What follows belongs to an exercise in optimizing a design on an open flow for small area, a short achievable clock period and few clock cycles per item; a production flow would make more cautious choices.
RTL that was checked went through simulation tests only; none was proved equivalent to the original.
The series may have gaps, and a smaller design here may also do less where the tests do not look.
Function not checked in runs 3 to 6 and 13: the RTL went through the layout flow alone.
Power and IR drop assume default switching activity.

==> design.v <==
module md5_kmsel (
  input  wire [5:0]  step,      
  output reg  [31:0] k_next,    
  output reg  [2:0]  msel,      
  output reg  [4:0]  shamt      
);
  always @(*) begin
    case (step)
      6'd0: begin k_next = 32'he8c7b756; msel = 3'd2; shamt = 5'd7; end
      6'd1: begin k_next = 32'h242070db; msel = 3'd4; shamt = 5'd12; end
      6'd2: begin k_next = 32'hc1bdceee; msel = 3'd1; shamt = 5'd17; end
      6'd3: begin k_next = 32'hf57c0faf; msel = 3'd0; shamt = 5'd22; end
      6'd4: begin k_next = 32'h4787c62a; msel = 3'd7; shamt = 5'd7; end
      6'd5: begin k_next = 32'ha8304613; msel = 3'd4; shamt = 5'd12; end
      6'd6: begin k_next = 32'hfd469501; msel = 3'd6; shamt = 5'd17; end
      6'd7: begin k_next = 32'h698098d8; msel = 3'd0; shamt = 5'd22; end
      6'd8: begin k_next = 32'h8b44f7af; msel = 3'd2; shamt = 5'd7; end
      6'd9: begin k_next = 32'hffff5bb1; msel = 3'd4; shamt = 5'd12; end
      6'd10: begin k_next = 32'h895cd7be; msel = 3'd1; shamt = 5'd17; end
      6'd11: begin k_next = 32'h6b901122; msel = 3'd0; shamt = 5'd22; end
      6'd12: begin k_next = 32'hfd987193; msel = 3'd7; shamt = 5'd7; end
      6'd13: begin k_next = 32'ha679438e; msel = 3'd4; shamt = 5'd12; end
      6'd14: begin k_next = 32'h49b40821; msel = 3'd6; shamt = 5'd17; end
      6'd15: begin k_next = 32'hf61e2562; msel = 3'd1; shamt = 5'd22; end
      6'd16: begin k_next = 32'hc040b340; msel = 3'd0; shamt = 5'd5; end
      6'd17: begin k_next = 32'h265e5a51; msel = 3'd5; shamt = 5'd9; end
      6'd18: begin k_next = 32'he9b6c7aa; msel = 3'd3; shamt = 5'd14; end
      6'd19: begin k_next = 32'hd62f105d; msel = 3'd6; shamt = 5'd20; end
      6'd20: begin k_next = 32'h02441453; msel = 3'd0; shamt = 5'd5; end
      6'd21: begin k_next = 32'hd8a1e681; msel = 3'd0; shamt = 5'd9; end
      6'd22: begin k_next = 32'he7d3fbc8; msel = 3'd3; shamt = 5'd14; end
      6'd23: begin k_next = 32'h21e1cde6; msel = 3'd1; shamt = 5'd20; end
      6'd24: begin k_next = 32'hc33707d6; msel = 3'd0; shamt = 5'd5; end
      6'd25: begin k_next = 32'hf4d50d87; msel = 3'd5; shamt = 5'd9; end
      6'd26: begin k_next = 32'h455a14ed; msel = 3'd3; shamt = 5'd14; end
      6'd27: begin k_next = 32'ha9e3e905; msel = 3'd6; shamt = 5'd20; end
      6'd28: begin k_next = 32'hfcefa3f8; msel = 3'd0; shamt = 5'd5; end
      6'd29: begin k_next = 32'h676f02d9; msel = 3'd0; shamt = 5'd9; end
      6'd30: begin k_next = 32'h8d2a4c8a; msel = 3'd3; shamt = 5'd14; end
      6'd31: begin k_next = 32'hfffa3942; msel = 3'd4; shamt = 5'd20; end
      6'd32: begin k_next = 32'h8771f681; msel = 3'd6; shamt = 5'd4; end
      6'd33: begin k_next = 32'h6d9d6122; msel = 3'd5; shamt = 5'd11; end
      6'd34: begin k_next = 32'hfde5380c; msel = 3'd7; shamt = 5'd16; end
      6'd35: begin k_next = 32'ha4beea44; msel = 3'd4; shamt = 5'd23; end
      6'd36: begin k_next = 32'h4bdecfa9; msel = 3'd1; shamt = 5'd4; end
      6'd37: begin k_next = 32'hf6bb4b60; msel = 3'd5; shamt = 5'd11; end
      6'd38: begin k_next = 32'hbebfbc70; msel = 3'd2; shamt = 5'd16; end
      6'd39: begin k_next = 32'h289b7ec6; msel = 3'd4; shamt = 5'd23; end
      6'd40: begin k_next = 32'heaa127fa; msel = 3'd6; shamt = 5'd4; end
      6'd41: begin k_next = 32'hd4ef3085; msel = 3'd5; shamt = 5'd11; end
      6'd42: begin k_next = 32'h04881d05; msel = 3'd7; shamt = 5'd16; end
      6'd43: begin k_next = 32'hd9d4d039; msel = 3'd4; shamt = 5'd23; end
      6'd44: begin k_next = 32'he6db99e5; msel = 3'd1; shamt = 5'd4; end
      6'd45: begin k_next = 32'h1fa27cf8; msel = 3'd5; shamt = 5'd11; end
      6'd46: begin k_next = 32'hc4ac5665; msel = 3'd2; shamt = 5'd16; end
      6'd47: begin k_next = 32'hf4292244; msel = 3'd0; shamt = 5'd23; end
      6'd48: begin k_next = 32'h432aff97; msel = 3'd3; shamt = 5'd6; end
      6'd49: begin k_next = 32'hab9423a7; msel = 3'd6; shamt = 5'd10; end
      6'd50: begin k_next = 32'hfc93a039; msel = 3'd5; shamt = 5'd15; end
      6'd51: begin k_next = 32'h655b59c3; msel = 3'd5; shamt = 5'd21; end
      6'd52: begin k_next = 32'h8f0ccc92; msel = 3'd3; shamt = 5'd6; end
      6'd53: begin k_next = 32'hffeff47d; msel = 3'd1; shamt = 5'd10; end
      6'd54: begin k_next = 32'h85845dd1; msel = 3'd5; shamt = 5'd15; end
      6'd55: begin k_next = 32'h6fa87e4f; msel = 3'd0; shamt = 5'd21; end
      6'd56: begin k_next = 32'hfe2ce6e0; msel = 3'd3; shamt = 5'd6; end
      6'd57: begin k_next = 32'ha3014314; msel = 3'd6; shamt = 5'd10; end
      6'd58: begin k_next = 32'h4e0811a1; msel = 3'd5; shamt = 5'd15; end
      6'd59: begin k_next = 32'hf7537e82; msel = 3'd5; shamt = 5'd21; end
      6'd60: begin k_next = 32'hbd3af235; msel = 3'd3; shamt = 5'd6; end
      6'd61: begin k_next = 32'h2ad7d2bb; msel = 3'd1; shamt = 5'd10; end
      6'd62: begin k_next = 32'heb86d391; msel = 3'd5; shamt = 5'd15; end
      6'd63: begin k_next = 32'hd76aa478; msel = 3'd0; shamt = 5'd21; end
      default: begin k_next = 32'h0; msel = 3'd0; shamt = 5'd0; end
    endcase
  end
endmodule
module MD5_custom_SIMD_instruction (clk, reset,
	in_v, rd, vrd1, vrd2,
		in_data, in_vdata1, in_vdata2,
	out_v, out_rd, out_vrd1, out_vrd2,
		out_data, out_vdata1, out_vdata2);
	input clk, reset;
	input in_v;
	input [4:0] rd;
	input [2:0] vrd1, vrd2;
	input [32-1:0] in_data;
	input [256-1:0] in_vdata1, in_vdata2;
	output out_v;
	output [4:0] out_rd;
	output [2:0] out_vrd1, out_vrd2;
	output [32-1:0] out_data;
	output [256-1:0] out_vdata1, out_vdata2;
	wire [511:0] min = {in_vdata2, in_vdata1};
	reg        busy, first, outv;
	reg [5:0]  cnt;
	reg [4:0]  t_rd;
	reg [2:0]  t_vrd1, t_vrd2;
	reg [31:0] a, b, c, d, t;
	reg [31:0] ring [0:15];
	wire [31:0] k_next;
	wire [2:0]  msel;
	wire [4:0]  shamt;
	md5_kmsel rom (.step(cnt), .k_next(k_next), .msel(msel), .shamt(shamt));
	reg [31:0] mword;
	always @(*) begin
		case (msel)
			3'd0: mword = ring[0];
			3'd1: mword = ring[1];
			3'd2: mword = ring[2];
			3'd3: mword = ring[3];
			3'd4: mword = ring[5];
			3'd5: mword = ring[8];
			3'd6: mword = ring[9];
			3'd7: mword = ring[10];
			default: mword = ring[0];
		endcase
	end
	reg [31:0] f;
	always @(*) begin
		if (first) f = 32'hd76aa477;
		else case (cnt[5:4])
			2'd0: f = (b & c) | (~b & d);
			2'd1: f = (d & b) | (~d & c);
			2'd2: f = b ^ c ^ d;
			default: f = c ^ (b | ~d);
		endcase
	end
	wire [31:0] x = f + t;
	wire [63:0] xx = {x, x} << shamt;
	wire [31:0] y = xx[63:32];
	wire [31:0] bn = b + y;
	integer j;
	always @(posedge clk) begin
		if (reset) begin
			busy <= 1'b0;
			outv <= 1'b0;
		end else begin
			busy <= busy ? (cnt != 6'd63) : in_v;
			outv <= busy & (cnt == 6'd63);
		end
		first <= ~busy;
		cnt <= busy ? cnt + 6'd1 : 6'd0;
		if (busy) begin
			a <= d; d <= c; c <= b; b <= bn;
			t <= d + k_next + mword;
			for (j = 0; j < 16; j = j + 1) ring[(j+1)%16] <= ring[j];
		end else begin
			a <= 32'h67452301; b <= 32'hefcdab89; c <= 32'h98badcfe; d <= 32'h10325476;
			t <= min[31:0];
			t_rd <= rd; t_vrd1 <= vrd1; t_vrd2 <= vrd2;
			ring[1] <= min[31:0];
			ring[2] <= min[63:32];
			ring[4] <= min[95:64];
			ring[15] <= min[127:96];
			ring[13] <= min[159:128];
			ring[6] <= min[191:160];
			ring[0] <= min[223:192];
			ring[3] <= min[255:224];
			ring[9] <= min[287:256];
			ring[10] <= min[319:288];
			ring[12] <= min[351:320];
			ring[7] <= min[383:352];
			ring[5] <= min[415:384];
			ring[14] <= min[447:416];
			ring[8] <= min[479:448];
			ring[11] <= min[511:480];
		end
	end
	assign out_v = outv;
	assign out_rd = t_rd;
	assign out_vrd1 = t_vrd1;
	assign out_vrd2 = t_vrd2;
	assign out_data = 32'd0;
	assign out_vdata2 = {256{1'b0}};
	assign out_vdata1 = {128'd0, d + 32'h10325476, c + 32'h98badcfe, b + 32'hefcdab89, a + 32'h67452301};
endmodule
==> run.sh <==
#!/bin/bash
# synth_recipe.tcl (not shown) runs the flow's synth.tcl, then flattens the netlist and writes it again
# the make line also repeats each setting of config.mk as NAME=value (left out here)
make -C /OpenROAD-flow-scripts/flow DESIGN_CONFIG=/design/flow/config.mk WORK_HOME=/design/flow/orfs CLKGATE_MAP_FILE= SYNTH_SCRIPT=/design/flow/synth_recipe.tcl finish
==> config.mk <==
export PLATFORM = sky130hd
export DESIGN_NAME = MD5_custom_SIMD_instruction
export DESIGN_NICKNAME = MD5_custom_SIMD_instruction
export VERILOG_FILES = /design/flow/design.v
export SDC_FILE = /design/flow/constraint.sdc
export NUM_CORES = 8
export LEC_CHECK = 0
export CAP_MARGIN = 20
export CORE_MARGIN = 2
export CORE_UTILIZATION = 30
export SLEW_MARGIN = 20
==> constraint.sdc <==
create_clock -name core_clock -period 12.0 [get_ports {clk}]
set_input_delay 2.4000 -clock core_clock [delete_from_list [all_inputs] [get_ports {clk}]]
set_output_delay 2.4000 -clock core_clock [all_outputs]
set_load 0.01 [all_outputs]
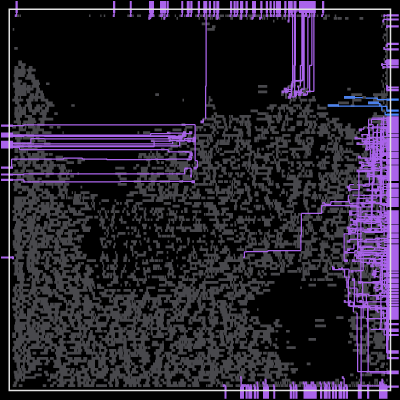
Figure 1: run 1, wires at chosen ports, followed through buffers.
Drawn at 1 px/um.
Key: out_vrd1 = blue [bits 3, direction output, edge right, end cells 3, buffers 3, wire 104 um]; out_vdata1 = purple [bits 256, direction output, edge 144 right, 55 top, 44 bottom, 13 left, end cells 256, buffers 128, wire 8,370 um]

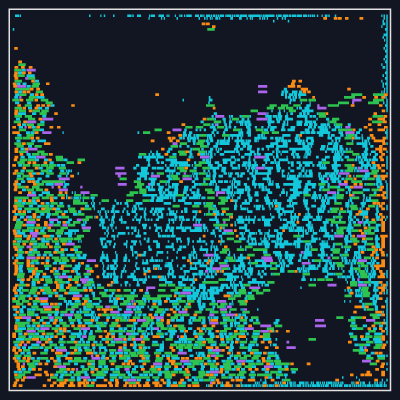
Figure 2: run 1, placed cells, one colour a class.
Drawn at 1 px/um.
Key: clock drivers and dummy loads = purple [cells 159]; combinational and other logic = cyan [cells 3,587]; flops = green [cells 732]; other buffers and delay cells = orange [cells 722]

==> run notes, run 1 <==
status=timing/DRC/antenna clean; largest family of logic cells by synthesized area=multiplexers; FILL cells=14,100; Synth Cell Area=42,400 um^2; ant diodes=29; placed cells=6,917; fraction of area in multi-input gates=0.471; most common cell in the netlist=dfxtp_1; first-pass GRT wire length=253,000 um; Post-synth EDFFs=11; register area=14,800 um^2; total power draw=10.6 mW; vias in the first global route=33,600; multiplexer share of the synthesized area=0.176; io pins=1,114; Final #Nets=5,841; Async SR Flop Fraction=0; Reg-to-Reg Start=cnt[4]; most frequent cells in the layout=dfxtp_1, clkdlybuf4s50_1, mux2_2; Compound-Gate Fraction of Synth Area=0.149; Combinational Power Share=0.442; arrival time at the worst endpoint=9930 ps; Hold Path Class=reg2reg; Critical Path End Type=flip-flop; Fin Hold WS=407 ps; pre-CTS setup slack=2920 ps; Tap Count=1,876; CTS sink count=732; DIE WIDTH=380 um; DRC viols=0; top power group=combinational cells; Clock Tree Root=clkbuf_16; Synth-to-Final Area Change=23.3%; CTS H-tree lvls=3; Core Rows=137; port buffer count=665; total of max-cap violations=0; switching share of power=0.392; overall routed net length=184,000 um; grt peak-use layer=met2; Largest cell class=multi-input combinational cells; Top reg by flops=ring; reg-to-reg slack, setup=2680 ps; Final Max Slew Viols=0; Primary FF master, synth=dfxtp_1; P_int=6.48 mW; Final HPWL DP=147,000 um; grt met2 use=0.393; Die Area=144,000 um^2; Leak=20.9 nW; grt met3 use=0.0722; CP peak stage delay=690 ps; pwr/cell area=204 nW/um^2; layout cells sized above 1=0.155
Testbench counts for the RTL of run 1, summed over its fixed seeds: cycles 104,000, hashes 1,600.
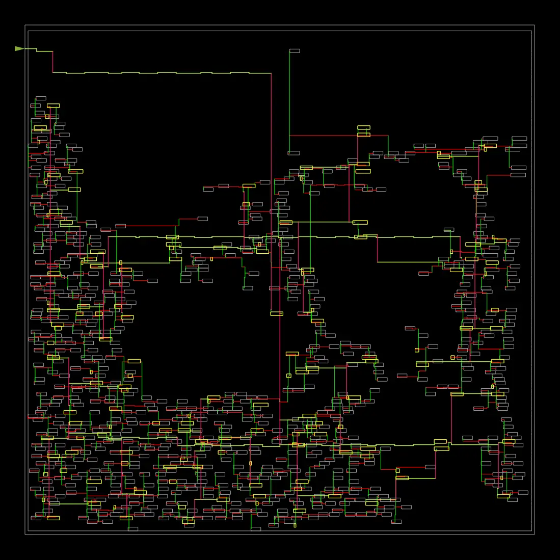
Figure 3: run 1, clock nets.
CTS buffer count: 86
flip-flop and latch count: 732
clock buffers: 126
Layout Skew: 64.0 ps
Clock Power: 2.80 mW

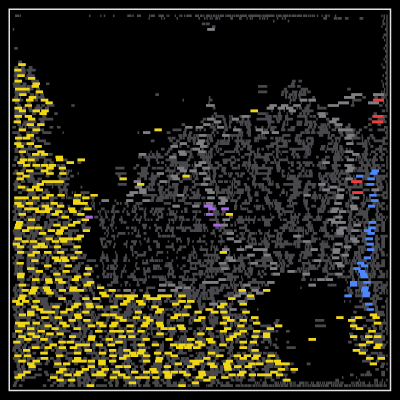
Figure 4: run 1, register map, names as in the netlist.
Drawn at 1 px/um. Other sequential cells in the stronger grey, the rest of the logic in the fainter grey.
Key: a = blue [sequential cells 32]; cnt = purple [sequential cells 6, where centre]; t_rd = red [sequential cells 5]; ring = yellow [sequential cells 512]

## Run 2: what changed since run 1
--- a/config.mk
+++ b/config.mk
@@ -5,7 +5,9 @@
 export SDC_FILE = /design/flow/constraint.sdc
 export NUM_CORES = 8
 export LEC_CHECK = 0
+export ABC_CLOCK_PERIOD_IN_PS = 2500
 export CAP_MARGIN = 20
 export CORE_MARGIN = 2
-export CORE_UTILIZATION = 30
+export CORE_UTILIZATION = 50
+export SETUP_SLACK_MARGIN = 5
 export SLEW_MARGIN = 20
==> run notes, run 2 <==
Yosys Warn Count=3; status=aborted with a tool error; top cells by area, synth=dfxtp_1, mux2_2, buf_4; simple-gate portion of the synthesized area=0.115; Synth Cell Area=42,400 um^2 (unchanged); Async SR Flop Fraction=0 (unchanged); xor/xnor share of the synthesized area=0.0515; Synth Area in Adders=0.0515; most common cell in the netlist=dfxtp_1; Post-Synthesis Cells=4,629; Stopped at=3_2_place_iop; First Err=[ERROR PPL-0024] Number of IO pins (1114) exceeds maximum number of available positions (1064). Increase the die perimeter from 1180.18um to 1515.04um.; Commonest cells post-synth=dfxtp_1, mux2_2, buf_4, nand2_1, nor2_1; largest family of logic cells by synthesized area=multiplexers; Primary FF master, synth=dfxtp_1; Post-synth EDFFs=11 (unchanged); Compound-Gate Fraction of Synth Area=0.149 (unchanged); Yosys cell types=89; initial core utilization=0.505; Synth Register Bits=732; DIE WIDTH=295 um (-22%); Seq/Total Area, Yosys=0.349; syn avg cell area=9.15 um^2; multiplexer share of the synthesized area=0.176 (unchanged); post-synth top area share=0.341; area leader, netlist=dfxtp_1; Core Rows=106 (-23%); Die Y=295 um
--- run 3 (changed files replaced; the others as in run 2) ---
==> design.v <==
module md5_tables (
  input  wire [5:0]  step,
  output reg  [31:0] kadd,
  output reg  [7:0]  msel,
  output reg  [15:0] rsel
);
  always @(*) begin
    case (step)
      6'd0: begin kadd = 32'he8c7b756; msel = 8'b00000100; rsel = 16'b0000000000000001; end
      6'd1: begin kadd = 32'h242070db; msel = 8'b00010000; rsel = 16'b0000000000000010; end
      6'd2: begin kadd = 32'hc1bdceee; msel = 8'b00000010; rsel = 16'b0000000000000100; end
      6'd3: begin kadd = 32'hf57c0faf; msel = 8'b00000001; rsel = 16'b0000000000001000; end
      6'd4: begin kadd = 32'h4787c62a; msel = 8'b10000000; rsel = 16'b0000000000000001; end
      6'd5: begin kadd = 32'ha8304613; msel = 8'b00010000; rsel = 16'b0000000000000010; end
      6'd6: begin kadd = 32'hfd469501; msel = 8'b01000000; rsel = 16'b0000000000000100; end
      6'd7: begin kadd = 32'h698098d8; msel = 8'b00000001; rsel = 16'b0000000000001000; end
      6'd8: begin kadd = 32'h8b44f7af; msel = 8'b00000100; rsel = 16'b0000000000000001; end
      6'd9: begin kadd = 32'hffff5bb1; msel = 8'b00010000; rsel = 16'b0000000000000010; end
      6'd10: begin kadd = 32'h895cd7be; msel = 8'b00000010; rsel = 16'b0000000000000100; end
      6'd11: begin kadd = 32'h6b901122; msel = 8'b00000001; rsel = 16'b0000000000001000; end
      6'd12: begin kadd = 32'hfd987193; msel = 8'b10000000; rsel = 16'b0000000000000001; end
      6'd13: begin kadd = 32'ha679438e; msel = 8'b00010000; rsel = 16'b0000000000000010; end
      6'd14: begin kadd = 32'h49b40821; msel = 8'b01000000; rsel = 16'b0000000000000100; end
      6'd15: begin kadd = 32'hf61e2562; msel = 8'b00000010; rsel = 16'b0000000000001000; end
      6'd16: begin kadd = 32'hc040b340; msel = 8'b00000001; rsel = 16'b0000000000010000; end
      6'd17: begin kadd = 32'h265e5a51; msel = 8'b00100000; rsel = 16'b0000000000100000; end
      6'd18: begin kadd = 32'he9b6c7aa; msel = 8'b00001000; rsel = 16'b0000000001000000; end
      6'd19: begin kadd = 32'hd62f105d; msel = 8'b01000000; rsel = 16'b0000000010000000; end
      6'd20: begin kadd = 32'h02441453; msel = 8'b00000001; rsel = 16'b0000000000010000; end
      6'd21: begin kadd = 32'hd8a1e681; msel = 8'b00000001; rsel = 16'b0000000000100000; end
      6'd22: begin kadd = 32'he7d3fbc8; msel = 8'b00001000; rsel = 16'b0000000001000000; end
      6'd23: begin kadd = 32'h21e1cde6; msel = 8'b00000010; rsel = 16'b0000000010000000; end
      6'd24: begin kadd = 32'hc33707d6; msel = 8'b00000001; rsel = 16'b0000000000010000; end
      6'd25: begin kadd = 32'hf4d50d87; msel = 8'b00100000; rsel = 16'b0000000000100000; end
      6'd26: begin kadd = 32'h455a14ed; msel = 8'b00001000; rsel = 16'b0000000001000000; end
      6'd27: begin kadd = 32'ha9e3e905; msel = 8'b01000000; rsel = 16'b0000000010000000; end
      6'd28: begin kadd = 32'hfcefa3f8; msel = 8'b00000001; rsel = 16'b0000000000010000; end
      6'd29: begin kadd = 32'h676f02d9; msel = 8'b00000001; rsel = 16'b0000000000100000; end
      6'd30: begin kadd = 32'h8d2a4c8a; msel = 8'b00001000; rsel = 16'b0000000001000000; end
      6'd31: begin kadd = 32'hfffa3942; msel = 8'b00010000; rsel = 16'b0000000010000000; end
      6'd32: begin kadd = 32'h8771f681; msel = 8'b01000000; rsel = 16'b0000000100000000; end
      6'd33: begin kadd = 32'h6d9d6122; msel = 8'b00100000; rsel = 16'b0000001000000000; end
      6'd34: begin kadd = 32'hfde5380c; msel = 8'b10000000; rsel = 16'b0000010000000000; end
      6'd35: begin kadd = 32'ha4beea44; msel = 8'b00010000; rsel = 16'b0000100000000000; end
      6'd36: begin kadd = 32'h4bdecfa9; msel = 8'b00000010; rsel = 16'b0000000100000000; end
      6'd37: begin kadd = 32'hf6bb4b60; msel = 8'b00100000; rsel = 16'b0000001000000000; end
      6'd38: begin kadd = 32'hbebfbc70; msel = 8'b00000100; rsel = 16'b0000010000000000; end
      6'd39: begin kadd = 32'h289b7ec6; msel = 8'b00010000; rsel = 16'b0000100000000000; end
      6'd40: begin kadd = 32'heaa127fa; msel = 8'b01000000; rsel = 16'b0000000100000000; end
      6'd41: begin kadd = 32'hd4ef3085; msel = 8'b00100000; rsel = 16'b0000001000000000; end
      6'd42: begin kadd = 32'h04881d05; msel = 8'b10000000; rsel = 16'b0000010000000000; end
      6'd43: begin kadd = 32'hd9d4d039; msel = 8'b00010000; rsel = 16'b0000100000000000; end
      6'd44: begin kadd = 32'he6db99e5; msel = 8'b00000010; rsel = 16'b0000000100000000; end
      6'd45: begin kadd = 32'h1fa27cf8; msel = 8'b00100000; rsel = 16'b0000001000000000; end
      6'd46: begin kadd = 32'hc4ac5665; msel = 8'b00000100; rsel = 16'b0000010000000000; end
      6'd47: begin kadd = 32'hf4292244; msel = 8'b00000001; rsel = 16'b0000100000000000; end
      6'd48: begin kadd = 32'h432aff97; msel = 8'b00001000; rsel = 16'b0001000000000000; end
      6'd49: begin kadd = 32'hab9423a7; msel = 8'b01000000; rsel = 16'b0010000000000000; end
      6'd50: begin kadd = 32'hfc93a039; msel = 8'b00100000; rsel = 16'b0100000000000000; end
      6'd51: begin kadd = 32'h655b59c3; msel = 8'b00100000; rsel = 16'b1000000000000000; end
      6'd52: begin kadd = 32'h8f0ccc92; msel = 8'b00001000; rsel = 16'b0001000000000000; end
      6'd53: begin kadd = 32'hffeff47d; msel = 8'b00000010; rsel = 16'b0010000000000000; end
      6'd54: begin kadd = 32'h85845dd1; msel = 8'b00100000; rsel = 16'b0100000000000000; end
      6'd55: begin kadd = 32'h6fa87e4f; msel = 8'b00000001; rsel = 16'b1000000000000000; end
      6'd56: begin kadd = 32'hfe2ce6e0; msel = 8'b00001000; rsel = 16'b0001000000000000; end
      6'd57: begin kadd = 32'ha3014314; msel = 8'b01000000; rsel = 16'b0010000000000000; end
      6'd58: begin kadd = 32'h4e0811a1; msel = 8'b00100000; rsel = 16'b0100000000000000; end
      6'd59: begin kadd = 32'hf7537e82; msel = 8'b00100000; rsel = 16'b1000000000000000; end
      6'd60: begin kadd = 32'hbd3af235; msel = 8'b00001000; rsel = 16'b0001000000000000; end
      6'd61: begin kadd = 32'h2ad7d2bb; msel = 8'b00000010; rsel = 16'b0010000000000000; end
      6'd62: begin kadd = 32'heb86d391; msel = 8'b00100000; rsel = 16'b0100000000000000; end
      6'd63: begin kadd = 32'h67452301; msel = 8'b00000000; rsel = 16'b1000000000000000; end
      default: begin kadd = 32'h0; msel = 8'b0; rsel = 16'b0; end
    endcase
  end
endmodule
module MD5_custom_SIMD_instruction (clk, reset,
	in_v, rd, vrd1, vrd2,
		in_data, in_vdata1, in_vdata2,
	out_v, out_rd, out_vrd1, out_vrd2,
		out_data, out_vdata1, out_vdata2);
	input clk, reset;
	input in_v;
	input [4:0] rd;
	input [2:0] vrd1, vrd2;
	input [32-1:0] in_data;
	input [256-1:0] in_vdata1, in_vdata2;
	output out_v;
	output [4:0] out_rd;
	output [2:0] out_vrd1, out_vrd2;
	output [32-1:0] out_data;
	output [256-1:0] out_vdata1, out_vdata2;
	wire [511:0] min = {in_vdata2, in_vdata1};
	reg        busy, fin, outv, first;
	reg [5:0]  cnt;
	reg [4:0]  t_rd;
	reg [2:0]  t_vrd1, t_vrd2;
	reg [31:0] a, b, c, d, t;
	reg [31:0] ring [0:15];
	wire       run = busy | fin;
	wire [31:0] kadd;
	wire [7:0]  msel;
	wire [15:0] rsel;
	md5_tables tab (.step(cnt), .kadd(kadd), .msel(msel), .rsel(rsel));
	wire [7:0] ms = fin ? 8'd0 : msel;
	wire [31:0] mword =
		({32{ms[0]}} & ring[0]) |
		({32{ms[1]}} & ring[1]) |
		({32{ms[2]}} & ring[2]) |
		({32{ms[3]}} & ring[3]) |
		({32{ms[4]}} & ring[5]) |
		({32{ms[5]}} & ring[8]) |
		({32{ms[6]}} & ring[9]) |
		({32{ms[7]}} & ring[10]);
	wire [31:0] kk = fin ? 32'h10325476 : kadd;
	wire [31:0] tsum = d + kk + mword;
	reg [31:0] f;
	always @(*) begin
		if (first) f = 32'hd76aa477;
		else case (cnt[5:4])
			2'd0: f = (b & c) | (~b & d);
			2'd1: f = (d & b) | (~d & c);
			2'd2: f = b ^ c ^ d;
			default: f = c ^ (b | ~d);
		endcase
	end
	wire [31:0] x = f + t;
	wire [15:0] rs = fin ? 16'd0 : rsel;
	wire [31:0] y =
		({32{rs[0]}} & {x[24:0], x[31:25]}) |
		({32{rs[1]}} & {x[19:0], x[31:20]}) |
		({32{rs[2]}} & {x[14:0], x[31:15]}) |
		({32{rs[3]}} & {x[9:0], x[31:10]}) |
		({32{rs[4]}} & {x[26:0], x[31:27]}) |
		({32{rs[5]}} & {x[22:0], x[31:23]}) |
		({32{rs[6]}} & {x[17:0], x[31:18]}) |
		({32{rs[7]}} & {x[11:0], x[31:12]}) |
		({32{rs[8]}} & {x[27:0], x[31:28]}) |
		({32{rs[9]}} & {x[20:0], x[31:21]}) |
		({32{rs[10]}} & {x[15:0], x[31:16]}) |
		({32{rs[11]}} & {x[8:0], x[31:9]}) |
		({32{rs[12]}} & {x[25:0], x[31:26]}) |
		({32{rs[13]}} & {x[21:0], x[31:22]}) |
		({32{rs[14]}} & {x[16:0], x[31:17]}) |
		({32{rs[15]}} & {x[10:0], x[31:11]}) |
		({32{fin}} & 32'hefcdab89);
	wire [31:0] bn = b + y;
	integer j;
	always @(posedge clk) begin
		if (reset) begin
			busy <= 1'b0;
			fin <= 1'b0;
			outv <= 1'b0;
		end else begin
			busy <= busy ? (cnt != 6'd63) : in_v;
			fin <= busy & (cnt == 6'd63);
			outv <= fin;
		end
		first <= ~run;
		cnt <= busy ? cnt + 6'd1 : 6'd0;
		a <= t;
		if (run) begin
			b <= bn;
			c <= b;
			d <= c + (fin ? 32'h98badcfe : 32'd0);
			t <= tsum;
			for (j = 0; j < 16; j = j + 1) ring[(j+1)%16] <= ring[j];
		end else begin
			b <= 32'hefcdab89; c <= 32'h98badcfe; d <= 32'h10325476;
			t <= min[31:0];
			t_rd <= rd; t_vrd1 <= vrd1; t_vrd2 <= vrd2;
			ring[1] <= min[31:0];
			ring[2] <= min[63:32];
			ring[4] <= min[95:64];
			ring[15] <= min[127:96];
			ring[13] <= min[159:128];
			ring[6] <= min[191:160];
			ring[0] <= min[223:192];
			ring[3] <= min[255:224];
			ring[9] <= min[287:256];
			ring[10] <= min[319:288];
			ring[12] <= min[351:320];
			ring[7] <= min[383:352];
			ring[5] <= min[415:384];
			ring[14] <= min[447:416];
			ring[8] <= min[479:448];
			ring[11] <= min[511:480];
		end
	end
	assign out_v = outv;
	assign out_rd = t_rd;
	assign out_vrd1 = t_vrd1;
	assign out_vrd2 = t_vrd2;
	assign out_data = 32'd0;
	assign out_vdata2 = {256{1'b0}};
	assign out_vdata1 = {128'd0, t, d, b, a};
endmodule
==> config.mk <==
export PLATFORM = sky130hd
export DESIGN_NAME = MD5_custom_SIMD_instruction
export DESIGN_NICKNAME = MD5_custom_SIMD_instruction
export VERILOG_FILES = /design/flow/design.v
export SDC_FILE = /design/flow/constraint.sdc
export NUM_CORES = 8
export LEC_CHECK = 0
export ABC_CLOCK_PERIOD_IN_PS = 1000
export CAP_MARGIN = 20
export CORE_AREA = 5 5 385 385
export DIE_AREA = 0 0 390 390
export SETUP_SLACK_MARGIN = 5
export SLEW_MARGIN = 20
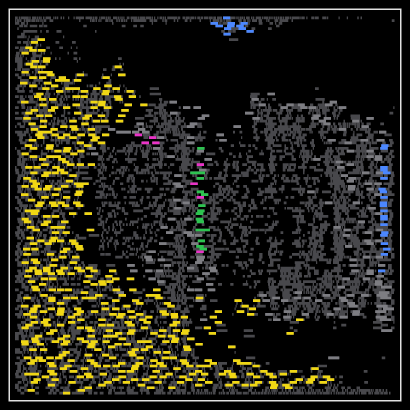
Figure 5: run 3, register map, names as in the netlist.
Drawn at 1 px/um. Other sequential cells in the stronger grey, the rest of the logic in the fainter grey.
Key: ring = yellow [sequential cells 512]; a = blue [sequential cells 32]; rsel = green [sequential cells 16, where centre]; msel = magenta [sequential cells 8]

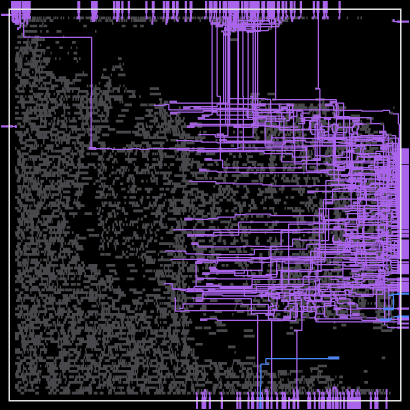
Figure 6: run 3, wires at chosen ports, followed through buffers.
Drawn at 1 px/um.
Key: out_vdata1 = purple [bits 256, direction output, edge 104 top, 99 right, 51 bottom, 2 left, end cells 256, buffers 128, wire 20.7 mm]; out_vrd1 = blue [bits 3, direction output, edge 2 right, 1 bottom, end cells 3, buffers 3, wire 157 um]

==> run notes, run 3 <==
Synth Register Bits=749 (+2.3%); register share of total power=0.295; largest family of logic cells by synthesized area=simple AND/OR/NAND/NOR gates; clock buffers=123; Core Rows=139 (+31%); xor/xnor share of the synthesized area=0.0307 (-0.0208); Post-CTS Resized=102; Yosys cell types=91 (+2.2%); switching share of power=0.416; DIE WIDTH=390 um (+32%); Longest Clk Path Bufs=3; Seq/Total Area, Yosys=0.358 (+0.00902); multiplexer share of the synthesized area=0.00219 (-0.173); initial core utilization=0.294 (-0.211); Die Y=390 um (+32%); status=timing/DRC/antenna clean; area leader, netlist=dfxtp_1; drt pass-1 iters=9; simple-gate portion of the synthesized area=0.243 (+0.128); Post-Synthesis Cells=5,627 (+22%); syn avg cell area=7.51 um^2 (-18%); most common cell in the netlist=nand2_1; Compound-Gate Fraction of Synth Area=0.190 (+0.0408); Synth Cell Area=42,200 um^2 (-0.27%); top cells by area, synth=dfxtp_1, nand2_1, buf_4; Post-synth EDFFs=11 (unchanged); Synth Area in Adders=0.0581 (+0.00654); r2r endpoint=b[29]; Primary FF master, synth=dfxtp_1; Async SR Flop Fraction=0 (unchanged)
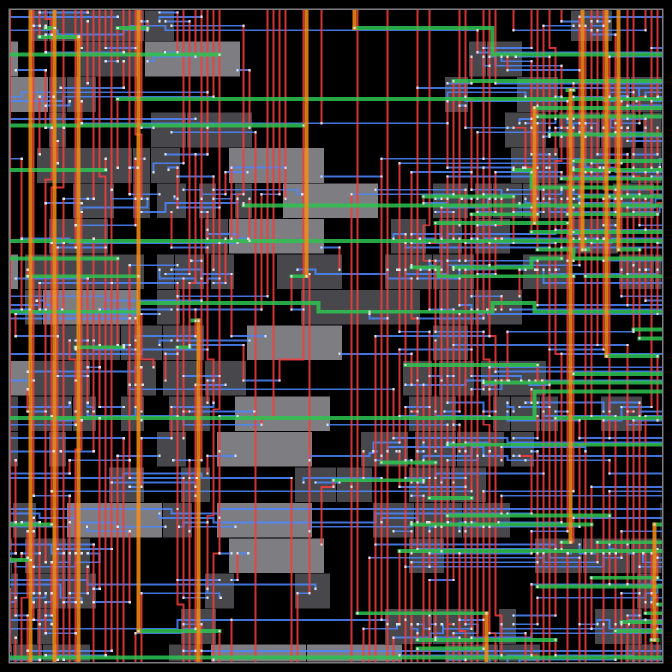
Figure 7: run 3, a small window of the routed layout.
Window x 170 to 220, y 170 to 220 um. Cells in grey, sequential cells in the stronger grey; small squares are vias.
Key: metal 3 = green; metal 4 = orange; metal 2 = red; metal 1 = blue
133 logic cells have their middle in the window. Sequential cells in the window: 13. Most frequent: a221o_1 (15), nand2_1 (13), dfxtp_1 (13). Netlist names of flops here include rsel (9), msel (2).

## Run 4: what changed since run 3
--- a/config.mk
+++ b/config.mk
@@ -5,7 +5,7 @@
 export SDC_FILE = /design/flow/constraint.sdc
 export NUM_CORES = 8
 export LEC_CHECK = 0
-export ABC_CLOCK_PERIOD_IN_PS = 1000
+export ABC_CLOCK_PERIOD_IN_PS = 2500
 export CAP_MARGIN = 20
 export CORE_AREA = 5 5 385 385
 export DIE_AREA = 0 0 390 390
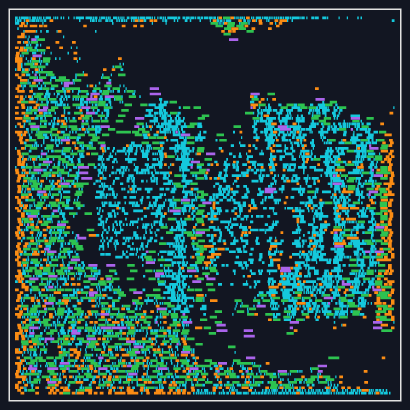
Figure 8: run 4, placed cells, one colour a class.
Drawn at 1 px/um.
Key: other buffers and delay cells = orange [cells 836]; clock drivers and dummy loads = purple [cells 156]; flops = green [cells 749]; combinational and other logic = cyan [cells 4,503]

==> run notes, run 4 <==
status=timing/DRC/antenna clean; Reg-to-Reg Start=cnt[4]; top cells by area, synth=dfxtp_1, nand2_1, buf_4; switching share of power=0.416 (unchanged); Final Core Density=0.378; simple-gate portion of the synthesized area=0.243 (unchanged); NonClk Buf Share=0.154; Post-CTS Resized=102 (unchanged); CP peak stage delay=450 ps; drt pass-1 iters=9 (unchanged); Finished Cell Area=54,200 um^2; P_int=6.37 mW; Die Y=390 um (unchanged); multiplexer share of the synthesized area=0.00219 (unchanged); Post-Synthesis Cells=5,627 (unchanged); most common cell in the netlist=nand2_1; grt met3 use=0.0740; FILL cells=14,900; Compound-Gate Fraction of Synth Area=0.190 (unchanged); final worst path period need=6840 ps; r2r endpoint=b[29]; register share of total power=0.295 (about the same); Yosys cell types=91 (unchanged); largest family of logic cells by synthesized area=simple AND/OR/NAND/NOR gates; layout cells sized above 1=0.0838; Post-synth EDFFs=11 (unchanged); WL met2=92,000 um; Synth-to-Final Area Change=28.4%; clock buffers=123 (unchanged); DIE WIDTH=390 um (unchanged); area leader, netlist=dfxtp_1; FF-to-FF path depth=31; Core Rows=139 (unchanged); Clock transition at path regs=60 ps; Synth Cell Area=42,200 um^2 (unchanged); xor/xnor share of the synthesized area=0.0307 (unchanged); Synth Register Bits=749 (unchanged); Fin Hold WS=367 ps; vias in the first global route=39,600; worst hold path startpoint=ring[14][7]; Longest Clk Path Bufs=3 (unchanged); initial core utilization=0.294 (unchanged); syn avg cell area=7.51 um^2 (unchanged); Synth Area in Adders=0.0581 (unchanged); Async SR Flop Fraction=0 (unchanged); first-pass GRT wire length=290,000 um; top sig layer=met5
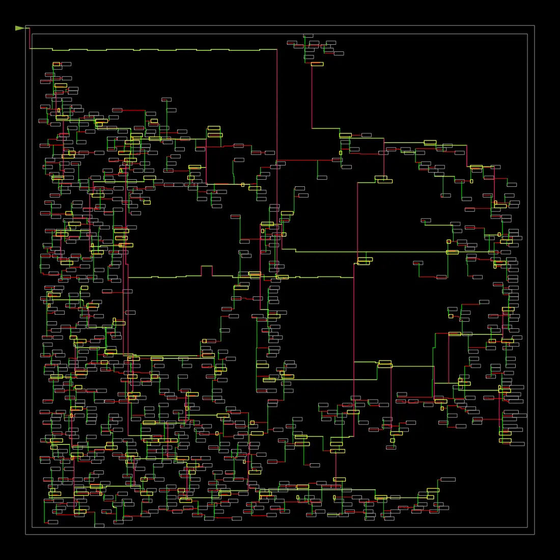
Figure 9: run 4, clock nets.
Layout Skew: 91.7 ps
flip-flop and latch count: 749

## Run 5: files that changed since run 4, shown whole
removed: run.sh
==> design.v <==
module md5_tables (
  input  wire [5:0]  step,
  output reg  [31:0] kadd,
  output reg  [7:0]  msel,
  output reg  [3:0]  fnext,    
  output reg  [16:0] rnext     
);
  always @(*) begin
    case (step)
      6'd0: kadd = 32'he8c7b756;
      6'd1: kadd = 32'h242070db;
      6'd2: kadd = 32'hc1bdceee;
      6'd3: kadd = 32'hf57c0faf;
      6'd4: kadd = 32'h4787c62a;
      6'd5: kadd = 32'ha8304613;
      6'd6: kadd = 32'hfd469501;
      6'd7: kadd = 32'h698098d8;
      6'd8: kadd = 32'h8b44f7af;
      6'd9: kadd = 32'hffff5bb1;
      6'd10: kadd = 32'h895cd7be;
      6'd11: kadd = 32'h6b901122;
      6'd12: kadd = 32'hfd987193;
      6'd13: kadd = 32'ha679438e;
      6'd14: kadd = 32'h49b40821;
      6'd15: kadd = 32'hf61e2562;
      6'd16: kadd = 32'hc040b340;
      6'd17: kadd = 32'h265e5a51;
      6'd18: kadd = 32'he9b6c7aa;
      6'd19: kadd = 32'hd62f105d;
      6'd20: kadd = 32'h02441453;
      6'd21: kadd = 32'hd8a1e681;
      6'd22: kadd = 32'he7d3fbc8;
      6'd23: kadd = 32'h21e1cde6;
      6'd24: kadd = 32'hc33707d6;
      6'd25: kadd = 32'hf4d50d87;
      6'd26: kadd = 32'h455a14ed;
      6'd27: kadd = 32'ha9e3e905;
      6'd28: kadd = 32'hfcefa3f8;
      6'd29: kadd = 32'h676f02d9;
      6'd30: kadd = 32'h8d2a4c8a;
      6'd31: kadd = 32'hfffa3942;
      6'd32: kadd = 32'h8771f681;
      6'd33: kadd = 32'h6d9d6122;
      6'd34: kadd = 32'hfde5380c;
      6'd35: kadd = 32'ha4beea44;
      6'd36: kadd = 32'h4bdecfa9;
      6'd37: kadd = 32'hf6bb4b60;
      6'd38: kadd = 32'hbebfbc70;
      6'd39: kadd = 32'h289b7ec6;
      6'd40: kadd = 32'heaa127fa;
      6'd41: kadd = 32'hd4ef3085;
      6'd42: kadd = 32'h04881d05;
      6'd43: kadd = 32'hd9d4d039;
      6'd44: kadd = 32'he6db99e5;
      6'd45: kadd = 32'h1fa27cf8;
      6'd46: kadd = 32'hc4ac5665;
      6'd47: kadd = 32'hf4292244;
      6'd48: kadd = 32'h432aff97;
      6'd49: kadd = 32'hab9423a7;
      6'd50: kadd = 32'hfc93a039;
      6'd51: kadd = 32'h655b59c3;
      6'd52: kadd = 32'h8f0ccc92;
      6'd53: kadd = 32'hffeff47d;
      6'd54: kadd = 32'h85845dd1;
      6'd55: kadd = 32'h6fa87e4f;
      6'd56: kadd = 32'hfe2ce6e0;
      6'd57: kadd = 32'ha3014314;
      6'd58: kadd = 32'h4e0811a1;
      6'd59: kadd = 32'hf7537e82;
      6'd60: kadd = 32'hbd3af235;
      6'd61: kadd = 32'h2ad7d2bb;
      6'd62: kadd = 32'heb86d391;
      6'd63: kadd = 32'h67452301;
      default: kadd = 32'h0;
    endcase
  end
  always @(*) begin
    case (step)
      6'd0: begin msel = 8'b00000100; fnext = 4'b0001; rnext = 17'b00000000000000010; end
      6'd1: begin msel = 8'b00010000; fnext = 4'b0001; rnext = 17'b00000000000000100; end
      6'd2: begin msel = 8'b00000010; fnext = 4'b0001; rnext = 17'b00000000000001000; end
      6'd3: begin msel = 8'b00000001; fnext = 4'b0001; rnext = 17'b00000000000000001; end
      6'd4: begin msel = 8'b10000000; fnext = 4'b0001; rnext = 17'b00000000000000010; end
      6'd5: begin msel = 8'b00010000; fnext = 4'b0001; rnext = 17'b00000000000000100; end
      6'd6: begin msel = 8'b01000000; fnext = 4'b0001; rnext = 17'b00000000000001000; end
      6'd7: begin msel = 8'b00000001; fnext = 4'b0001; rnext = 17'b00000000000000001; end
      6'd8: begin msel = 8'b00000100; fnext = 4'b0001; rnext = 17'b00000000000000010; end
      6'd9: begin msel = 8'b00010000; fnext = 4'b0001; rnext = 17'b00000000000000100; end
      6'd10: begin msel = 8'b00000010; fnext = 4'b0001; rnext = 17'b00000000000001000; end
      6'd11: begin msel = 8'b00000001; fnext = 4'b0001; rnext = 17'b00000000000000001; end
      6'd12: begin msel = 8'b10000000; fnext = 4'b0001; rnext = 17'b00000000000000010; end
      6'd13: begin msel = 8'b00010000; fnext = 4'b0001; rnext = 17'b00000000000000100; end
      6'd14: begin msel = 8'b01000000; fnext = 4'b0001; rnext = 17'b00000000000001000; end
      6'd15: begin msel = 8'b00000010; fnext = 4'b0010; rnext = 17'b00000000000010000; end
      6'd16: begin msel = 8'b00000001; fnext = 4'b0010; rnext = 17'b00000000000100000; end
      6'd17: begin msel = 8'b00100000; fnext = 4'b0010; rnext = 17'b00000000001000000; end
      6'd18: begin msel = 8'b00001000; fnext = 4'b0010; rnext = 17'b00000000010000000; end
      6'd19: begin msel = 8'b01000000; fnext = 4'b0010; rnext = 17'b00000000000010000; end
      6'd20: begin msel = 8'b00000001; fnext = 4'b0010; rnext = 17'b00000000000100000; end
      6'd21: begin msel = 8'b00000001; fnext = 4'b0010; rnext = 17'b00000000001000000; end
      6'd22: begin msel = 8'b00001000; fnext = 4'b0010; rnext = 17'b00000000010000000; end
      6'd23: begin msel = 8'b00000010; fnext = 4'b0010; rnext = 17'b00000000000010000; end
      6'd24: begin msel = 8'b00000001; fnext = 4'b0010; rnext = 17'b00000000000100000; end
      6'd25: begin msel = 8'b00100000; fnext = 4'b0010; rnext = 17'b00000000001000000; end
      6'd26: begin msel = 8'b00001000; fnext = 4'b0010; rnext = 17'b00000000010000000; end
      6'd27: begin msel = 8'b01000000; fnext = 4'b0010; rnext = 17'b00000000000010000; end
      6'd28: begin msel = 8'b00000001; fnext = 4'b0010; rnext = 17'b00000000000100000; end
      6'd29: begin msel = 8'b00000001; fnext = 4'b0010; rnext = 17'b00000000001000000; end
      6'd30: begin msel = 8'b00001000; fnext = 4'b0010; rnext = 17'b00000000010000000; end
      6'd31: begin msel = 8'b00010000; fnext = 4'b0100; rnext = 17'b00000000100000000; end
      6'd32: begin msel = 8'b01000000; fnext = 4'b0100; rnext = 17'b00000001000000000; end
      6'd33: begin msel = 8'b00100000; fnext = 4'b0100; rnext = 17'b00000010000000000; end
      6'd34: begin msel = 8'b10000000; fnext = 4'b0100; rnext = 17'b00000100000000000; end
      6'd35: begin msel = 8'b00010000; fnext = 4'b0100; rnext = 17'b00000000100000000; end
      6'd36: begin msel = 8'b00000010; fnext = 4'b0100; rnext = 17'b00000001000000000; end
      6'd37: begin msel = 8'b00100000; fnext = 4'b0100; rnext = 17'b00000010000000000; end
      6'd38: begin msel = 8'b00000100; fnext = 4'b0100; rnext = 17'b00000100000000000; end
      6'd39: begin msel = 8'b00010000; fnext = 4'b0100; rnext = 17'b00000000100000000; end
      6'd40: begin msel = 8'b01000000; fnext = 4'b0100; rnext = 17'b00000001000000000; end
      6'd41: begin msel = 8'b00100000; fnext = 4'b0100; rnext = 17'b00000010000000000; end
      6'd42: begin msel = 8'b10000000; fnext = 4'b0100; rnext = 17'b00000100000000000; end
      6'd43: begin msel = 8'b00010000; fnext = 4'b0100; rnext = 17'b00000000100000000; end
      6'd44: begin msel = 8'b00000010; fnext = 4'b0100; rnext = 17'b00000001000000000; end
      6'd45: begin msel = 8'b00100000; fnext = 4'b0100; rnext = 17'b00000010000000000; end
      6'd46: begin msel = 8'b00000100; fnext = 4'b0100; rnext = 17'b00000100000000000; end
      6'd47: begin msel = 8'b00000001; fnext = 4'b1000; rnext = 17'b00001000000000000; end
      6'd48: begin msel = 8'b00001000; fnext = 4'b1000; rnext = 17'b00010000000000000; end
      6'd49: begin msel = 8'b01000000; fnext = 4'b1000; rnext = 17'b00100000000000000; end
      6'd50: begin msel = 8'b00100000; fnext = 4'b1000; rnext = 17'b01000000000000000; end
      6'd51: begin msel = 8'b00100000; fnext = 4'b1000; rnext = 17'b00001000000000000; end
      6'd52: begin msel = 8'b00001000; fnext = 4'b1000; rnext = 17'b00010000000000000; end
      6'd53: begin msel = 8'b00000010; fnext = 4'b1000; rnext = 17'b00100000000000000; end
      6'd54: begin msel = 8'b00100000; fnext = 4'b1000; rnext = 17'b01000000000000000; end
      6'd55: begin msel = 8'b00000001; fnext = 4'b1000; rnext = 17'b00001000000000000; end
      6'd56: begin msel = 8'b00001000; fnext = 4'b1000; rnext = 17'b00010000000000000; end
      6'd57: begin msel = 8'b01000000; fnext = 4'b1000; rnext = 17'b00100000000000000; end
      6'd58: begin msel = 8'b00100000; fnext = 4'b1000; rnext = 17'b01000000000000000; end
      6'd59: begin msel = 8'b00100000; fnext = 4'b1000; rnext = 17'b00001000000000000; end
      6'd60: begin msel = 8'b00001000; fnext = 4'b1000; rnext = 17'b00010000000000000; end
      6'd61: begin msel = 8'b00000010; fnext = 4'b1000; rnext = 17'b00100000000000000; end
      6'd62: begin msel = 8'b00100000; fnext = 4'b1000; rnext = 17'b01000000000000000; end
      6'd63: begin msel = 8'b00000000; fnext = 4'b0000; rnext = 17'b10000000000000000; end
      default: begin msel = 8'b0; fnext = 4'b0; rnext = 17'b0; end
    endcase
  end
endmodule
module MD5_custom_SIMD_instruction (clk, reset,
	in_v, rd, vrd1, vrd2,
		in_data, in_vdata1, in_vdata2,
	out_v, out_rd, out_vrd1, out_vrd2,
		out_data, out_vdata1, out_vdata2);
	input clk, reset;
	input in_v;
	input [4:0] rd;
	input [2:0] vrd1, vrd2;
	input [32-1:0] in_data;
	input [256-1:0] in_vdata1, in_vdata2;
	output out_v;
	output [4:0] out_rd;
	output [2:0] out_vrd1, out_vrd2;
	output [32-1:0] out_data;
	output [256-1:0] out_vdata1, out_vdata2;
	wire [511:0] min = {in_vdata2, in_vdata1};
	reg        busy, fin, outv, first;
	reg [5:0]  cnt;
	reg [4:0]  t_rd;
	reg [2:0]  t_vrd1, t_vrd2;
	reg [31:0] a, b, c, d, t;
	reg [31:0] ring [0:15];
	wire       run = busy | fin;
	wire [31:0] kadd;
	wire [7:0]  msel;
	wire [3:0]  fnext;
	wire [16:0] rnext;
	reg  [3:0]  fs;    
	reg  [16:0] rs;    
	md5_tables tab (.step(cnt), .kadd(kadd), .msel(msel), .fnext(fnext), .rnext(rnext));
	wire [7:0] ms = fin ? 8'd0 : msel;
	wire [31:0] mword =
		({32{ms[0]}} & ring[0]) |
		({32{ms[1]}} & ring[1]) |
		({32{ms[2]}} & ring[2]) |
		({32{ms[3]}} & ring[3]) |
		({32{ms[4]}} & ring[5]) |
		({32{ms[5]}} & ring[8]) |
		({32{ms[6]}} & ring[9]) |
		({32{ms[7]}} & ring[10]);
	wire [31:0] kk = fin ? 32'h10325476 : kadd;
	wire [31:0] tsum = d + kk + mword;
	wire [31:0] f = ({32{first}} & 32'hd76aa477) |
		({32{fs[0]}} & ((b & c) | (~b & d))) |
		({32{fs[1]}} & ((d & b) | (~d & c))) |
		({32{fs[2]}} & (b ^ c ^ d)) |
		({32{fs[3]}} & (c ^ (b | ~d)));
	wire [31:0] x = f + t;
	wire [31:0] y =
		({32{rs[0]}} & {x[24:0], x[31:25]}) |
		({32{rs[1]}} & {x[19:0], x[31:20]}) |
		({32{rs[2]}} & {x[14:0], x[31:15]}) |
		({32{rs[3]}} & {x[9:0], x[31:10]}) |
		({32{rs[4]}} & {x[26:0], x[31:27]}) |
		({32{rs[5]}} & {x[22:0], x[31:23]}) |
		({32{rs[6]}} & {x[17:0], x[31:18]}) |
		({32{rs[7]}} & {x[11:0], x[31:12]}) |
		({32{rs[8]}} & {x[27:0], x[31:28]}) |
		({32{rs[9]}} & {x[20:0], x[31:21]}) |
		({32{rs[10]}} & {x[15:0], x[31:16]}) |
		({32{rs[11]}} & {x[8:0], x[31:9]}) |
		({32{rs[12]}} & {x[25:0], x[31:26]}) |
		({32{rs[13]}} & {x[21:0], x[31:22]}) |
		({32{rs[14]}} & {x[16:0], x[31:17]}) |
		({32{rs[15]}} & {x[10:0], x[31:11]}) |
		({32{rs[16]}} & 32'hefcdab89);
	wire [31:0] bn = b + y;
	integer j;
	always @(posedge clk) begin
		if (reset) begin
			busy <= 1'b0;
			fin <= 1'b0;
			outv <= 1'b0;
		end else begin
			busy <= busy ? (cnt != 6'd63) : in_v;
			fin <= busy & (cnt == 6'd63);
			outv <= fin;
		end
		first <= ~run;
		fs <= run ? fnext : 4'd0;
		rs <= run ? rnext : 17'd1;
		cnt <= busy ? cnt + 6'd1 : 6'd0;
		a <= t;
		if (run) begin
			b <= bn;
			c <= b;
			d <= c + (fin ? 32'h98badcfe : 32'd0);
			t <= tsum;
			for (j = 0; j < 16; j = j + 1) ring[(j+1)%16] <= ring[j];
		end else begin
			b <= 32'hefcdab89; c <= 32'h98badcfe; d <= 32'h10325476;
			t <= min[31:0];
			t_rd <= rd; t_vrd1 <= vrd1; t_vrd2 <= vrd2;
			ring[1] <= min[31:0];
			ring[2] <= min[63:32];
			ring[4] <= min[95:64];
			ring[15] <= min[127:96];
			ring[13] <= min[159:128];
			ring[6] <= min[191:160];
			ring[0] <= min[223:192];
			ring[3] <= min[255:224];
			ring[9] <= min[287:256];
			ring[10] <= min[319:288];
			ring[12] <= min[351:320];
			ring[7] <= min[383:352];
			ring[5] <= min[415:384];
			ring[14] <= min[447:416];
			ring[8] <= min[479:448];
			ring[11] <= min[511:480];
		end
	end
	assign out_v = outv;
	assign out_rd = t_rd;
	assign out_vrd1 = t_vrd1;
	assign out_vrd2 = t_vrd2;
	assign out_data = 32'd0;
	assign out_vdata2 = {256{1'b0}};
	assign out_vdata1 = {128'd0, t, d, b, a};
endmodule
==> flow/run.sh <==
#!/bin/bash
# Standard ORFS layout with a tighter setup-repair target and minimum-size port buffers.
set -euo pipefail
bash standard.sh SETUP_SLACK_MARGIN=7.5 "BUFFER_PORTS_ARGS=-buffer_cell sky130_fd_sc_hd__buf_1" finish > standard.log 2>&1
==> standard.sh <==
#!/bin/bash
# synth_recipe.tcl (not shown) runs the flow's synth.tcl, then flattens the netlist and writes it again
# the make line also repeats each setting of config.mk as NAME=value (left out here)
make -C /OpenROAD-flow-scripts/flow DESIGN_CONFIG=/design/flow/config.mk WORK_HOME=/design/flow/orfs CLKGATE_MAP_FILE= SYNTH_SCRIPT=/design/flow/synth_recipe.tcl "${@:-finish}"
==> config.mk <==
export PLATFORM = sky130hd
export DESIGN_NAME = MD5_custom_SIMD_instruction
export DESIGN_NICKNAME = MD5_custom_SIMD_instruction
export VERILOG_FILES = /design/flow/design.v
export SDC_FILE = /design/flow/constraint.sdc
export NUM_CORES = 8
export LEC_CHECK = 0
export CAP_MARGIN = 20
export CORE_AREA = 5 5 385 385
export DIE_AREA = 0 0 390 390
export SLEW_MARGIN = 20
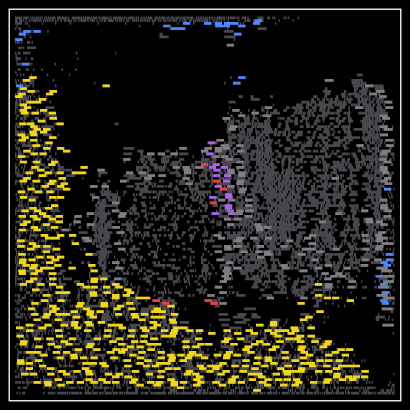
Figure 10: run 5, register map, names as in the netlist.
Drawn at 1 px/um. Other sequential cells in the stronger grey, the rest of the logic in the fainter grey.
Key: ring = yellow [sequential cells 512]; msel = red [sequential cells 8]; a = blue [sequential cells 32, where widely spread]; rnext = purple [sequential cells 17, where centre]
Another 206 sequential cells are not coloured.

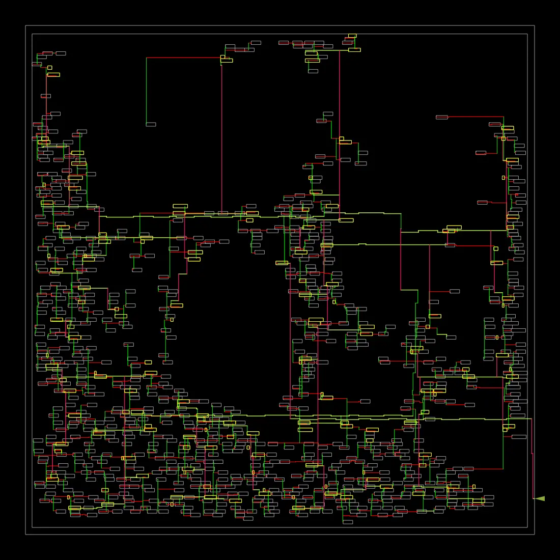
Figure 11: run 5, clock nets.
clock buffers: 127
CTS sink count: 775
Clock Power: 2.88 mW
Layout Skew: 66.4 ps

==> run notes, run 5 <==
worst hold path startpoint=ring[12][15]; area leader, netlist=dfxtp_1; Synth-to-Final Area Change=24.3%; xor/xnor share of the synthesized area=0.0325 (+0.00181); register share of total power=0.281 (-0.014); Synth Area in Adders=0.0552 (-0.00287); Post-synth EDFFs=11 (unchanged); Post-CTS Resized=332 (+230%); Final Core Density=0.371 (-0.00665); most common cell in the netlist=nand2_1; drt pass-1 iters=9 (unchanged); first-pass GRT wire length=296,000 um (+2.1%); Finished Cell Area=53,300 um^2 (-1.8%); Synth Cell Area=42,800 um^2 (+1.4%); layout cells sized above 1=0.129 (+0.0453); Yosys cell types=88 (-3.3%); status=timing/DRC/antenna clean; Die Y=390 um (unchanged); P_int=7.01 mW (+10%); r2r endpoint=b[31]; CP peak stage delay=390 ps (-60 ps); switching share of power=0.417 (+0.00124); NonClk Buf Share=0.112 (-0.0423); final worst path period need=6860 ps (+15.5 ps); Longest Clk Path Bufs=3 (unchanged); top cells by area, synth=dfxtp_1, nand2_1, buf_4; FF-to-FF path depth=42 (+35%); flip-flop and latch count=775 (+3.5%); syn avg cell area=7.62 um^2 (+1.5%)
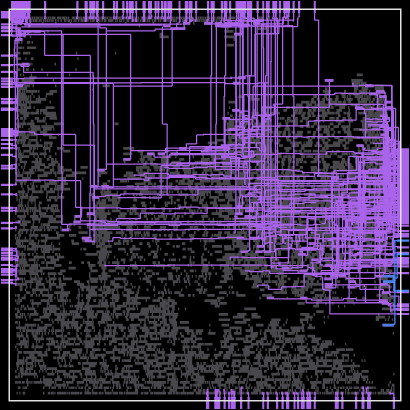
Figure 12: run 5, wires at chosen ports, followed through buffers.
Drawn at 1 px/um.
Key: out_vdata1 = purple [bits 256, direction output, edge 91 top, 75 right, 53 left, 37 bottom, end cells 256, buffers 132, wire 27.7 mm]; out_vrd1 = blue [bits 3, direction output, edge right, end cells 3, buffers 3, wire 145 um]

Figure 13. A small window of the routed layout (run 5).
Window x 170 to 220, y 170 to 220 um. Cells in grey, sequential cells in the stronger grey; small squares are vias.
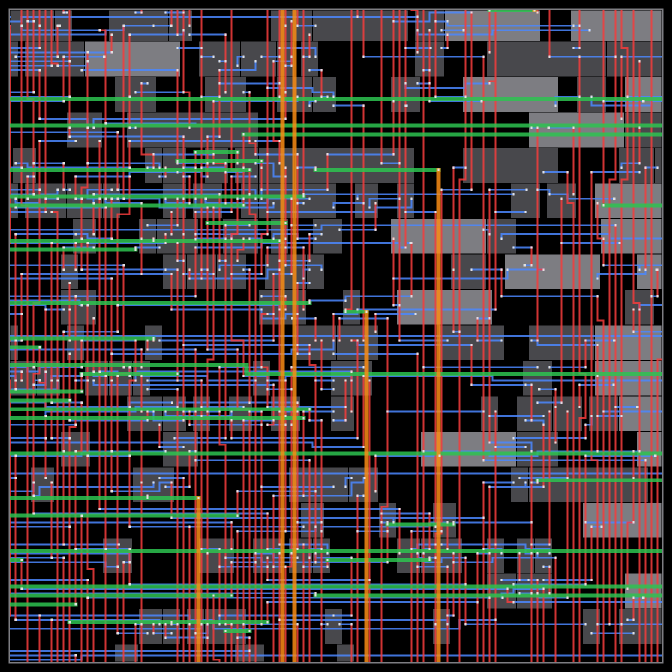

## Run 6: what changed since run 5
==> flow/run.sh (replaced) <==
#!/bin/bash
# Standard ORFS layout with a tighter setup-repair target and minimum-size port buffers.
set -euo pipefail
bash standard.sh SETUP_SLACK_MARGIN=8.5 "BUFFER_PORTS_ARGS=-buffer_cell sky130_fd_sc_hd__buf_1" finish > standard.log 2>&1
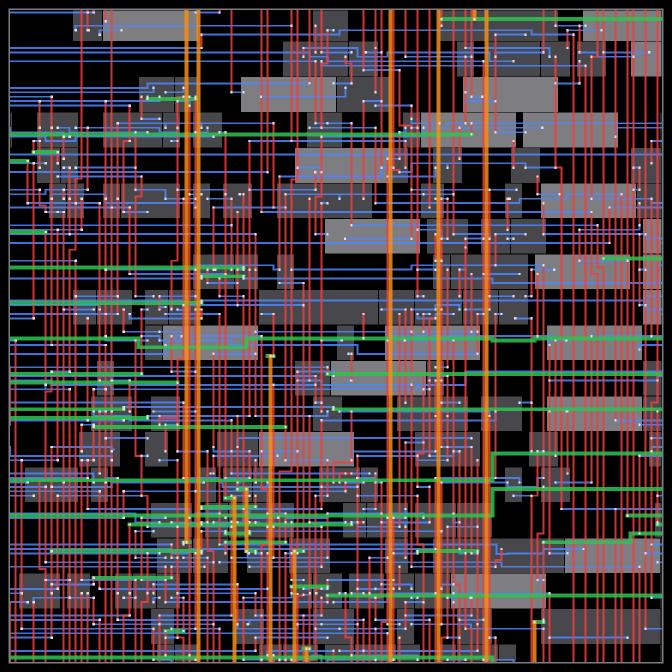
Figure 14: run 6, a small window of the routed layout.
Window x 170 to 220, y 170 to 220 um. Cells in grey, sequential cells in the stronger grey; small squares are vias.
Key: metal 3 = green; metal 4 = orange; metal 2 = red; metal 1 = blue
Netlist names of flops here include rnext (7), cnt (5), rs (4). Sequential cells in the window: 18. Most frequent: dfxtp_1 (18), nand2_1 (14), nor2_1 (10). 137 logic cells have their middle in the window.

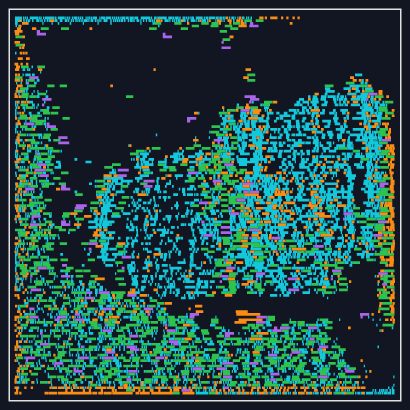
Figure 15: run 6, placed cells, one colour a class.
Drawn at 1 px/um.
Key: other buffers and delay cells = orange [cells 1,033]; clock drivers and dummy loads = purple [cells 168]; combinational and other logic = cyan [cells 4,461]; flops = green [cells 775]

==> run notes, run 6 <==
top cells by area, synth=dfxtp_1, nand2_1, buf_4; area leader, netlist=dfxtp_1; FF-to-FF path depth=30 (-29%); Longest Clk Path Bufs=3 (unchanged); register share of total power=0.277 (-0.004); Final Core Density=0.384 (+0.0125); switching share of power=0.413 (-0.00416); xor/xnor share of the synthesized area=0.0325 (unchanged); Finished Cell Area=55,100 um^2 (+3.4%); layout cells sized above 1=0.173 (+0.0438); CTS sink count=775 (unchanged); Synth Area in Adders=0.0552 (unchanged); drt pass-1 iters=9 (unchanged); flip-flop and latch count=775 (unchanged); syn avg cell area=7.62 um^2 (unchanged); Power Combinational=5.92 mW; CP peak stage delay=380 ps (about the same); Clock Power=2.91 mW (about the same); final hold violations=0; Hold Path Class=reg2reg; NonClk Buf Share=0.129 (+0.0175); Layout Skew=69.6 ps (+3.22 ps); P_int=7.17 mW (+2.3%); Post-CTS Resized=711 (+110%); Post-synth EDFFs=11 (unchanged); worst hold path startpoint=ring[4][12]; most common cell in the netlist=nand2_1; status=timing/DRC/antenna clean; clock buffers=125 (-1.6%); Synth-to-Final Area Change=28.5%; Die Y=390 um (unchanged); Synth Cell Area=42,800 um^2 (unchanged)
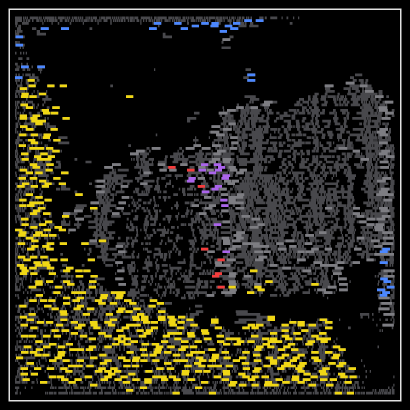
Figure 16: run 6, register map, names as in the netlist.
Drawn at 1 px/um. Other sequential cells in the stronger grey, the rest of the logic in the fainter grey.
Key: rnext = purple [sequential cells 17, where centre]; msel = red [sequential cells 8]; ring = yellow [sequential cells 512]; a = blue [sequential cells 32, where widely spread]

Figure 17. Wires at chosen ports, followed through buffers (run 6).
Drawn at 1 px/um.
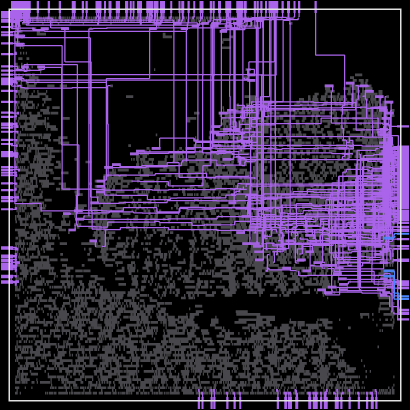

--- run 7 (changed files replaced; the others as in run 6) ---
==> design.v <==
module md5_tables (
  input  wire [5:0]  step,
  output wire [31:0] kadd,
  output wire [7:0]  msel,
  output wire [3:0]  fnext,
  output wire [16:0] rnext
);
  wire [63:0] dec = 64'd1 << step;
  assign kadd[0] = |(dec & 64'hf4ef5e112e3a536a);
  assign kadd[1] = |(dec & 64'h289b0182c394bd3f);
  assign kadd[2] = |(dec & 64'h12a3d68c0f88250d);
  assign kadd[3] = |(dec & 64'h20a42914744c259e);
  assign kadd[4] = |(dec & 64'h72752940311a16a3);
  assign kadd[5] = |(dec & 64'h352679721484cf1c);
  assign kadd[6] = |(dec & 64'h01e8f1e8b5db8087);
  assign kadd[7] = |(dec & 64'h6d5b339177e4378e);
  assign kadd[8] = |(dec & 64'hc64b15329bc5bf49);
  assign kadd[9] = |(dec & 64'hfb83c1b93167273d);
  assign kadd[10] = |(dec & 64'h09f165d147b4857d);
  assign kadd[11] = |(dec & 64'h08d934fccac2428c);
  assign kadd[12] = |(dec & 64'h7ce97ec5845b1fc3);
  assign kadd[13] = |(dec & 64'h99a7a3cf98619103);
  assign kadd[14] = |(dec & 64'h7bf968bb48e63736);
  assign kadd[15] = |(dec & 64'h7135185918e505d5);
  assign kadd[16] = |(dec & 64'haa2c93e73be82215);
  assign kadd[17] = |(dec & 64'h782d32f8fd4e8251);
  assign kadd[18] = |(dec & 64'he1724a5e331ec75d);
  assign kadd[19] = |(dec & 64'h15b9d6faf40ab60c);
  assign kadd[20] = |(dec & 64'h380e18fb8746fe2c);
  assign kadd[21] = |(dec & 64'h11a1e36df9ac622e);
  assign kadd[22] = |(dec & 64'ha8281a15bed32749);
  assign kadd[23] = |(dec & 64'h60e67ffe9ae45a95);
  assign kadd[24] = |(dec & 64'hdafb2817edc45fdc);
  assign kadd[25] = |(dec & 64'hefb33171a15aab10);
  assign kadd[26] = |(dec & 64'h9dfcf66ff64ab25a);
  assign kadd[27] = |(dec & 64'h75b629d6d8245fe1);
  assign kadd[28] = |(dec & 64'h1924aa6492289248);
  assign kadd[29] = |(dec & 64'hfbae91eebac6baeb);
  assign kadd[30] = |(dec & 64'hcdaddb36b76ddadd);
  assign kadd[31] = |(dec & 64'h5b76db6ddb6db76d);
  assign msel[0] = |(dec & 64'h0080800031310888);
  assign msel[1] = |(dec & 64'h2020101000808404);
  assign msel[2] = |(dec & 64'h0000404000000101);
  assign msel[3] = |(dec & 64'h1111000044440000);
  assign msel[4] = |(dec & 64'h0000088880002222);
  assign msel[5] = |(dec & 64'h4c4c222202020000);
  assign msel[6] = |(dec & 64'h0202010108084040);
  assign msel[7] = |(dec & 64'h0000040400001010);
  assign fnext[0] = |(dec & 64'h0000000000007fff);
  assign fnext[1] = |(dec & 64'h000000007fff8000);
  assign fnext[2] = |(dec & 64'h00007fff80000000);
  assign fnext[3] = |(dec & 64'h7fff800000000000);
  assign rnext[0] = |(dec & 64'h0000000000000888);
  assign rnext[1] = |(dec & 64'h0000000000001111);
  assign rnext[2] = |(dec & 64'h0000000000002222);
  assign rnext[3] = |(dec & 64'h0000000000004444);
  assign rnext[4] = |(dec & 64'h0000000008888000);
  assign rnext[5] = |(dec & 64'h0000000011110000);
  assign rnext[6] = |(dec & 64'h0000000022220000);
  assign rnext[7] = |(dec & 64'h0000000044440000);
  assign rnext[8] = |(dec & 64'h0000088880000000);
  assign rnext[9] = |(dec & 64'h0000111100000000);
  assign rnext[10] = |(dec & 64'h0000222200000000);
  assign rnext[11] = |(dec & 64'h0000444400000000);
  assign rnext[12] = |(dec & 64'h0888800000000000);
  assign rnext[13] = |(dec & 64'h1111000000000000);
  assign rnext[14] = |(dec & 64'h2222000000000000);
  assign rnext[15] = |(dec & 64'h4444000000000000);
  assign rnext[16] = |(dec & 64'h8000000000000000);
endmodule
module MD5_custom_SIMD_instruction (clk, reset,
	in_v, rd, vrd1, vrd2,
		in_data, in_vdata1, in_vdata2,
	out_v, out_rd, out_vrd1, out_vrd2,
		out_data, out_vdata1, out_vdata2);
	input clk, reset;
	input in_v;
	input [4:0] rd;
	input [2:0] vrd1, vrd2;
	input [32-1:0] in_data;
	input [256-1:0] in_vdata1, in_vdata2;
	output out_v;
	output [4:0] out_rd;
	output [2:0] out_vrd1, out_vrd2;
	output [32-1:0] out_data;
	output [256-1:0] out_vdata1, out_vdata2;
	wire [511:0] min = {in_vdata2, in_vdata1};
	reg        busy, fin, outv, first;
	reg [5:0]  cnt;
	reg [4:0]  t_rd;
	reg [2:0]  t_vrd1, t_vrd2;
	reg [31:0] a, b, c, d, t;
	reg [31:0] ring [0:15];
	wire       run = busy | fin;
	wire [31:0] kadd;
	wire [7:0]  msel;
	wire [3:0]  fnext;
	wire [16:0] rnext;
	reg  [3:0]  fs;    
	reg  [16:0] rs;    
	md5_tables tab (.step(cnt), .kadd(kadd), .msel(msel), .fnext(fnext), .rnext(rnext));
	wire [7:0] ms = fin ? 8'd0 : msel;
	wire        pol = ~cnt[0] & ~fin;
	wire [31:0] mword = {32{pol}} ^ (
		({32{ms[0]}} & ring[0]) |
		({32{ms[1]}} & ring[1]) |
		({32{ms[2]}} & ring[2]) |
		({32{ms[3]}} & ring[3]) |
		({32{ms[4]}} & ring[5]) |
		({32{ms[5]}} & ring[8]) |
		({32{ms[6]}} & ring[9]) |
		({32{ms[7]}} & ring[10]));
	wire [31:0] kk = fin ? 32'h10325476 : kadd;
	wire [31:0] tsum = d + kk + mword;
	wire [31:0] f = ({32{first}} & 32'hd76aa477) |
		({32{fs[0]}} & ((b & c) | (~b & d))) |
		({32{fs[1]}} & ((d & b) | (~d & c))) |
		({32{fs[2]}} & (b ^ c ^ d)) |
		({32{fs[3]}} & (c ^ (b | ~d)));
	wire [31:0] x = f + t;
	wire [31:0] y =
		({32{rs[0]}} & {x[24:0], x[31:25]}) |
		({32{rs[1]}} & {x[19:0], x[31:20]}) |
		({32{rs[2]}} & {x[14:0], x[31:15]}) |
		({32{rs[3]}} & {x[9:0], x[31:10]}) |
		({32{rs[4]}} & {x[26:0], x[31:27]}) |
		({32{rs[5]}} & {x[22:0], x[31:23]}) |
		({32{rs[6]}} & {x[17:0], x[31:18]}) |
		({32{rs[7]}} & {x[11:0], x[31:12]}) |
		({32{rs[8]}} & {x[27:0], x[31:28]}) |
		({32{rs[9]}} & {x[20:0], x[31:21]}) |
		({32{rs[10]}} & {x[15:0], x[31:16]}) |
		({32{rs[11]}} & {x[8:0], x[31:9]}) |
		({32{rs[12]}} & {x[25:0], x[31:26]}) |
		({32{rs[13]}} & {x[21:0], x[31:22]}) |
		({32{rs[14]}} & {x[16:0], x[31:17]}) |
		({32{rs[15]}} & {x[10:0], x[31:11]}) |
		({32{rs[16]}} & 32'hefcdab89);
	wire [31:0] bn = b + y;
	integer j;
	always @(posedge clk) begin
		if (reset) begin
			busy <= 1'b0;
			fin <= 1'b0;
			outv <= 1'b0;
		end else begin
			busy <= busy ? (cnt != 6'd63) : in_v;
			fin <= busy & (cnt == 6'd63);
			outv <= fin;
		end
		first <= ~run;
		fs <= run ? fnext : 4'd0;
		rs <= run ? rnext : 17'd1;
		cnt <= busy ? cnt + 6'd1 : 6'd0;
		a <= t;
		if (run) begin
			b <= bn;
			c <= b;
			d <= c + (fin ? 32'h98badcfe : 32'd0);
			t <= tsum;
			for (j = 0; j < 16; j = j + 1) ring[(j+1)%16] <= ~ring[j];
		end else begin
			b <= 32'hefcdab89; c <= 32'h98badcfe; d <= 32'h10325476;
			t <= min[31:0];
			t_rd <= rd; t_vrd1 <= vrd1; t_vrd2 <= vrd2;
			ring[1] <= ~min[31:0];
			ring[2] <= ~min[63:32];
			ring[4] <= ~min[95:64];
			ring[15] <= ~min[127:96];
			ring[13] <= ~min[159:128];
			ring[6] <= ~min[191:160];
			ring[0] <= ~min[223:192];
			ring[3] <= ~min[255:224];
			ring[9] <= ~min[287:256];
			ring[10] <= ~min[319:288];
			ring[12] <= ~min[351:320];
			ring[7] <= ~min[383:352];
			ring[5] <= ~min[415:384];
			ring[14] <= ~min[447:416];
			ring[8] <= ~min[479:448];
			ring[11] <= ~min[511:480];
		end
	end
	assign out_v = outv;
	assign out_rd = t_rd;
	assign out_vrd1 = t_vrd1;
	assign out_vrd2 = t_vrd2;
	assign out_data = 32'd0;
	assign out_vdata2 = {256{1'b0}};
	assign out_vdata1 = {128'd0, t, d, b, a};
endmodule
==> config.mk <==
export PLATFORM = sky130hd
export DESIGN_NAME = MD5_custom_SIMD_instruction
export DESIGN_NICKNAME = MD5_custom_SIMD_instruction
export VERILOG_FILES = /design/flow/design.v
export SDC_FILE = /design/flow/constraint.sdc
export NUM_CORES = 8
export LEC_CHECK = 0
export ABC_AREA = 1
export CAP_MARGIN = 20
export CORE_AREA = 5 5 385 385
export CTS_BUF_LIST = sky130_fd_sc_hd__clkbuf_4 sky130_fd_sc_hd__clkbuf_8
export DIE_AREA = 0 0 390 390
export SLEW_MARGIN = 20
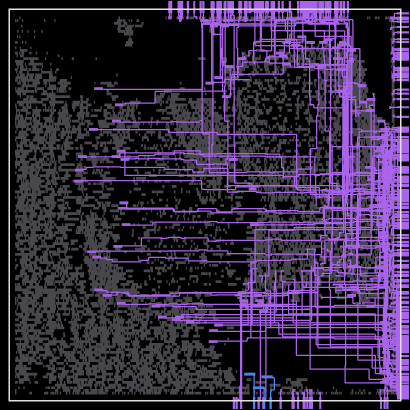
Figure 18: run 7, wires at chosen ports, followed through buffers.
Drawn at 1 px/um.
Key: out_vrd1 = blue [bits 3, direction output, edge bottom, end cells 3, buffers 3, wire 64.3 um]; out_vdata1 = purple [bits 256, direction output, edge 159 right, 79 top, 18 bottom, end cells 256, buffers 146, wire 24.4 mm]

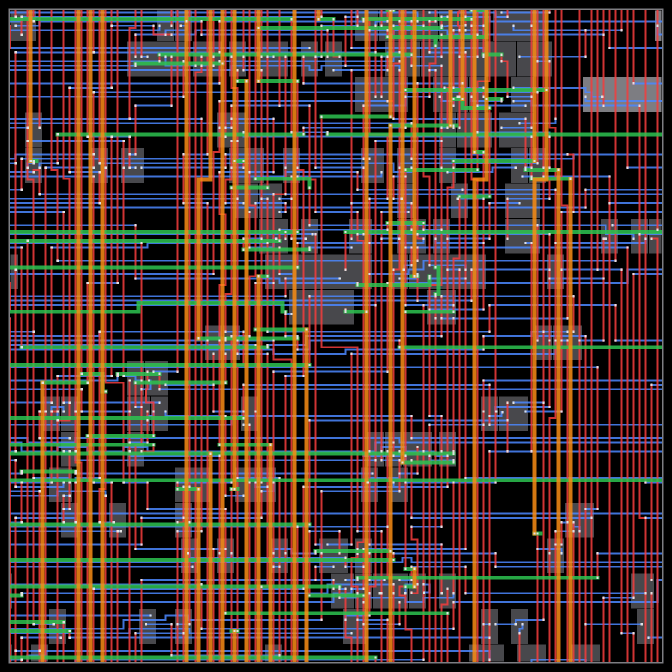
Figure 19: run 7, a small window of the routed layout.
Window x 170 to 220, y 170 to 220 um. Cells in grey, sequential cells in the stronger grey; small squares are vias.
Key: metal 1 = blue; metal 3 = green; metal 2 = red; metal 4 = orange
Sequential cells in the window: 1. 112 logic cells have their middle in the window. Most frequent: nor2_1 (24), nand2_1 (22), inv_1 (16). Netlist names of flops here include rs (1).

==> run notes, run 7 <==
status=timing/DRC/antenna clean; top cells by area, synth=dfxtp_1, mux2i_1, nand2_1; Worst path depth=34; Longest Clk Path Bufs=3 (unchanged); xor/xnor share of the synthesized area=0.0109 (-0.0216); post-synth top area share=0.330; drt pass-1 iters=9 (unchanged); flip-flop and latch count=714 (-7.9%); layout cells sized above 1=0.291 (+0.118); FF-to-FF path depth=34 (+13%); Synth Area in Adders=0.0516 (-0.00359); Synth Cell Area=42,700 um^2 (-0.41%); fraction of area in multi-input gates=0.483; top power group=combinational cells; clk tree area frac=0.0468; non-filler instance count after layout=8,936; Die Area=152,000 um^2; unrepaired setup endpoints after global routing=true; initial DRC count=4,837; CP peak stage delay=400 ps (+20 ps); syn avg cell area=7.42 um^2 (-2.7%); Die Y=390 um (unchanged); Synth-to-Final Area Change=41.6%; most common cell in the netlist=nand2_1; pwr/cell area=215 nW/um^2; final hold violations=0 (unchanged); Hold Path Class=reg2reg; switching share of power=0.453 (+0.0403); Power Combinational=7.16 mW (+21%); pin count of the biggest net entering global routing=133; Final Max Slew Viols=0; final period utilization=0.421; final worst path period need=5050 ps; worst hold path startpoint=ring[4][16]; DIE WIDTH=390 um; Clock Power=2.58 mW (-11%); Post-CTS Resized=1,305 (+84%); clock buffers=193 (+54%); Post-synth EDFFs=11 (unchanged); NonClk Buf Share=0.138 (+0.00863); multiplexer share of the synthesized area=0.0997; Finished Cell Area=60,400 um^2 (+9.7%); Combinational Power Share=0.551; Final Core Density=0.421 (+0.0374); P_int=7.10 mW (-0.97%); Layout Skew=75.8 ps (+6.22 ps)
Testbench counts for the RTL of run 7, summed over its fixed seeds: cycles 105,600, hashes 1,600.
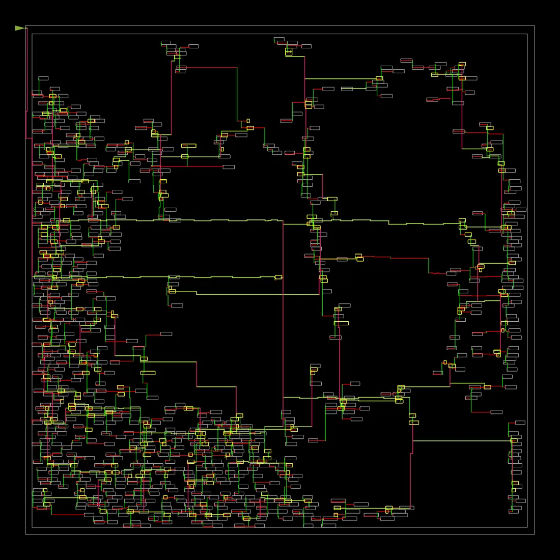
Figure 20: run 7, clock nets.
CTS sink count: 714
latest clock arrival within the worst-skew pair: 900 ps
CTS buffer count: 131

Figure 21. Register map, names as in the netlist (run 7).
Drawn at 1 px/um. Other sequential cells in the stronger grey, the rest of the logic in the fainter grey.
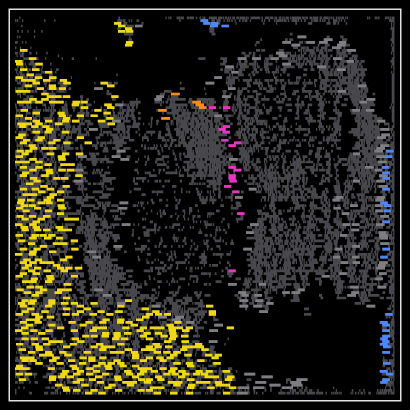

## Run 8: what changed since run 7
--- a/config.mk
+++ b/config.mk
@@ -8,6 +8,5 @@
 export ABC_AREA = 1
 export CAP_MARGIN = 20
 export CORE_AREA = 5 5 385 385
-export CTS_BUF_LIST = sky130_fd_sc_hd__clkbuf_4 sky130_fd_sc_hd__clkbuf_8
 export DIE_AREA = 0 0 390 390
 export SLEW_MARGIN = 20
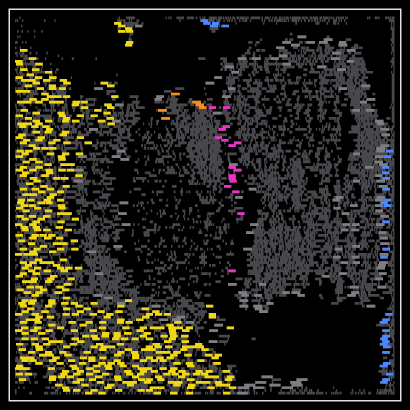
Figure 22: run 8, register map, names as in the netlist.
Drawn at 1 px/um. Other sequential cells in the stronger grey, the rest of the logic in the fainter grey.
Key: rs = magenta [sequential cells 17, where centre]; ring = yellow [sequential cells 512]; a = blue [sequential cells 32]; cnt = orange [sequential cells 6, where top centre]

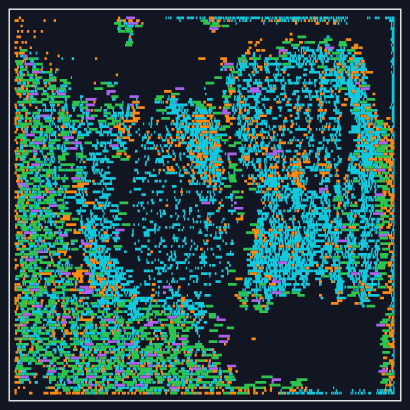
Figure 23: run 8, placed cells, one colour a class.
Drawn at 1 px/um.
Key: other buffers and delay cells = orange [cells 1,249]; flops = green [cells 714]; combinational and other logic = cyan [cells 4,842]; clock drivers and dummy loads = purple [cells 155]

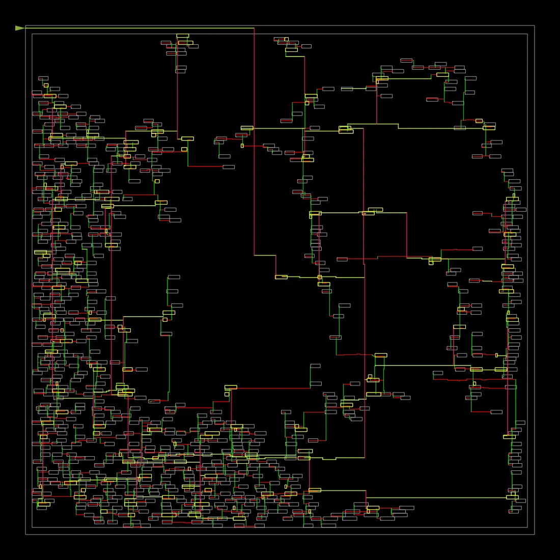
Figure 24: run 8, clock nets.
flip-flop and latch count: 714
Layout Skew: 75.1 ps
clock buffers: 111
latest clock arrival within the worst-skew pair: 760 ps
Clock Power: 2.72 mW

==> run notes, run 8 <==
status=timing/DRC/antenna clean; syn avg cell area=7.42 um^2 (unchanged); multiplexer share of the synthesized area=0.0997 (unchanged); layout cells sized above 1=0.294 (+0.00317); Synth-to-Final Area Change=43.3%; Synth Area in Adders=0.0516 (unchanged); final hold violations=0 (unchanged); Final Max Slew Viols=0 (unchanged); top power group=combinational cells; post-synth top area share=0.330 (unchanged); Post-CTS Resized=1,317 (+0.92%); Die Area=152,000 um^2 (unchanged); final worst path period need=5050 ps (+2.98 ps); Finished Cell Area=61,200 um^2 (+1.2%); worst hold path startpoint=ring[4][19]; non-filler instance count after layout=8,894 (-0.47%); most frequent cells in the layout=nand2_1, dfxtp_1, buf_1; Tap Count=1,903; final period utilization=0.421 (about the same); Die Y=390 um (unchanged); P_int=7.38 mW (+4.0%); clk tree area frac=0.0480 (+0.00123); pin count of the biggest net entering global routing=133 (unchanged); grt peak-use layer=met2; drt pass-1 iters=6 (-3); CTS buffer count=84 (-36%); Power Combinational=7.37 mW (+2.9%); most common cell in the netlist=nand2_1; Hold Path Class=reg2reg; Longest Clk Path Bufs=3 (unchanged); Final Core Density=0.426 (+0.00517); pwr/cell area=218 nW/um^2 (+1.6%); CTS sink count=714 (unchanged); total grt overflow=0; NonClk Buf Share=0.142 (+0.00448); CP peak stage delay=370 ps (-30 ps); largest family of logic cells by synthesized area=simple AND/OR/NAND/NOR gates; DR vias/cell=5.25; Post-Synthesis Cells=5,751; Worst path depth=33 (-2.9%); area leader, netlist=dfxtp_1; xor/xnor share of the synthesized area=0.0109 (unchanged); Post-synth EDFFs=11 (unchanged); FF-to-FF path depth=33 (-2.9%); top cells by area, synth=dfxtp_1, mux2i_1, nand2_1
Figure 25. A small window of the routed layout (run 8).
Window x 170 to 220, y 170 to 220 um. Cells in grey, sequential cells in the stronger grey; small squares are vias.
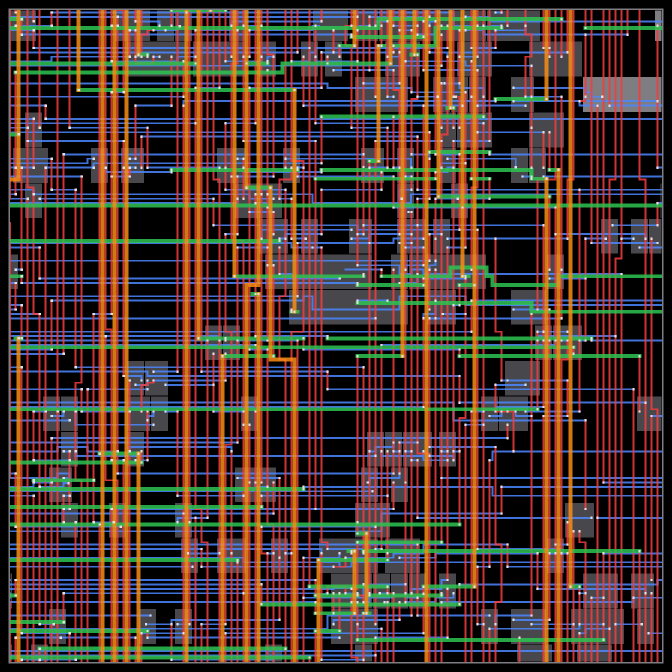

## Run 9: what changed since run 8
==> flow/run.sh (replaced) <==
#!/bin/bash
# Standard ORFS layout with a tighter setup-repair target, free resizing and minimum-size port buffers.
set -euo pipefail
bash standard.sh SETUP_SLACK_MARGIN=8.5 MATCH_CELL_FOOTPRINT=0 "BUFFER_PORTS_ARGS=-buffer_cell sky130_fd_sc_hd__buf_1" finish > standard.log 2>&1
--- a/config.mk
+++ b/config.mk
@@ -10,3 +10,4 @@
 export CORE_AREA = 5 5 385 385
 export DIE_AREA = 0 0 390 390
 export SLEW_MARGIN = 20
+export TNS_END_PERCENT = 0
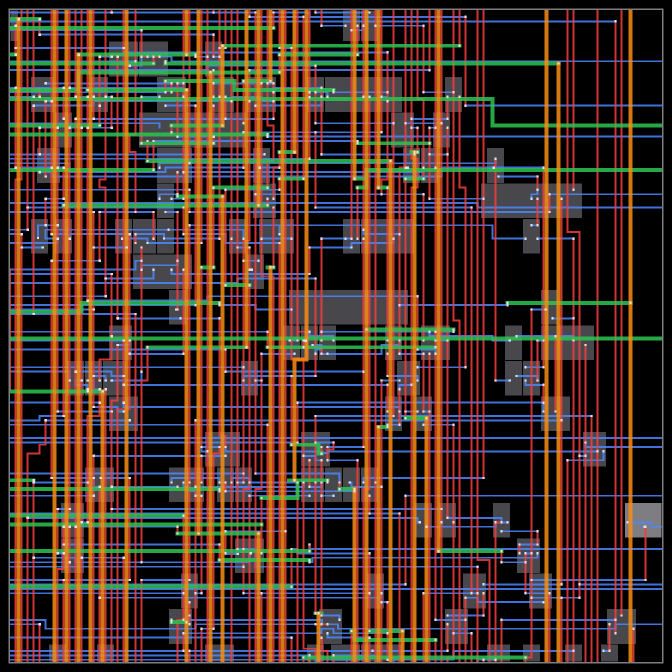
Figure 26: run 9, a small window of the routed layout.
Window x 170 to 220, y 170 to 220 um. Cells in grey, sequential cells in the stronger grey; small squares are vias.
Key: metal 2 = red; metal 4 = orange; metal 1 = blue; metal 3 = green
98 logic cells have their middle in the window. Sequential cells in the window: 0. Most frequent: nor2_1 (22), nand2_1 (16), inv_1 (16).

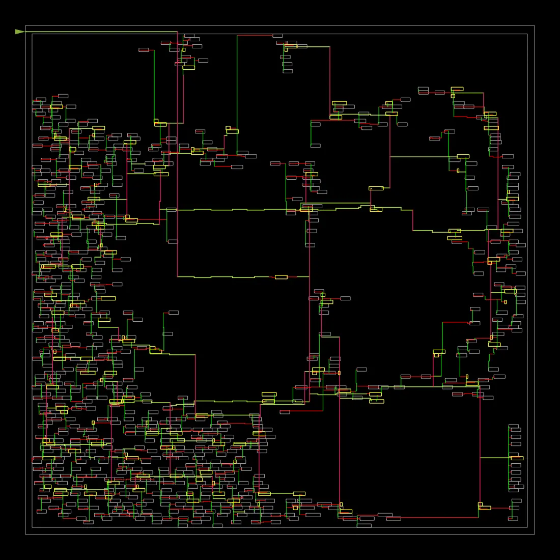
Figure 27: run 9, clock nets.
latest clock arrival within the worst-skew pair: 730 ps
clock buffers: 108
CTS buffer count: 82

==> run notes, run 9 <==
status=timing/DRC/antenna clean; Hold Path Class=reg2reg; P_int=6.32 mW (-14%); Longest Clk Path Bufs=3 (unchanged); Tap Count=1,903 (unchanged); Finished Cell Area=55,200 um^2 (-9.7%); grt peak-use layer=met2; non-filler instance count after layout=8,636 (-2.9%); highest clock rate=0.194 GHz; most common cell in the netlist=nand2_1; final worst path period need=5140 ps (+93.1 ps); final hold violations=0 (unchanged); Post-Synthesis Cells=5,751 (unchanged); Clock Power=2.59 mW (-5%); final period utilization=0.429 (+0.00776); clk tree area frac=0.0499 (+0.00190); most frequent cells in the layout=nand2_1, buf_1, dfxtp_1; Worst path depth=30 (-9.1%); drt pass-1 iters=6 (unchanged); total grt overflow=0 (unchanged); Post-synth EDFFs=11 (unchanged); CP peak stage delay=440 ps (+70 ps); DR vias/cell=5.25 (about the same); Final Core Density=0.385 (-0.0412); largest family of logic cells by synthesized area=simple AND/OR/NAND/NOR gates; area leader, netlist=dfxtp_1; Die Y=390 um (unchanged); top power group=combinational cells; multiplexer share of the synthesized area=0.0997 (unchanged); post-synth top area share=0.330 (unchanged); Synth Area in Adders=0.0516 (unchanged); Synth-to-Final Area Change=29.5%; pwr/cell area=211 nW/um^2 (-3.5%); pin count of the biggest net entering global routing=145 (+9.0%); Final Max Slew Viols=0 (unchanged); xor/xnor share of the synthesized area=0.0109 (unchanged); Compound-Gate Fraction of Synth Area=0.120; worst hold path startpoint=ring[4][11]; FF-to-FF path depth=30 (-9.1%); sequential power=3.21 mW; layout cells sized above 1=0.187 (-0.107); Die Area=152,000 um^2 (unchanged); Layout Skew=53.6 ps (-21.5 ps); top cells by area, synth=dfxtp_1, mux2i_1, nand2_1; NonClk Buf Share=0.101 (-0.0413)
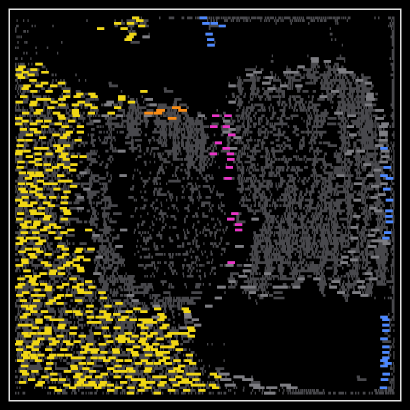
Figure 28: run 9, register map, names as in the netlist.
Drawn at 1 px/um. Other sequential cells in the stronger grey, the rest of the logic in the fainter grey.
Key: rs = magenta [sequential cells 17]; cnt = orange [sequential cells 6, where top centre]; a = blue [sequential cells 32]; ring = yellow [sequential cells 512]
Another 147 sequential cells are not coloured.

Figure 29. Placed cells, one colour a class (run 9).
Drawn at 1 px/um.
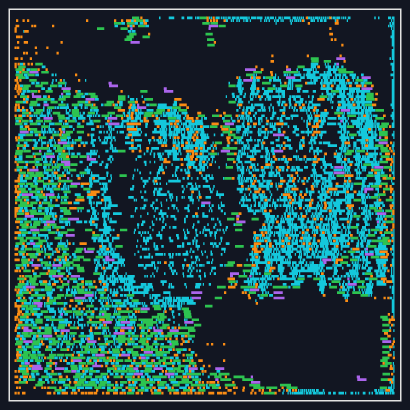

## Run 10: what changed since run 9
==> flow/run.sh (replaced) <==
#!/bin/bash
# Standard ORFS layout with a tighter setup-repair target, free resizing and minimum-size port buffers.
set -euo pipefail
bash standard.sh SETUP_SLACK_MARGIN=7.5 MATCH_CELL_FOOTPRINT=0 "BUFFER_PORTS_ARGS=-buffer_cell sky130_fd_sc_hd__buf_1" finish > standard.log 2>&1
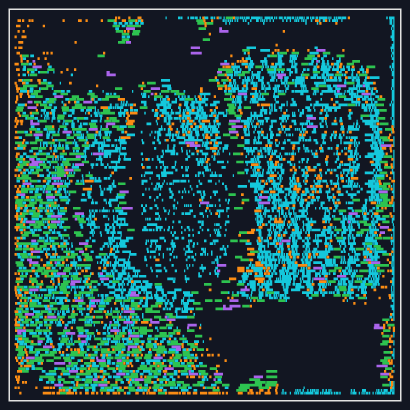
Figure 30: run 10, placed cells, one colour a class.
Drawn at 1 px/um.
Key: flops = green [cells 714]; combinational and other logic = cyan [cells 4,838]; other buffers and delay cells = orange [cells 983]; clock drivers and dummy loads = purple [cells 158]

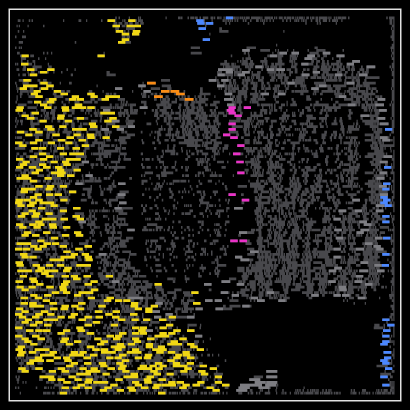
Figure 31: run 10, register map, names as in the netlist.
Drawn at 1 px/um. Other sequential cells in the stronger grey, the rest of the logic in the fainter grey.
Key: ring = yellow [sequential cells 512]; a = blue [sequential cells 32]; rs = magenta [sequential cells 17]; cnt = orange [sequential cells 6, where top centre]
Another 147 sequential cells are not coloured.

==> run notes, run 10 <==
sequential power=3.21 mW (about the same); largest family of logic cells by synthesized area=simple AND/OR/NAND/NOR gates; post-synth top area share=0.330 (unchanged); Synth-to-Final Area Change=28.5%; clock buffers=117 (+8.3%); xor/xnor share of the synthesized area=0.0109 (unchanged); CP peak stage delay=770 ps (+330 ps); drt pass-1 iters=7 (+1); top power group=combinational cells; final hold violations=0 (unchanged); NonClk Buf Share=0.0969 (-0.00420); DR vias/cell=5.19 (-0.99%); Tap Count=1,903 (unchanged); Synth Area in Adders=0.0516 (unchanged); non-filler instance count after layout=8,612 (-0.28%); Post-synth EDFFs=11 (unchanged); Hold Path Class=reg2reg; highest clock rate=0.193 GHz (-0.76%); status=timing/DRC/antenna clean; grt peak-use layer=met2; final period utilization=0.432 (+0.00326); Die Area=152,000 um^2 (unchanged); worst hold path startpoint=ring[7][11]; final worst path period need=5180 ps (+39.1 ps); total grt overflow=0 (unchanged); Compound-Gate Fraction of Synth Area=0.120 (unchanged); pin count of the biggest net entering global routing=124 (-14%)
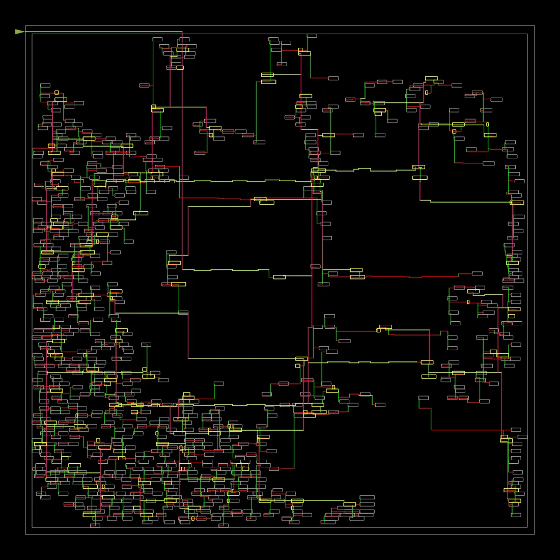
Figure 32: run 10, clock nets.
CTS buffer count: 86
Layout Skew: 78.7 ps
Clock Power: 2.84 mW

Figure 33. Wires at chosen ports, followed through buffers (run 10).
Drawn at 1 px/um.
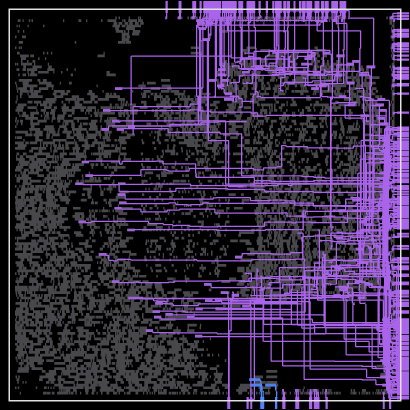

==> run 11: too many edits to list; what changed since run 10 <==
design.v: 191 -> 361 lines; modules unchanged: 0
  md5_tables: edited, 70 -> 63 lines
  md5_add: new, 169 lines
  MD5_custom_SIMD_instruction: edited, 121 -> 129 lines
==> module md5_tables as of run 11 <==
module md5_tables (
  input  wire [5:0]  step,
  output wire [31:0] kadd,
  output wire [7:0]  msel,
  output wire [3:0]  fsel,
  output wire [3:0]  rv,
  output wire [4:0]  ru
);
  wire [63:0] dec = 64'd1 << step;
  assign kadd[0] = |(dec & 64'hf4ef5e112e3a536a);
  assign kadd[1] = |(dec & 64'h289b0182c394bd3f);
  assign kadd[2] = |(dec & 64'h12a3d68c0f88250d);
  assign kadd[3] = |(dec & 64'h20a42914744c259e);
  assign kadd[4] = |(dec & 64'h72752940311a16a3);
  assign kadd[5] = |(dec & 64'h352679721484cf1c);
  assign kadd[6] = |(dec & 64'h01e8f1e8b5db8087);
  assign kadd[7] = |(dec & 64'h6d5b339177e4378e);
  assign kadd[8] = |(dec & 64'hc64b15329bc5bf49);
  assign kadd[9] = |(dec & 64'hfb83c1b93167273d);
  assign kadd[10] = |(dec & 64'h09f165d147b4857d);
  assign kadd[11] = |(dec & 64'h08d934fccac2428c);
  assign kadd[12] = |(dec & 64'h7ce97ec5845b1fc3);
  assign kadd[13] = |(dec & 64'h99a7a3cf98619103);
  assign kadd[14] = |(dec & 64'h7bf968bb48e63736);
  assign kadd[15] = |(dec & 64'h7135185918e505d5);
  assign kadd[16] = |(dec & 64'haa2c93e73be82215);
  assign kadd[17] = |(dec & 64'h782d32f8fd4e8251);
  assign kadd[18] = |(dec & 64'he1724a5e331ec75d);
  assign kadd[19] = |(dec & 64'h15b9d6faf40ab60c);
  assign kadd[20] = |(dec & 64'h380e18fb8746fe2c);
  assign kadd[21] = |(dec & 64'h11a1e36df9ac622e);
  assign kadd[22] = |(dec & 64'ha8281a15bed32749);
  assign kadd[23] = |(dec & 64'h60e67ffe9ae45a95);
  assign kadd[24] = |(dec & 64'hdafb2817edc45fdc);
  assign kadd[25] = |(dec & 64'hefb33171a15aab10);
  assign kadd[26] = |(dec & 64'h9dfcf66ff64ab25a);
  assign kadd[27] = |(dec & 64'h75b629d6d8245fe1);
  assign kadd[28] = |(dec & 64'h1924aa6492289248);
  assign kadd[29] = |(dec & 64'hfbae91eebac6baeb);
  assign kadd[30] = |(dec & 64'hcdaddb36b76ddadd);
  assign kadd[31] = |(dec & 64'h5b76db6ddb6db76d);
  assign msel[0] = |(dec & 64'h0080800031310888);
  assign msel[1] = |(dec & 64'h2020101000808404);
  assign msel[2] = |(dec & 64'h0000404000000101);
  assign msel[3] = |(dec & 64'h1111000044440000);
  assign msel[4] = |(dec & 64'h0000088880002222);
  assign msel[5] = |(dec & 64'h4c4c222202020000);
  assign msel[6] = |(dec & 64'h0202010108084040);
  assign msel[7] = |(dec & 64'h0000040400001010);
  assign fsel[0] = |(dec & 64'h000000000000fffe);
  assign fsel[1] = |(dec & 64'h00000000ffff0000);
  assign fsel[2] = |(dec & 64'h0000ffff00000000);
  assign fsel[3] = |(dec & 64'hffff000000000000);
  assign rv[0] = |(dec & 64'h0000555588882222);
  assign rv[1] = |(dec & 64'h8888000033334444);
  assign rv[2] = |(dec & 64'h3333000044448888);
  assign rv[3] = |(dec & 64'h4444aaaa00001111);
  assign ru[0] = |(dec & 64'h1111111111111111);
  assign ru[1] = |(dec & 64'h2222222222220000);
  assign ru[2] = |(dec & 64'h4444000044442222);
  assign ru[3] = |(dec & 64'h0000444400004444);
  assign ru[4] = |(dec & 64'h8888888888888888);
endmodule
==> flow/run.sh (replaced) <==
#!/bin/bash
# ORFS layout (standard.sh) with: the full-adder and half-adder cells kept out of
# synthesis and layout (the platform's don't-use list plus fa/ha), a tighter setup-repair
# target, free resizing, and minimum-size port buffers.
set -euo pipefail
DU="sky130_fd_sc_hd__probe_p_8 sky130_fd_sc_hd__probec_p_8 sky130_fd_sc_hd__lpflow_bleeder_1 sky130_fd_sc_hd__lpflow_clkbufkapwr_1 sky130_fd_sc_hd__lpflow_clkbufkapwr_16 sky130_fd_sc_hd__lpflow_clkbufkapwr_2 sky130_fd_sc_hd__lpflow_clkbufkapwr_4 sky130_fd_sc_hd__lpflow_clkbufkapwr_8 sky130_fd_sc_hd__lpflow_clkinvkapwr_1 sky130_fd_sc_hd__lpflow_clkinvkapwr_16 sky130_fd_sc_hd__lpflow_clkinvkapwr_2 sky130_fd_sc_hd__lpflow_clkinvkapwr_4 sky130_fd_sc_hd__lpflow_clkinvkapwr_8 sky130_fd_sc_hd__lpflow_decapkapwr_12 sky130_fd_sc_hd__lpflow_decapkapwr_3 sky130_fd_sc_hd__lpflow_decapkapwr_4 sky130_fd_sc_hd__lpflow_decapkapwr_6 sky130_fd_sc_hd__lpflow_decapkapwr_8 sky130_fd_sc_hd__lpflow_inputiso0n_1 sky130_fd_sc_hd__lpflow_inputiso0p_1 sky130_fd_sc_hd__lpflow_inputiso1n_1 sky130_fd_sc_hd__lpflow_inputiso1p_1 sky130_fd_sc_hd__lpflow_inputisolatch_1 sky130_fd_sc_hd__lpflow_isobufsrc_1 sky130_fd_sc_hd__lpflow_isobufsrc_16 sky130_fd_sc_hd__lpflow_isobufsrc_2 sky130_fd_sc_hd__lpflow_isobufsrc_4 sky130_fd_sc_hd__lpflow_isobufsrc_8 sky130_fd_sc_hd__lpflow_isobufsrckapwr_16 sky130_fd_sc_hd__lpflow_lsbuf_lh_hl_isowell_tap_1 sky130_fd_sc_hd__lpflow_lsbuf_lh_hl_isowell_tap_2 sky130_fd_sc_hd__lpflow_lsbuf_lh_hl_isowell_tap_4 sky130_fd_sc_hd__lpflow_lsbuf_lh_isowell_4 sky130_fd_sc_hd__lpflow_lsbuf_lh_isowell_tap_1 sky130_fd_sc_hd__lpflow_lsbuf_lh_isowell_tap_2 sky130_fd_sc_hd__lpflow_lsbuf_lh_isowell_tap_4 sky130_fd_sc_hd__fa_1 sky130_fd_sc_hd__fa_2 sky130_fd_sc_hd__fa_4 sky130_fd_sc_hd__ha_1 sky130_fd_sc_hd__ha_2 sky130_fd_sc_hd__ha_4"
bash standard.sh "DONT_USE_CELLS=$DU" SETUP_SLACK_MARGIN=9 MATCH_CELL_FOOTPRINT=0 "BUFFER_PORTS_ARGS=-buffer_cell sky130_fd_sc_hd__buf_1" finish > standard.log 2>&1
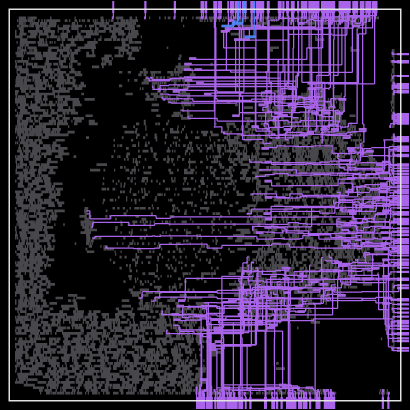
Figure 34: run 11, wires at chosen ports, followed through buffers.
Drawn at 1 px/um.
Key: out_vrd1 = blue [bits 3, direction output, edge top, end cells 3, buffers 3, wire 62.6 um]; out_vdata1 = purple [bits 256, direction output, edge 103 right, 87 top, 66 bottom, end cells 256, buffers 128, wire 22.0 mm]

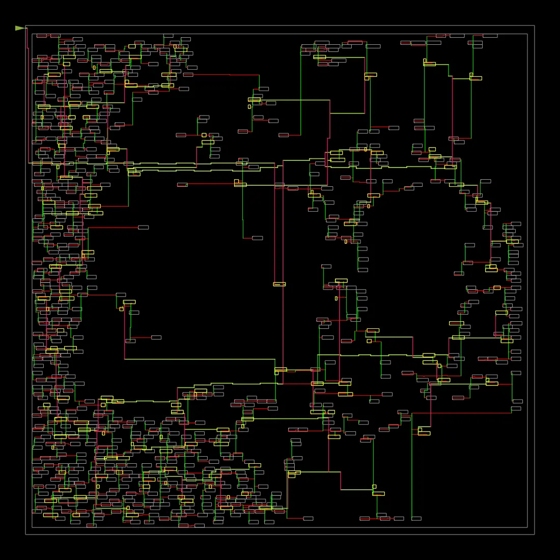
Figure 35: run 11, clock nets.
flip-flop and latch count: 747
clock buffers: 113
Layout Skew: 78.0 ps
CTS sink count: 747

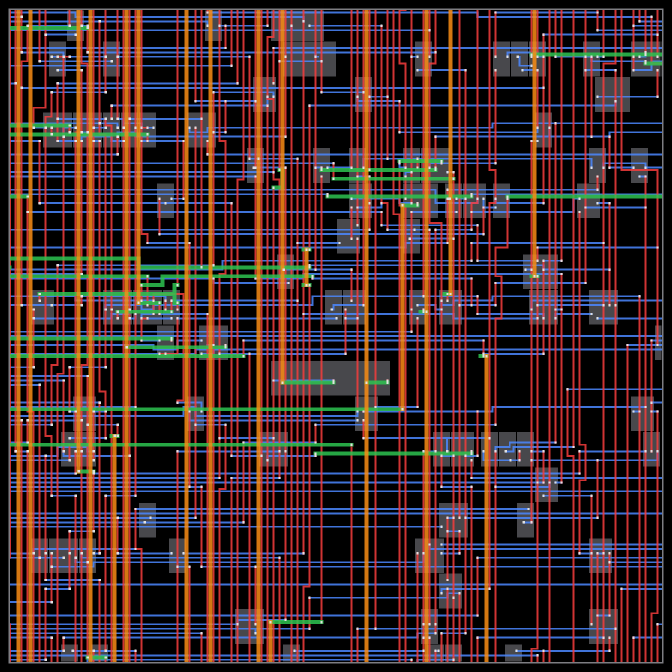
Figure 36: run 11, a small window of the routed layout.
Window x 170 to 220, y 170 to 220 um. Cells in grey, sequential cells in the stronger grey; small squares are vias.
Key: metal 3 = green; metal 4 = orange; metal 2 = red; metal 1 = blue
Most frequent: nor2_1 (20), nand2_1 (15), inv_1 (14). Sequential cells in the window: 0. 86 logic cells have their middle in the window.

==> run notes, run 11 <==
Hold Path Class=reg2reg; Core Area=143,000 um^2; post-synth top area share=0.366 (+0.0360); xor/xnor share of the synthesized area=0.0226 (+0.0117); sequential power=3.24 mW (about the same); Clock Power=2.84 mW (about the same); Yosys Warn Count=2; drt pass-1 iters=6 (-1); highest clock rate=0.232 GHz (+20%); Critical Path End Type=flip-flop; Post-Synthesis Cells=5,389; CP peak stage delay=430 ps (-340 ps); Die Area=152,000 um^2 (unchanged); largest family of logic cells by synthesized area=simple AND/OR/NAND/NOR gates; total grt overflow=0 (unchanged); Synth-to-Final Area Change=22.1%; Largest cell class=multi-input combinational cells; final worst path period need=4300 ps (-882 ps); pin count of the biggest net entering global routing=131 (+5.6%); Synth Area in Adders=0 (-0.0516); Buffers excl. clock=833; NonClk Buf Share=0.0804 (-0.0165); Psw=4.09 mW; Post-CTS Resized=337; CTS buffer count=86 (unchanged); final period utilization=0.358 (-0.0735); Compound-Gate Fraction of Synth Area=0.0717 (-0.0484); grt peak-use layer=met2; top power group=combinational cells; status=timing/DRC/antenna clean; final hold violations=0 (unchanged); Post-synth EDFFs=11 (unchanged); worst hold path startpoint=ring[4][12]; DR vias/cell=4.86 (-6.5%)
Testbench counts for the RTL of run 11, summed over its fixed seeds: cycles 105,600, hashes 1,600.
Figure 37. Placed cells, one colour a class (run 11).
Drawn at 1 px/um.
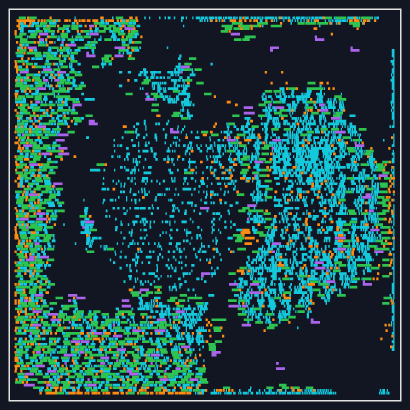

## Run 12: what changed since run 11
==> flow/run.sh (replaced) <==
#!/bin/bash
# ORFS layout (standard.sh) with: the full-adder and half-adder cells kept out of
# synthesis and layout (the platform's don't-use list plus fa/ha), a tighter setup-repair
# target, free resizing, and minimum-size port buffers.
set -euo pipefail
DU="sky130_fd_sc_hd__probe_p_8 sky130_fd_sc_hd__probec_p_8 sky130_fd_sc_hd__lpflow_bleeder_1 sky130_fd_sc_hd__lpflow_clkbufkapwr_1 sky130_fd_sc_hd__lpflow_clkbufkapwr_16 sky130_fd_sc_hd__lpflow_clkbufkapwr_2 sky130_fd_sc_hd__lpflow_clkbufkapwr_4 sky130_fd_sc_hd__lpflow_clkbufkapwr_8 sky130_fd_sc_hd__lpflow_clkinvkapwr_1 sky130_fd_sc_hd__lpflow_clkinvkapwr_16 sky130_fd_sc_hd__lpflow_clkinvkapwr_2 sky130_fd_sc_hd__lpflow_clkinvkapwr_4 sky130_fd_sc_hd__lpflow_clkinvkapwr_8 sky130_fd_sc_hd__lpflow_decapkapwr_12 sky130_fd_sc_hd__lpflow_decapkapwr_3 sky130_fd_sc_hd__lpflow_decapkapwr_4 sky130_fd_sc_hd__lpflow_decapkapwr_6 sky130_fd_sc_hd__lpflow_decapkapwr_8 sky130_fd_sc_hd__lpflow_inputiso0n_1 sky130_fd_sc_hd__lpflow_inputiso0p_1 sky130_fd_sc_hd__lpflow_inputiso1n_1 sky130_fd_sc_hd__lpflow_inputiso1p_1 sky130_fd_sc_hd__lpflow_inputisolatch_1 sky130_fd_sc_hd__lpflow_isobufsrc_1 sky130_fd_sc_hd__lpflow_isobufsrc_16 sky130_fd_sc_hd__lpflow_isobufsrc_2 sky130_fd_sc_hd__lpflow_isobufsrc_4 sky130_fd_sc_hd__lpflow_isobufsrc_8 sky130_fd_sc_hd__lpflow_isobufsrckapwr_16 sky130_fd_sc_hd__lpflow_lsbuf_lh_hl_isowell_tap_1 sky130_fd_sc_hd__lpflow_lsbuf_lh_hl_isowell_tap_2 sky130_fd_sc_hd__lpflow_lsbuf_lh_hl_isowell_tap_4 sky130_fd_sc_hd__lpflow_lsbuf_lh_isowell_4 sky130_fd_sc_hd__lpflow_lsbuf_lh_isowell_tap_1 sky130_fd_sc_hd__lpflow_lsbuf_lh_isowell_tap_2 sky130_fd_sc_hd__lpflow_lsbuf_lh_isowell_tap_4 sky130_fd_sc_hd__fa_1 sky130_fd_sc_hd__fa_2 sky130_fd_sc_hd__fa_4 sky130_fd_sc_hd__ha_1 sky130_fd_sc_hd__ha_2 sky130_fd_sc_hd__ha_4"
bash standard.sh "DONT_USE_CELLS=$DU" SETUP_SLACK_MARGIN=8.5 MATCH_CELL_FOOTPRINT=0 "BUFFER_PORTS_ARGS=-buffer_cell sky130_fd_sc_hd__buf_1" finish > standard.log 2>&1
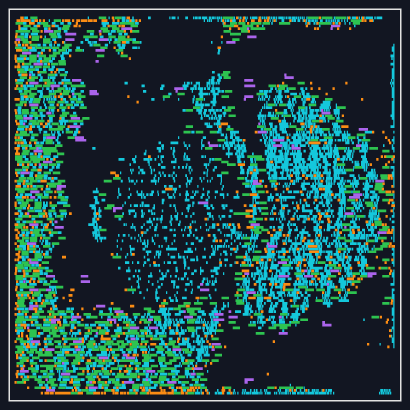
Figure 38: run 12, placed cells, one colour a class.
Drawn at 1 px/um.
Key: clock drivers and dummy loads = purple [cells 156]; combinational and other logic = cyan [cells 4,481]; other buffers and delay cells = orange [cells 844]; flops = green [cells 747]

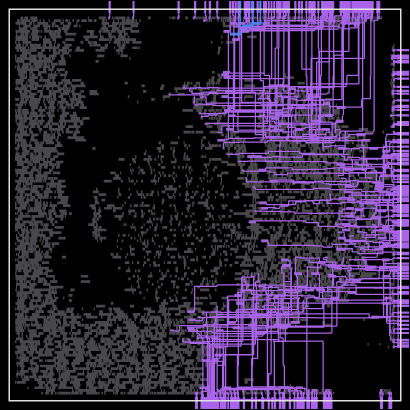
Figure 39: run 12, wires at chosen ports, followed through buffers.
Drawn at 1 px/um.
Key: out_vrd1 = blue [bits 3, direction output, edge top, end cells 3, buffers 3, wire 58.0 um]; out_vdata1 = purple [bits 256, direction output, edge 106 right, 84 top, 66 bottom, end cells 256, buffers 130, wire 19,700 um]

==> run notes, run 12 <==
status=timing/DRC/antenna clean; Post-synth EDFFs=11 (unchanged); Compound-Gate Fraction of Synth Area=0.0717 (unchanged); final worst path period need=4210 ps (-96.2 ps); post-synth top area share=0.366 (unchanged); highest clock rate=0.238 GHz (+2.3%); Synth-to-Final Area Change=23.0%; clock buffers=121 (+7.1%); CTS H-tree lvls=3; Post-CTS Resized=291 (-14%); NonClk Buf Share=0.0833 (+0.00289); total grt overflow=0 (unchanged); #MultiIn Comb=3,992; Psw=4.11 mW (+0.46%); final hold violations=0 (unchanged); CP peak stage delay=500 ps (+70 ps); DR vias/cell=4.85 (-0.14%); Largest cell class=multi-input combinational cells; sequential power=3.24 mW (about the same); pin count of the biggest net entering global routing=134 (+2.3%); CTS buffer count=85 (-1.2%); Yosys Warn Count=2 (unchanged); Layout Skew=81.2 ps (+3.22 ps); worst hold path startpoint=ring[15][23]; Die Area=152,000 um^2 (unchanged); WL met2=87,600 um; Synth Area in Adders=0 (unchanged); grt peak-use layer=met2; xor/xnor share of the synthesized area=0.0226 (unchanged); Buffers excl. clock=844 (+1.3%); Core Area=143,000 um^2 (unchanged); Clock Power=2.67 mW (-6%); grt met3 use=0.0503; Critical Path End Type=flip-flop; CTS sink count=747 (unchanged); drt pass-1 iters=5 (-1)
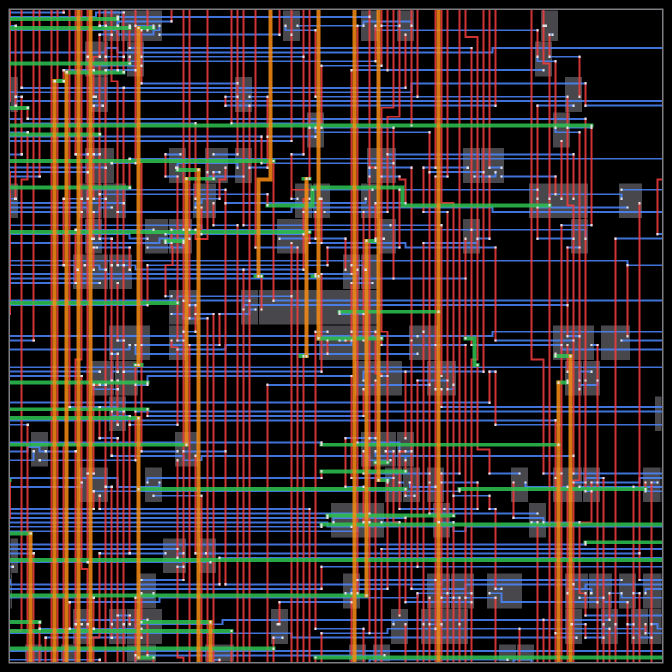
Figure 40: run 12, a small window of the routed layout.
Window x 170 to 220, y 170 to 220 um. Cells in grey, sequential cells in the stronger grey; small squares are vias.
Key: metal 2 = red; metal 3 = green; metal 1 = blue; metal 4 = orange
Most frequent: nand2_1 (24), nor2_1 (21), inv_1 (18). 104 logic cells have their middle in the window. Sequential cells in the window: 0.

Figure 41. Clock nets (run 12).
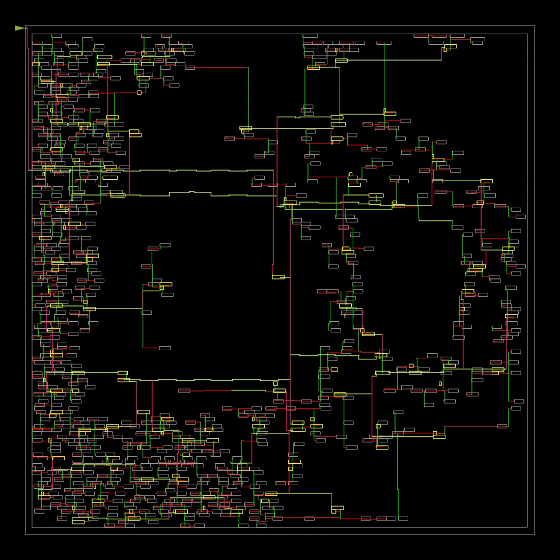

## Run 13: large edit since run 12, in outline
design.v: 361 -> 363 lines; modules unchanged: 1
  md5_tables: edited, 63 -> 65 lines
  MD5_custom_SIMD_instruction: edited, 129 -> 129 lines
--- a/config.mk
+++ b/config.mk
@@ -11,3 +11,3 @@
 export DIE_AREA = 0 0 390 390
 export SLEW_MARGIN = 20
-export TNS_END_PERCENT = 0
+export TNS_END_PERCENT = 30
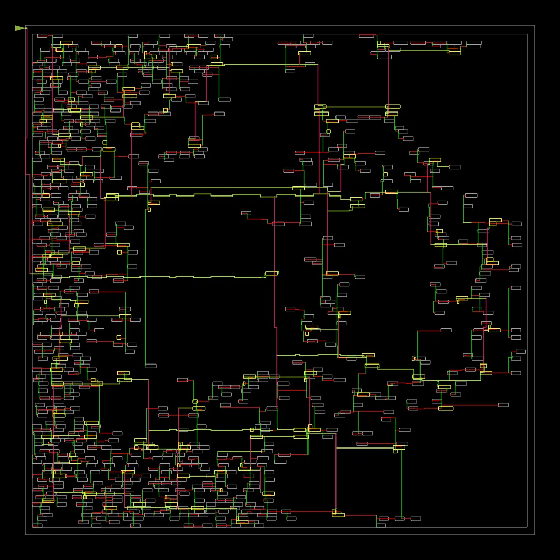
Figure 42: run 13, clock nets.
clock buffers: 116
latest clock arrival within the worst-skew pair: 740 ps
Layout Skew: 64.0 ps
Clock Power: 2.83 mW
CTS buffer count: 88

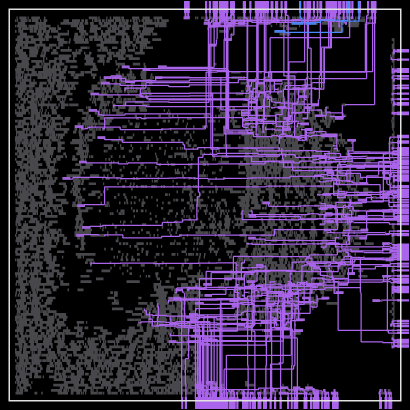
Figure 43: run 13, wires at chosen ports, followed through buffers.
Drawn at 1 px/um.
Key: out_vdata1 = purple [bits 256, direction output, edge 101 right, 80 bottom, 75 top, end cells 256, buffers 132, wire 22.5 mm]; out_vrd1 = blue [bits 3, direction output, edge top, end cells 3, buffers 3, wire 155 um]

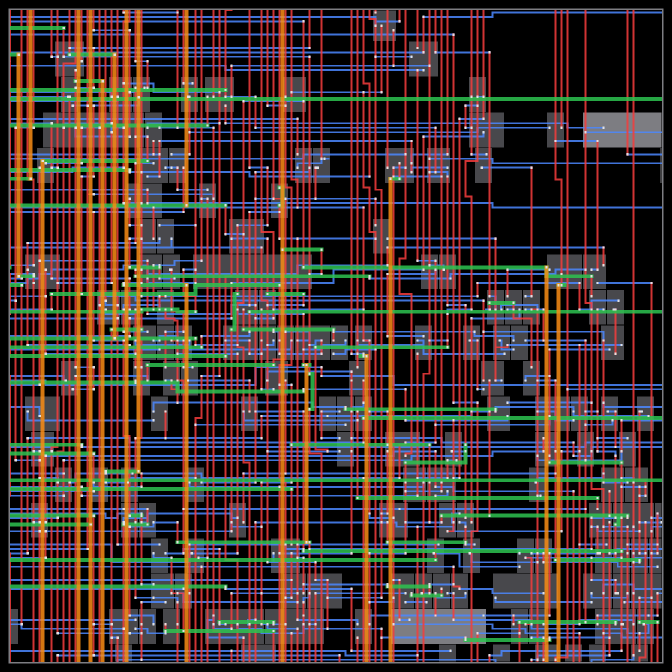
Figure 44: run 13, a small window of the routed layout.
Window x 170 to 220, y 170 to 220 um. Cells in grey, sequential cells in the stronger grey; small squares are vias.
Key: metal 4 = orange; metal 3 = green; metal 2 = red; metal 1 = blue
Sequential cells in the window: 2. Most frequent: nor2_1 (48), inv_1 (25), nand2_1 (18). 148 logic cells have their middle in the window. Netlist names of flops here include cnt (1), fs (1).

==> run notes, run 13 <==
WL met2=92,900 um (+6.1%); Setup crit end=b[30]; Psw=4.34 mW (+5.6%); Worst path depth=31; final hold violations=0 (unchanged); Synth Area in Adders=0.000248 (+0.000248); Critical Path End Type=flip-flop; final worst setup slack=7740 ps; Post-synth EDFFs=11 (unchanged); drt pass-1 iters=6 (+1); Power Combinational=4.37 mW; Die Area=152,000 um^2 (unchanged); CTS H-tree lvls=3 (unchanged); Buffers excl. clock=927 (+9.8%); xor/xnor share of the synthesized area=0.0217 (-0.000957); status=timing/DRC/antenna clean; WP buf/inv=3; initial DRC count=3,322; Final HPWL DP=150,000 um; Fin Hold WS=363 ps; grt peak-use layer=met2; Post-CTS Resized=483 (+66%); Synth-to-Final Area Change=29.6%; final worst path period need=4260 ps (+54.9 ps); initial core utilization=0.282; CP top delay family=simple AND/OR/NAND/NOR gates; CTS sink count=747 (unchanged); Post-Synthesis Cells=5,419; multiplexer share of the synthesized area=0.121; total grt overflow=0 (unchanged); grt met3 use=0.0529 (+0.00254); io pins=1,114; reg-to-reg slack, setup=7740 ps; pin count of the biggest net entering global routing=79 (-41%); CTS hold repair buffers=0; register area=15,300 um^2; highest clock rate=0.235 GHz (-1.3%); GR met1 Demand/Resource=0.298; CP peak stage delay=410 ps (-90 ps); worst hold path startpoint=ring[7][13]; DR vias/cell=4.87 (+0.51%); post-synth top area share=0.364 (-0.00147); #MultiIn Comb=4,003 (+0.28%); Core Area=143,000 um^2 (unchanged); Synth Register Bits=747; Primary FF master, synth=dfxtp_1; Inverters=501; Yosys Warn Count=2 (unchanged); FILL cells=15,000; Compound-Gate Fraction of Synth Area=0.0706 (-0.00109); NonClk Buf Share=0.101 (+0.0176); Largest cell class=multi-input combinational cells; grt met2 use=0.403; final period utilization=0.355; max reg flops=512; commonest non-fill, non-tap cell in the layout=nand2_1; top power group=combinational cells; sequential power=3.23 mW (about the same); first-pass GRT wire length=268,000 um

static timing again, ports no longer ideal:
The flow's constraints put no driver on any port. The routed layouts listed below were extracted and timed again, unchanged, in two steps. Step 1 (the two cells are an assumption about what drives the block):
set clk [get_ports {clk}]
set_driving_cell -lib_cell sky130_fd_sc_hd__clkbuf_16 $clk
set_driving_cell -lib_cell sky130_fd_sc_hd__buf_2 [delete_from_list [all_inputs] $clk]
Step 2 moves the port delays by t, midway between the first and last clock arrival at a register: inputs arrive t later, outputs are due t later. That takes back most of the time a late clock gives input paths. Slacks: no drivers / after step 1 / after step 2; pairs: no drivers / after step 1.
| run | t (ns) | setup WS [ns] | clock arrival spread, ns |
|---|---|---|---|
| run 1 | 0.781 | 2.677 / 2.677 / 2.677 | 0.080 / 0.080 |
| run 3 | 0.774 | 5.157 / 5.157 / 5.157 | 0.095 / 0.096 |
| run 4 | 0.774 | 5.157 / 5.157 / 5.157 | 0.095 / 0.096 |
| run 5 | 0.780 | 5.141 / 5.141 / 5.141 | 0.068 / 0.067 |
| run 6 | 0.772 | 5.326 / 5.326 / 5.326 | 0.084 / 0.083 |
| run 7 | 0.954 | 6.952 / 6.952 / 6.952 | 0.076 / 0.076 |
| run 8 | 0.796 | 6.949 / 6.949 / 6.949 | 0.080 / 0.081 |
| run 9 | 0.786 | 6.856 / 6.856 / 6.856 | 0.054 / 0.054 |
| run 10 | 0.804 | 6.817 / 6.817 / 6.817 | 0.079 / 0.079 |
| run 11 | 0.779 | 7.699 / 7.699 / 7.699 | 0.079 / 0.079 |
| run 12 | 0.776 | 7.795 / 7.795 / 7.795 | 0.084 / 0.084 |
| run 13 | 0.796 | 7.740 / 7.740 / 7.740 | 0.067 / 0.067 |
After both steps every run listed still meets setup and hold.
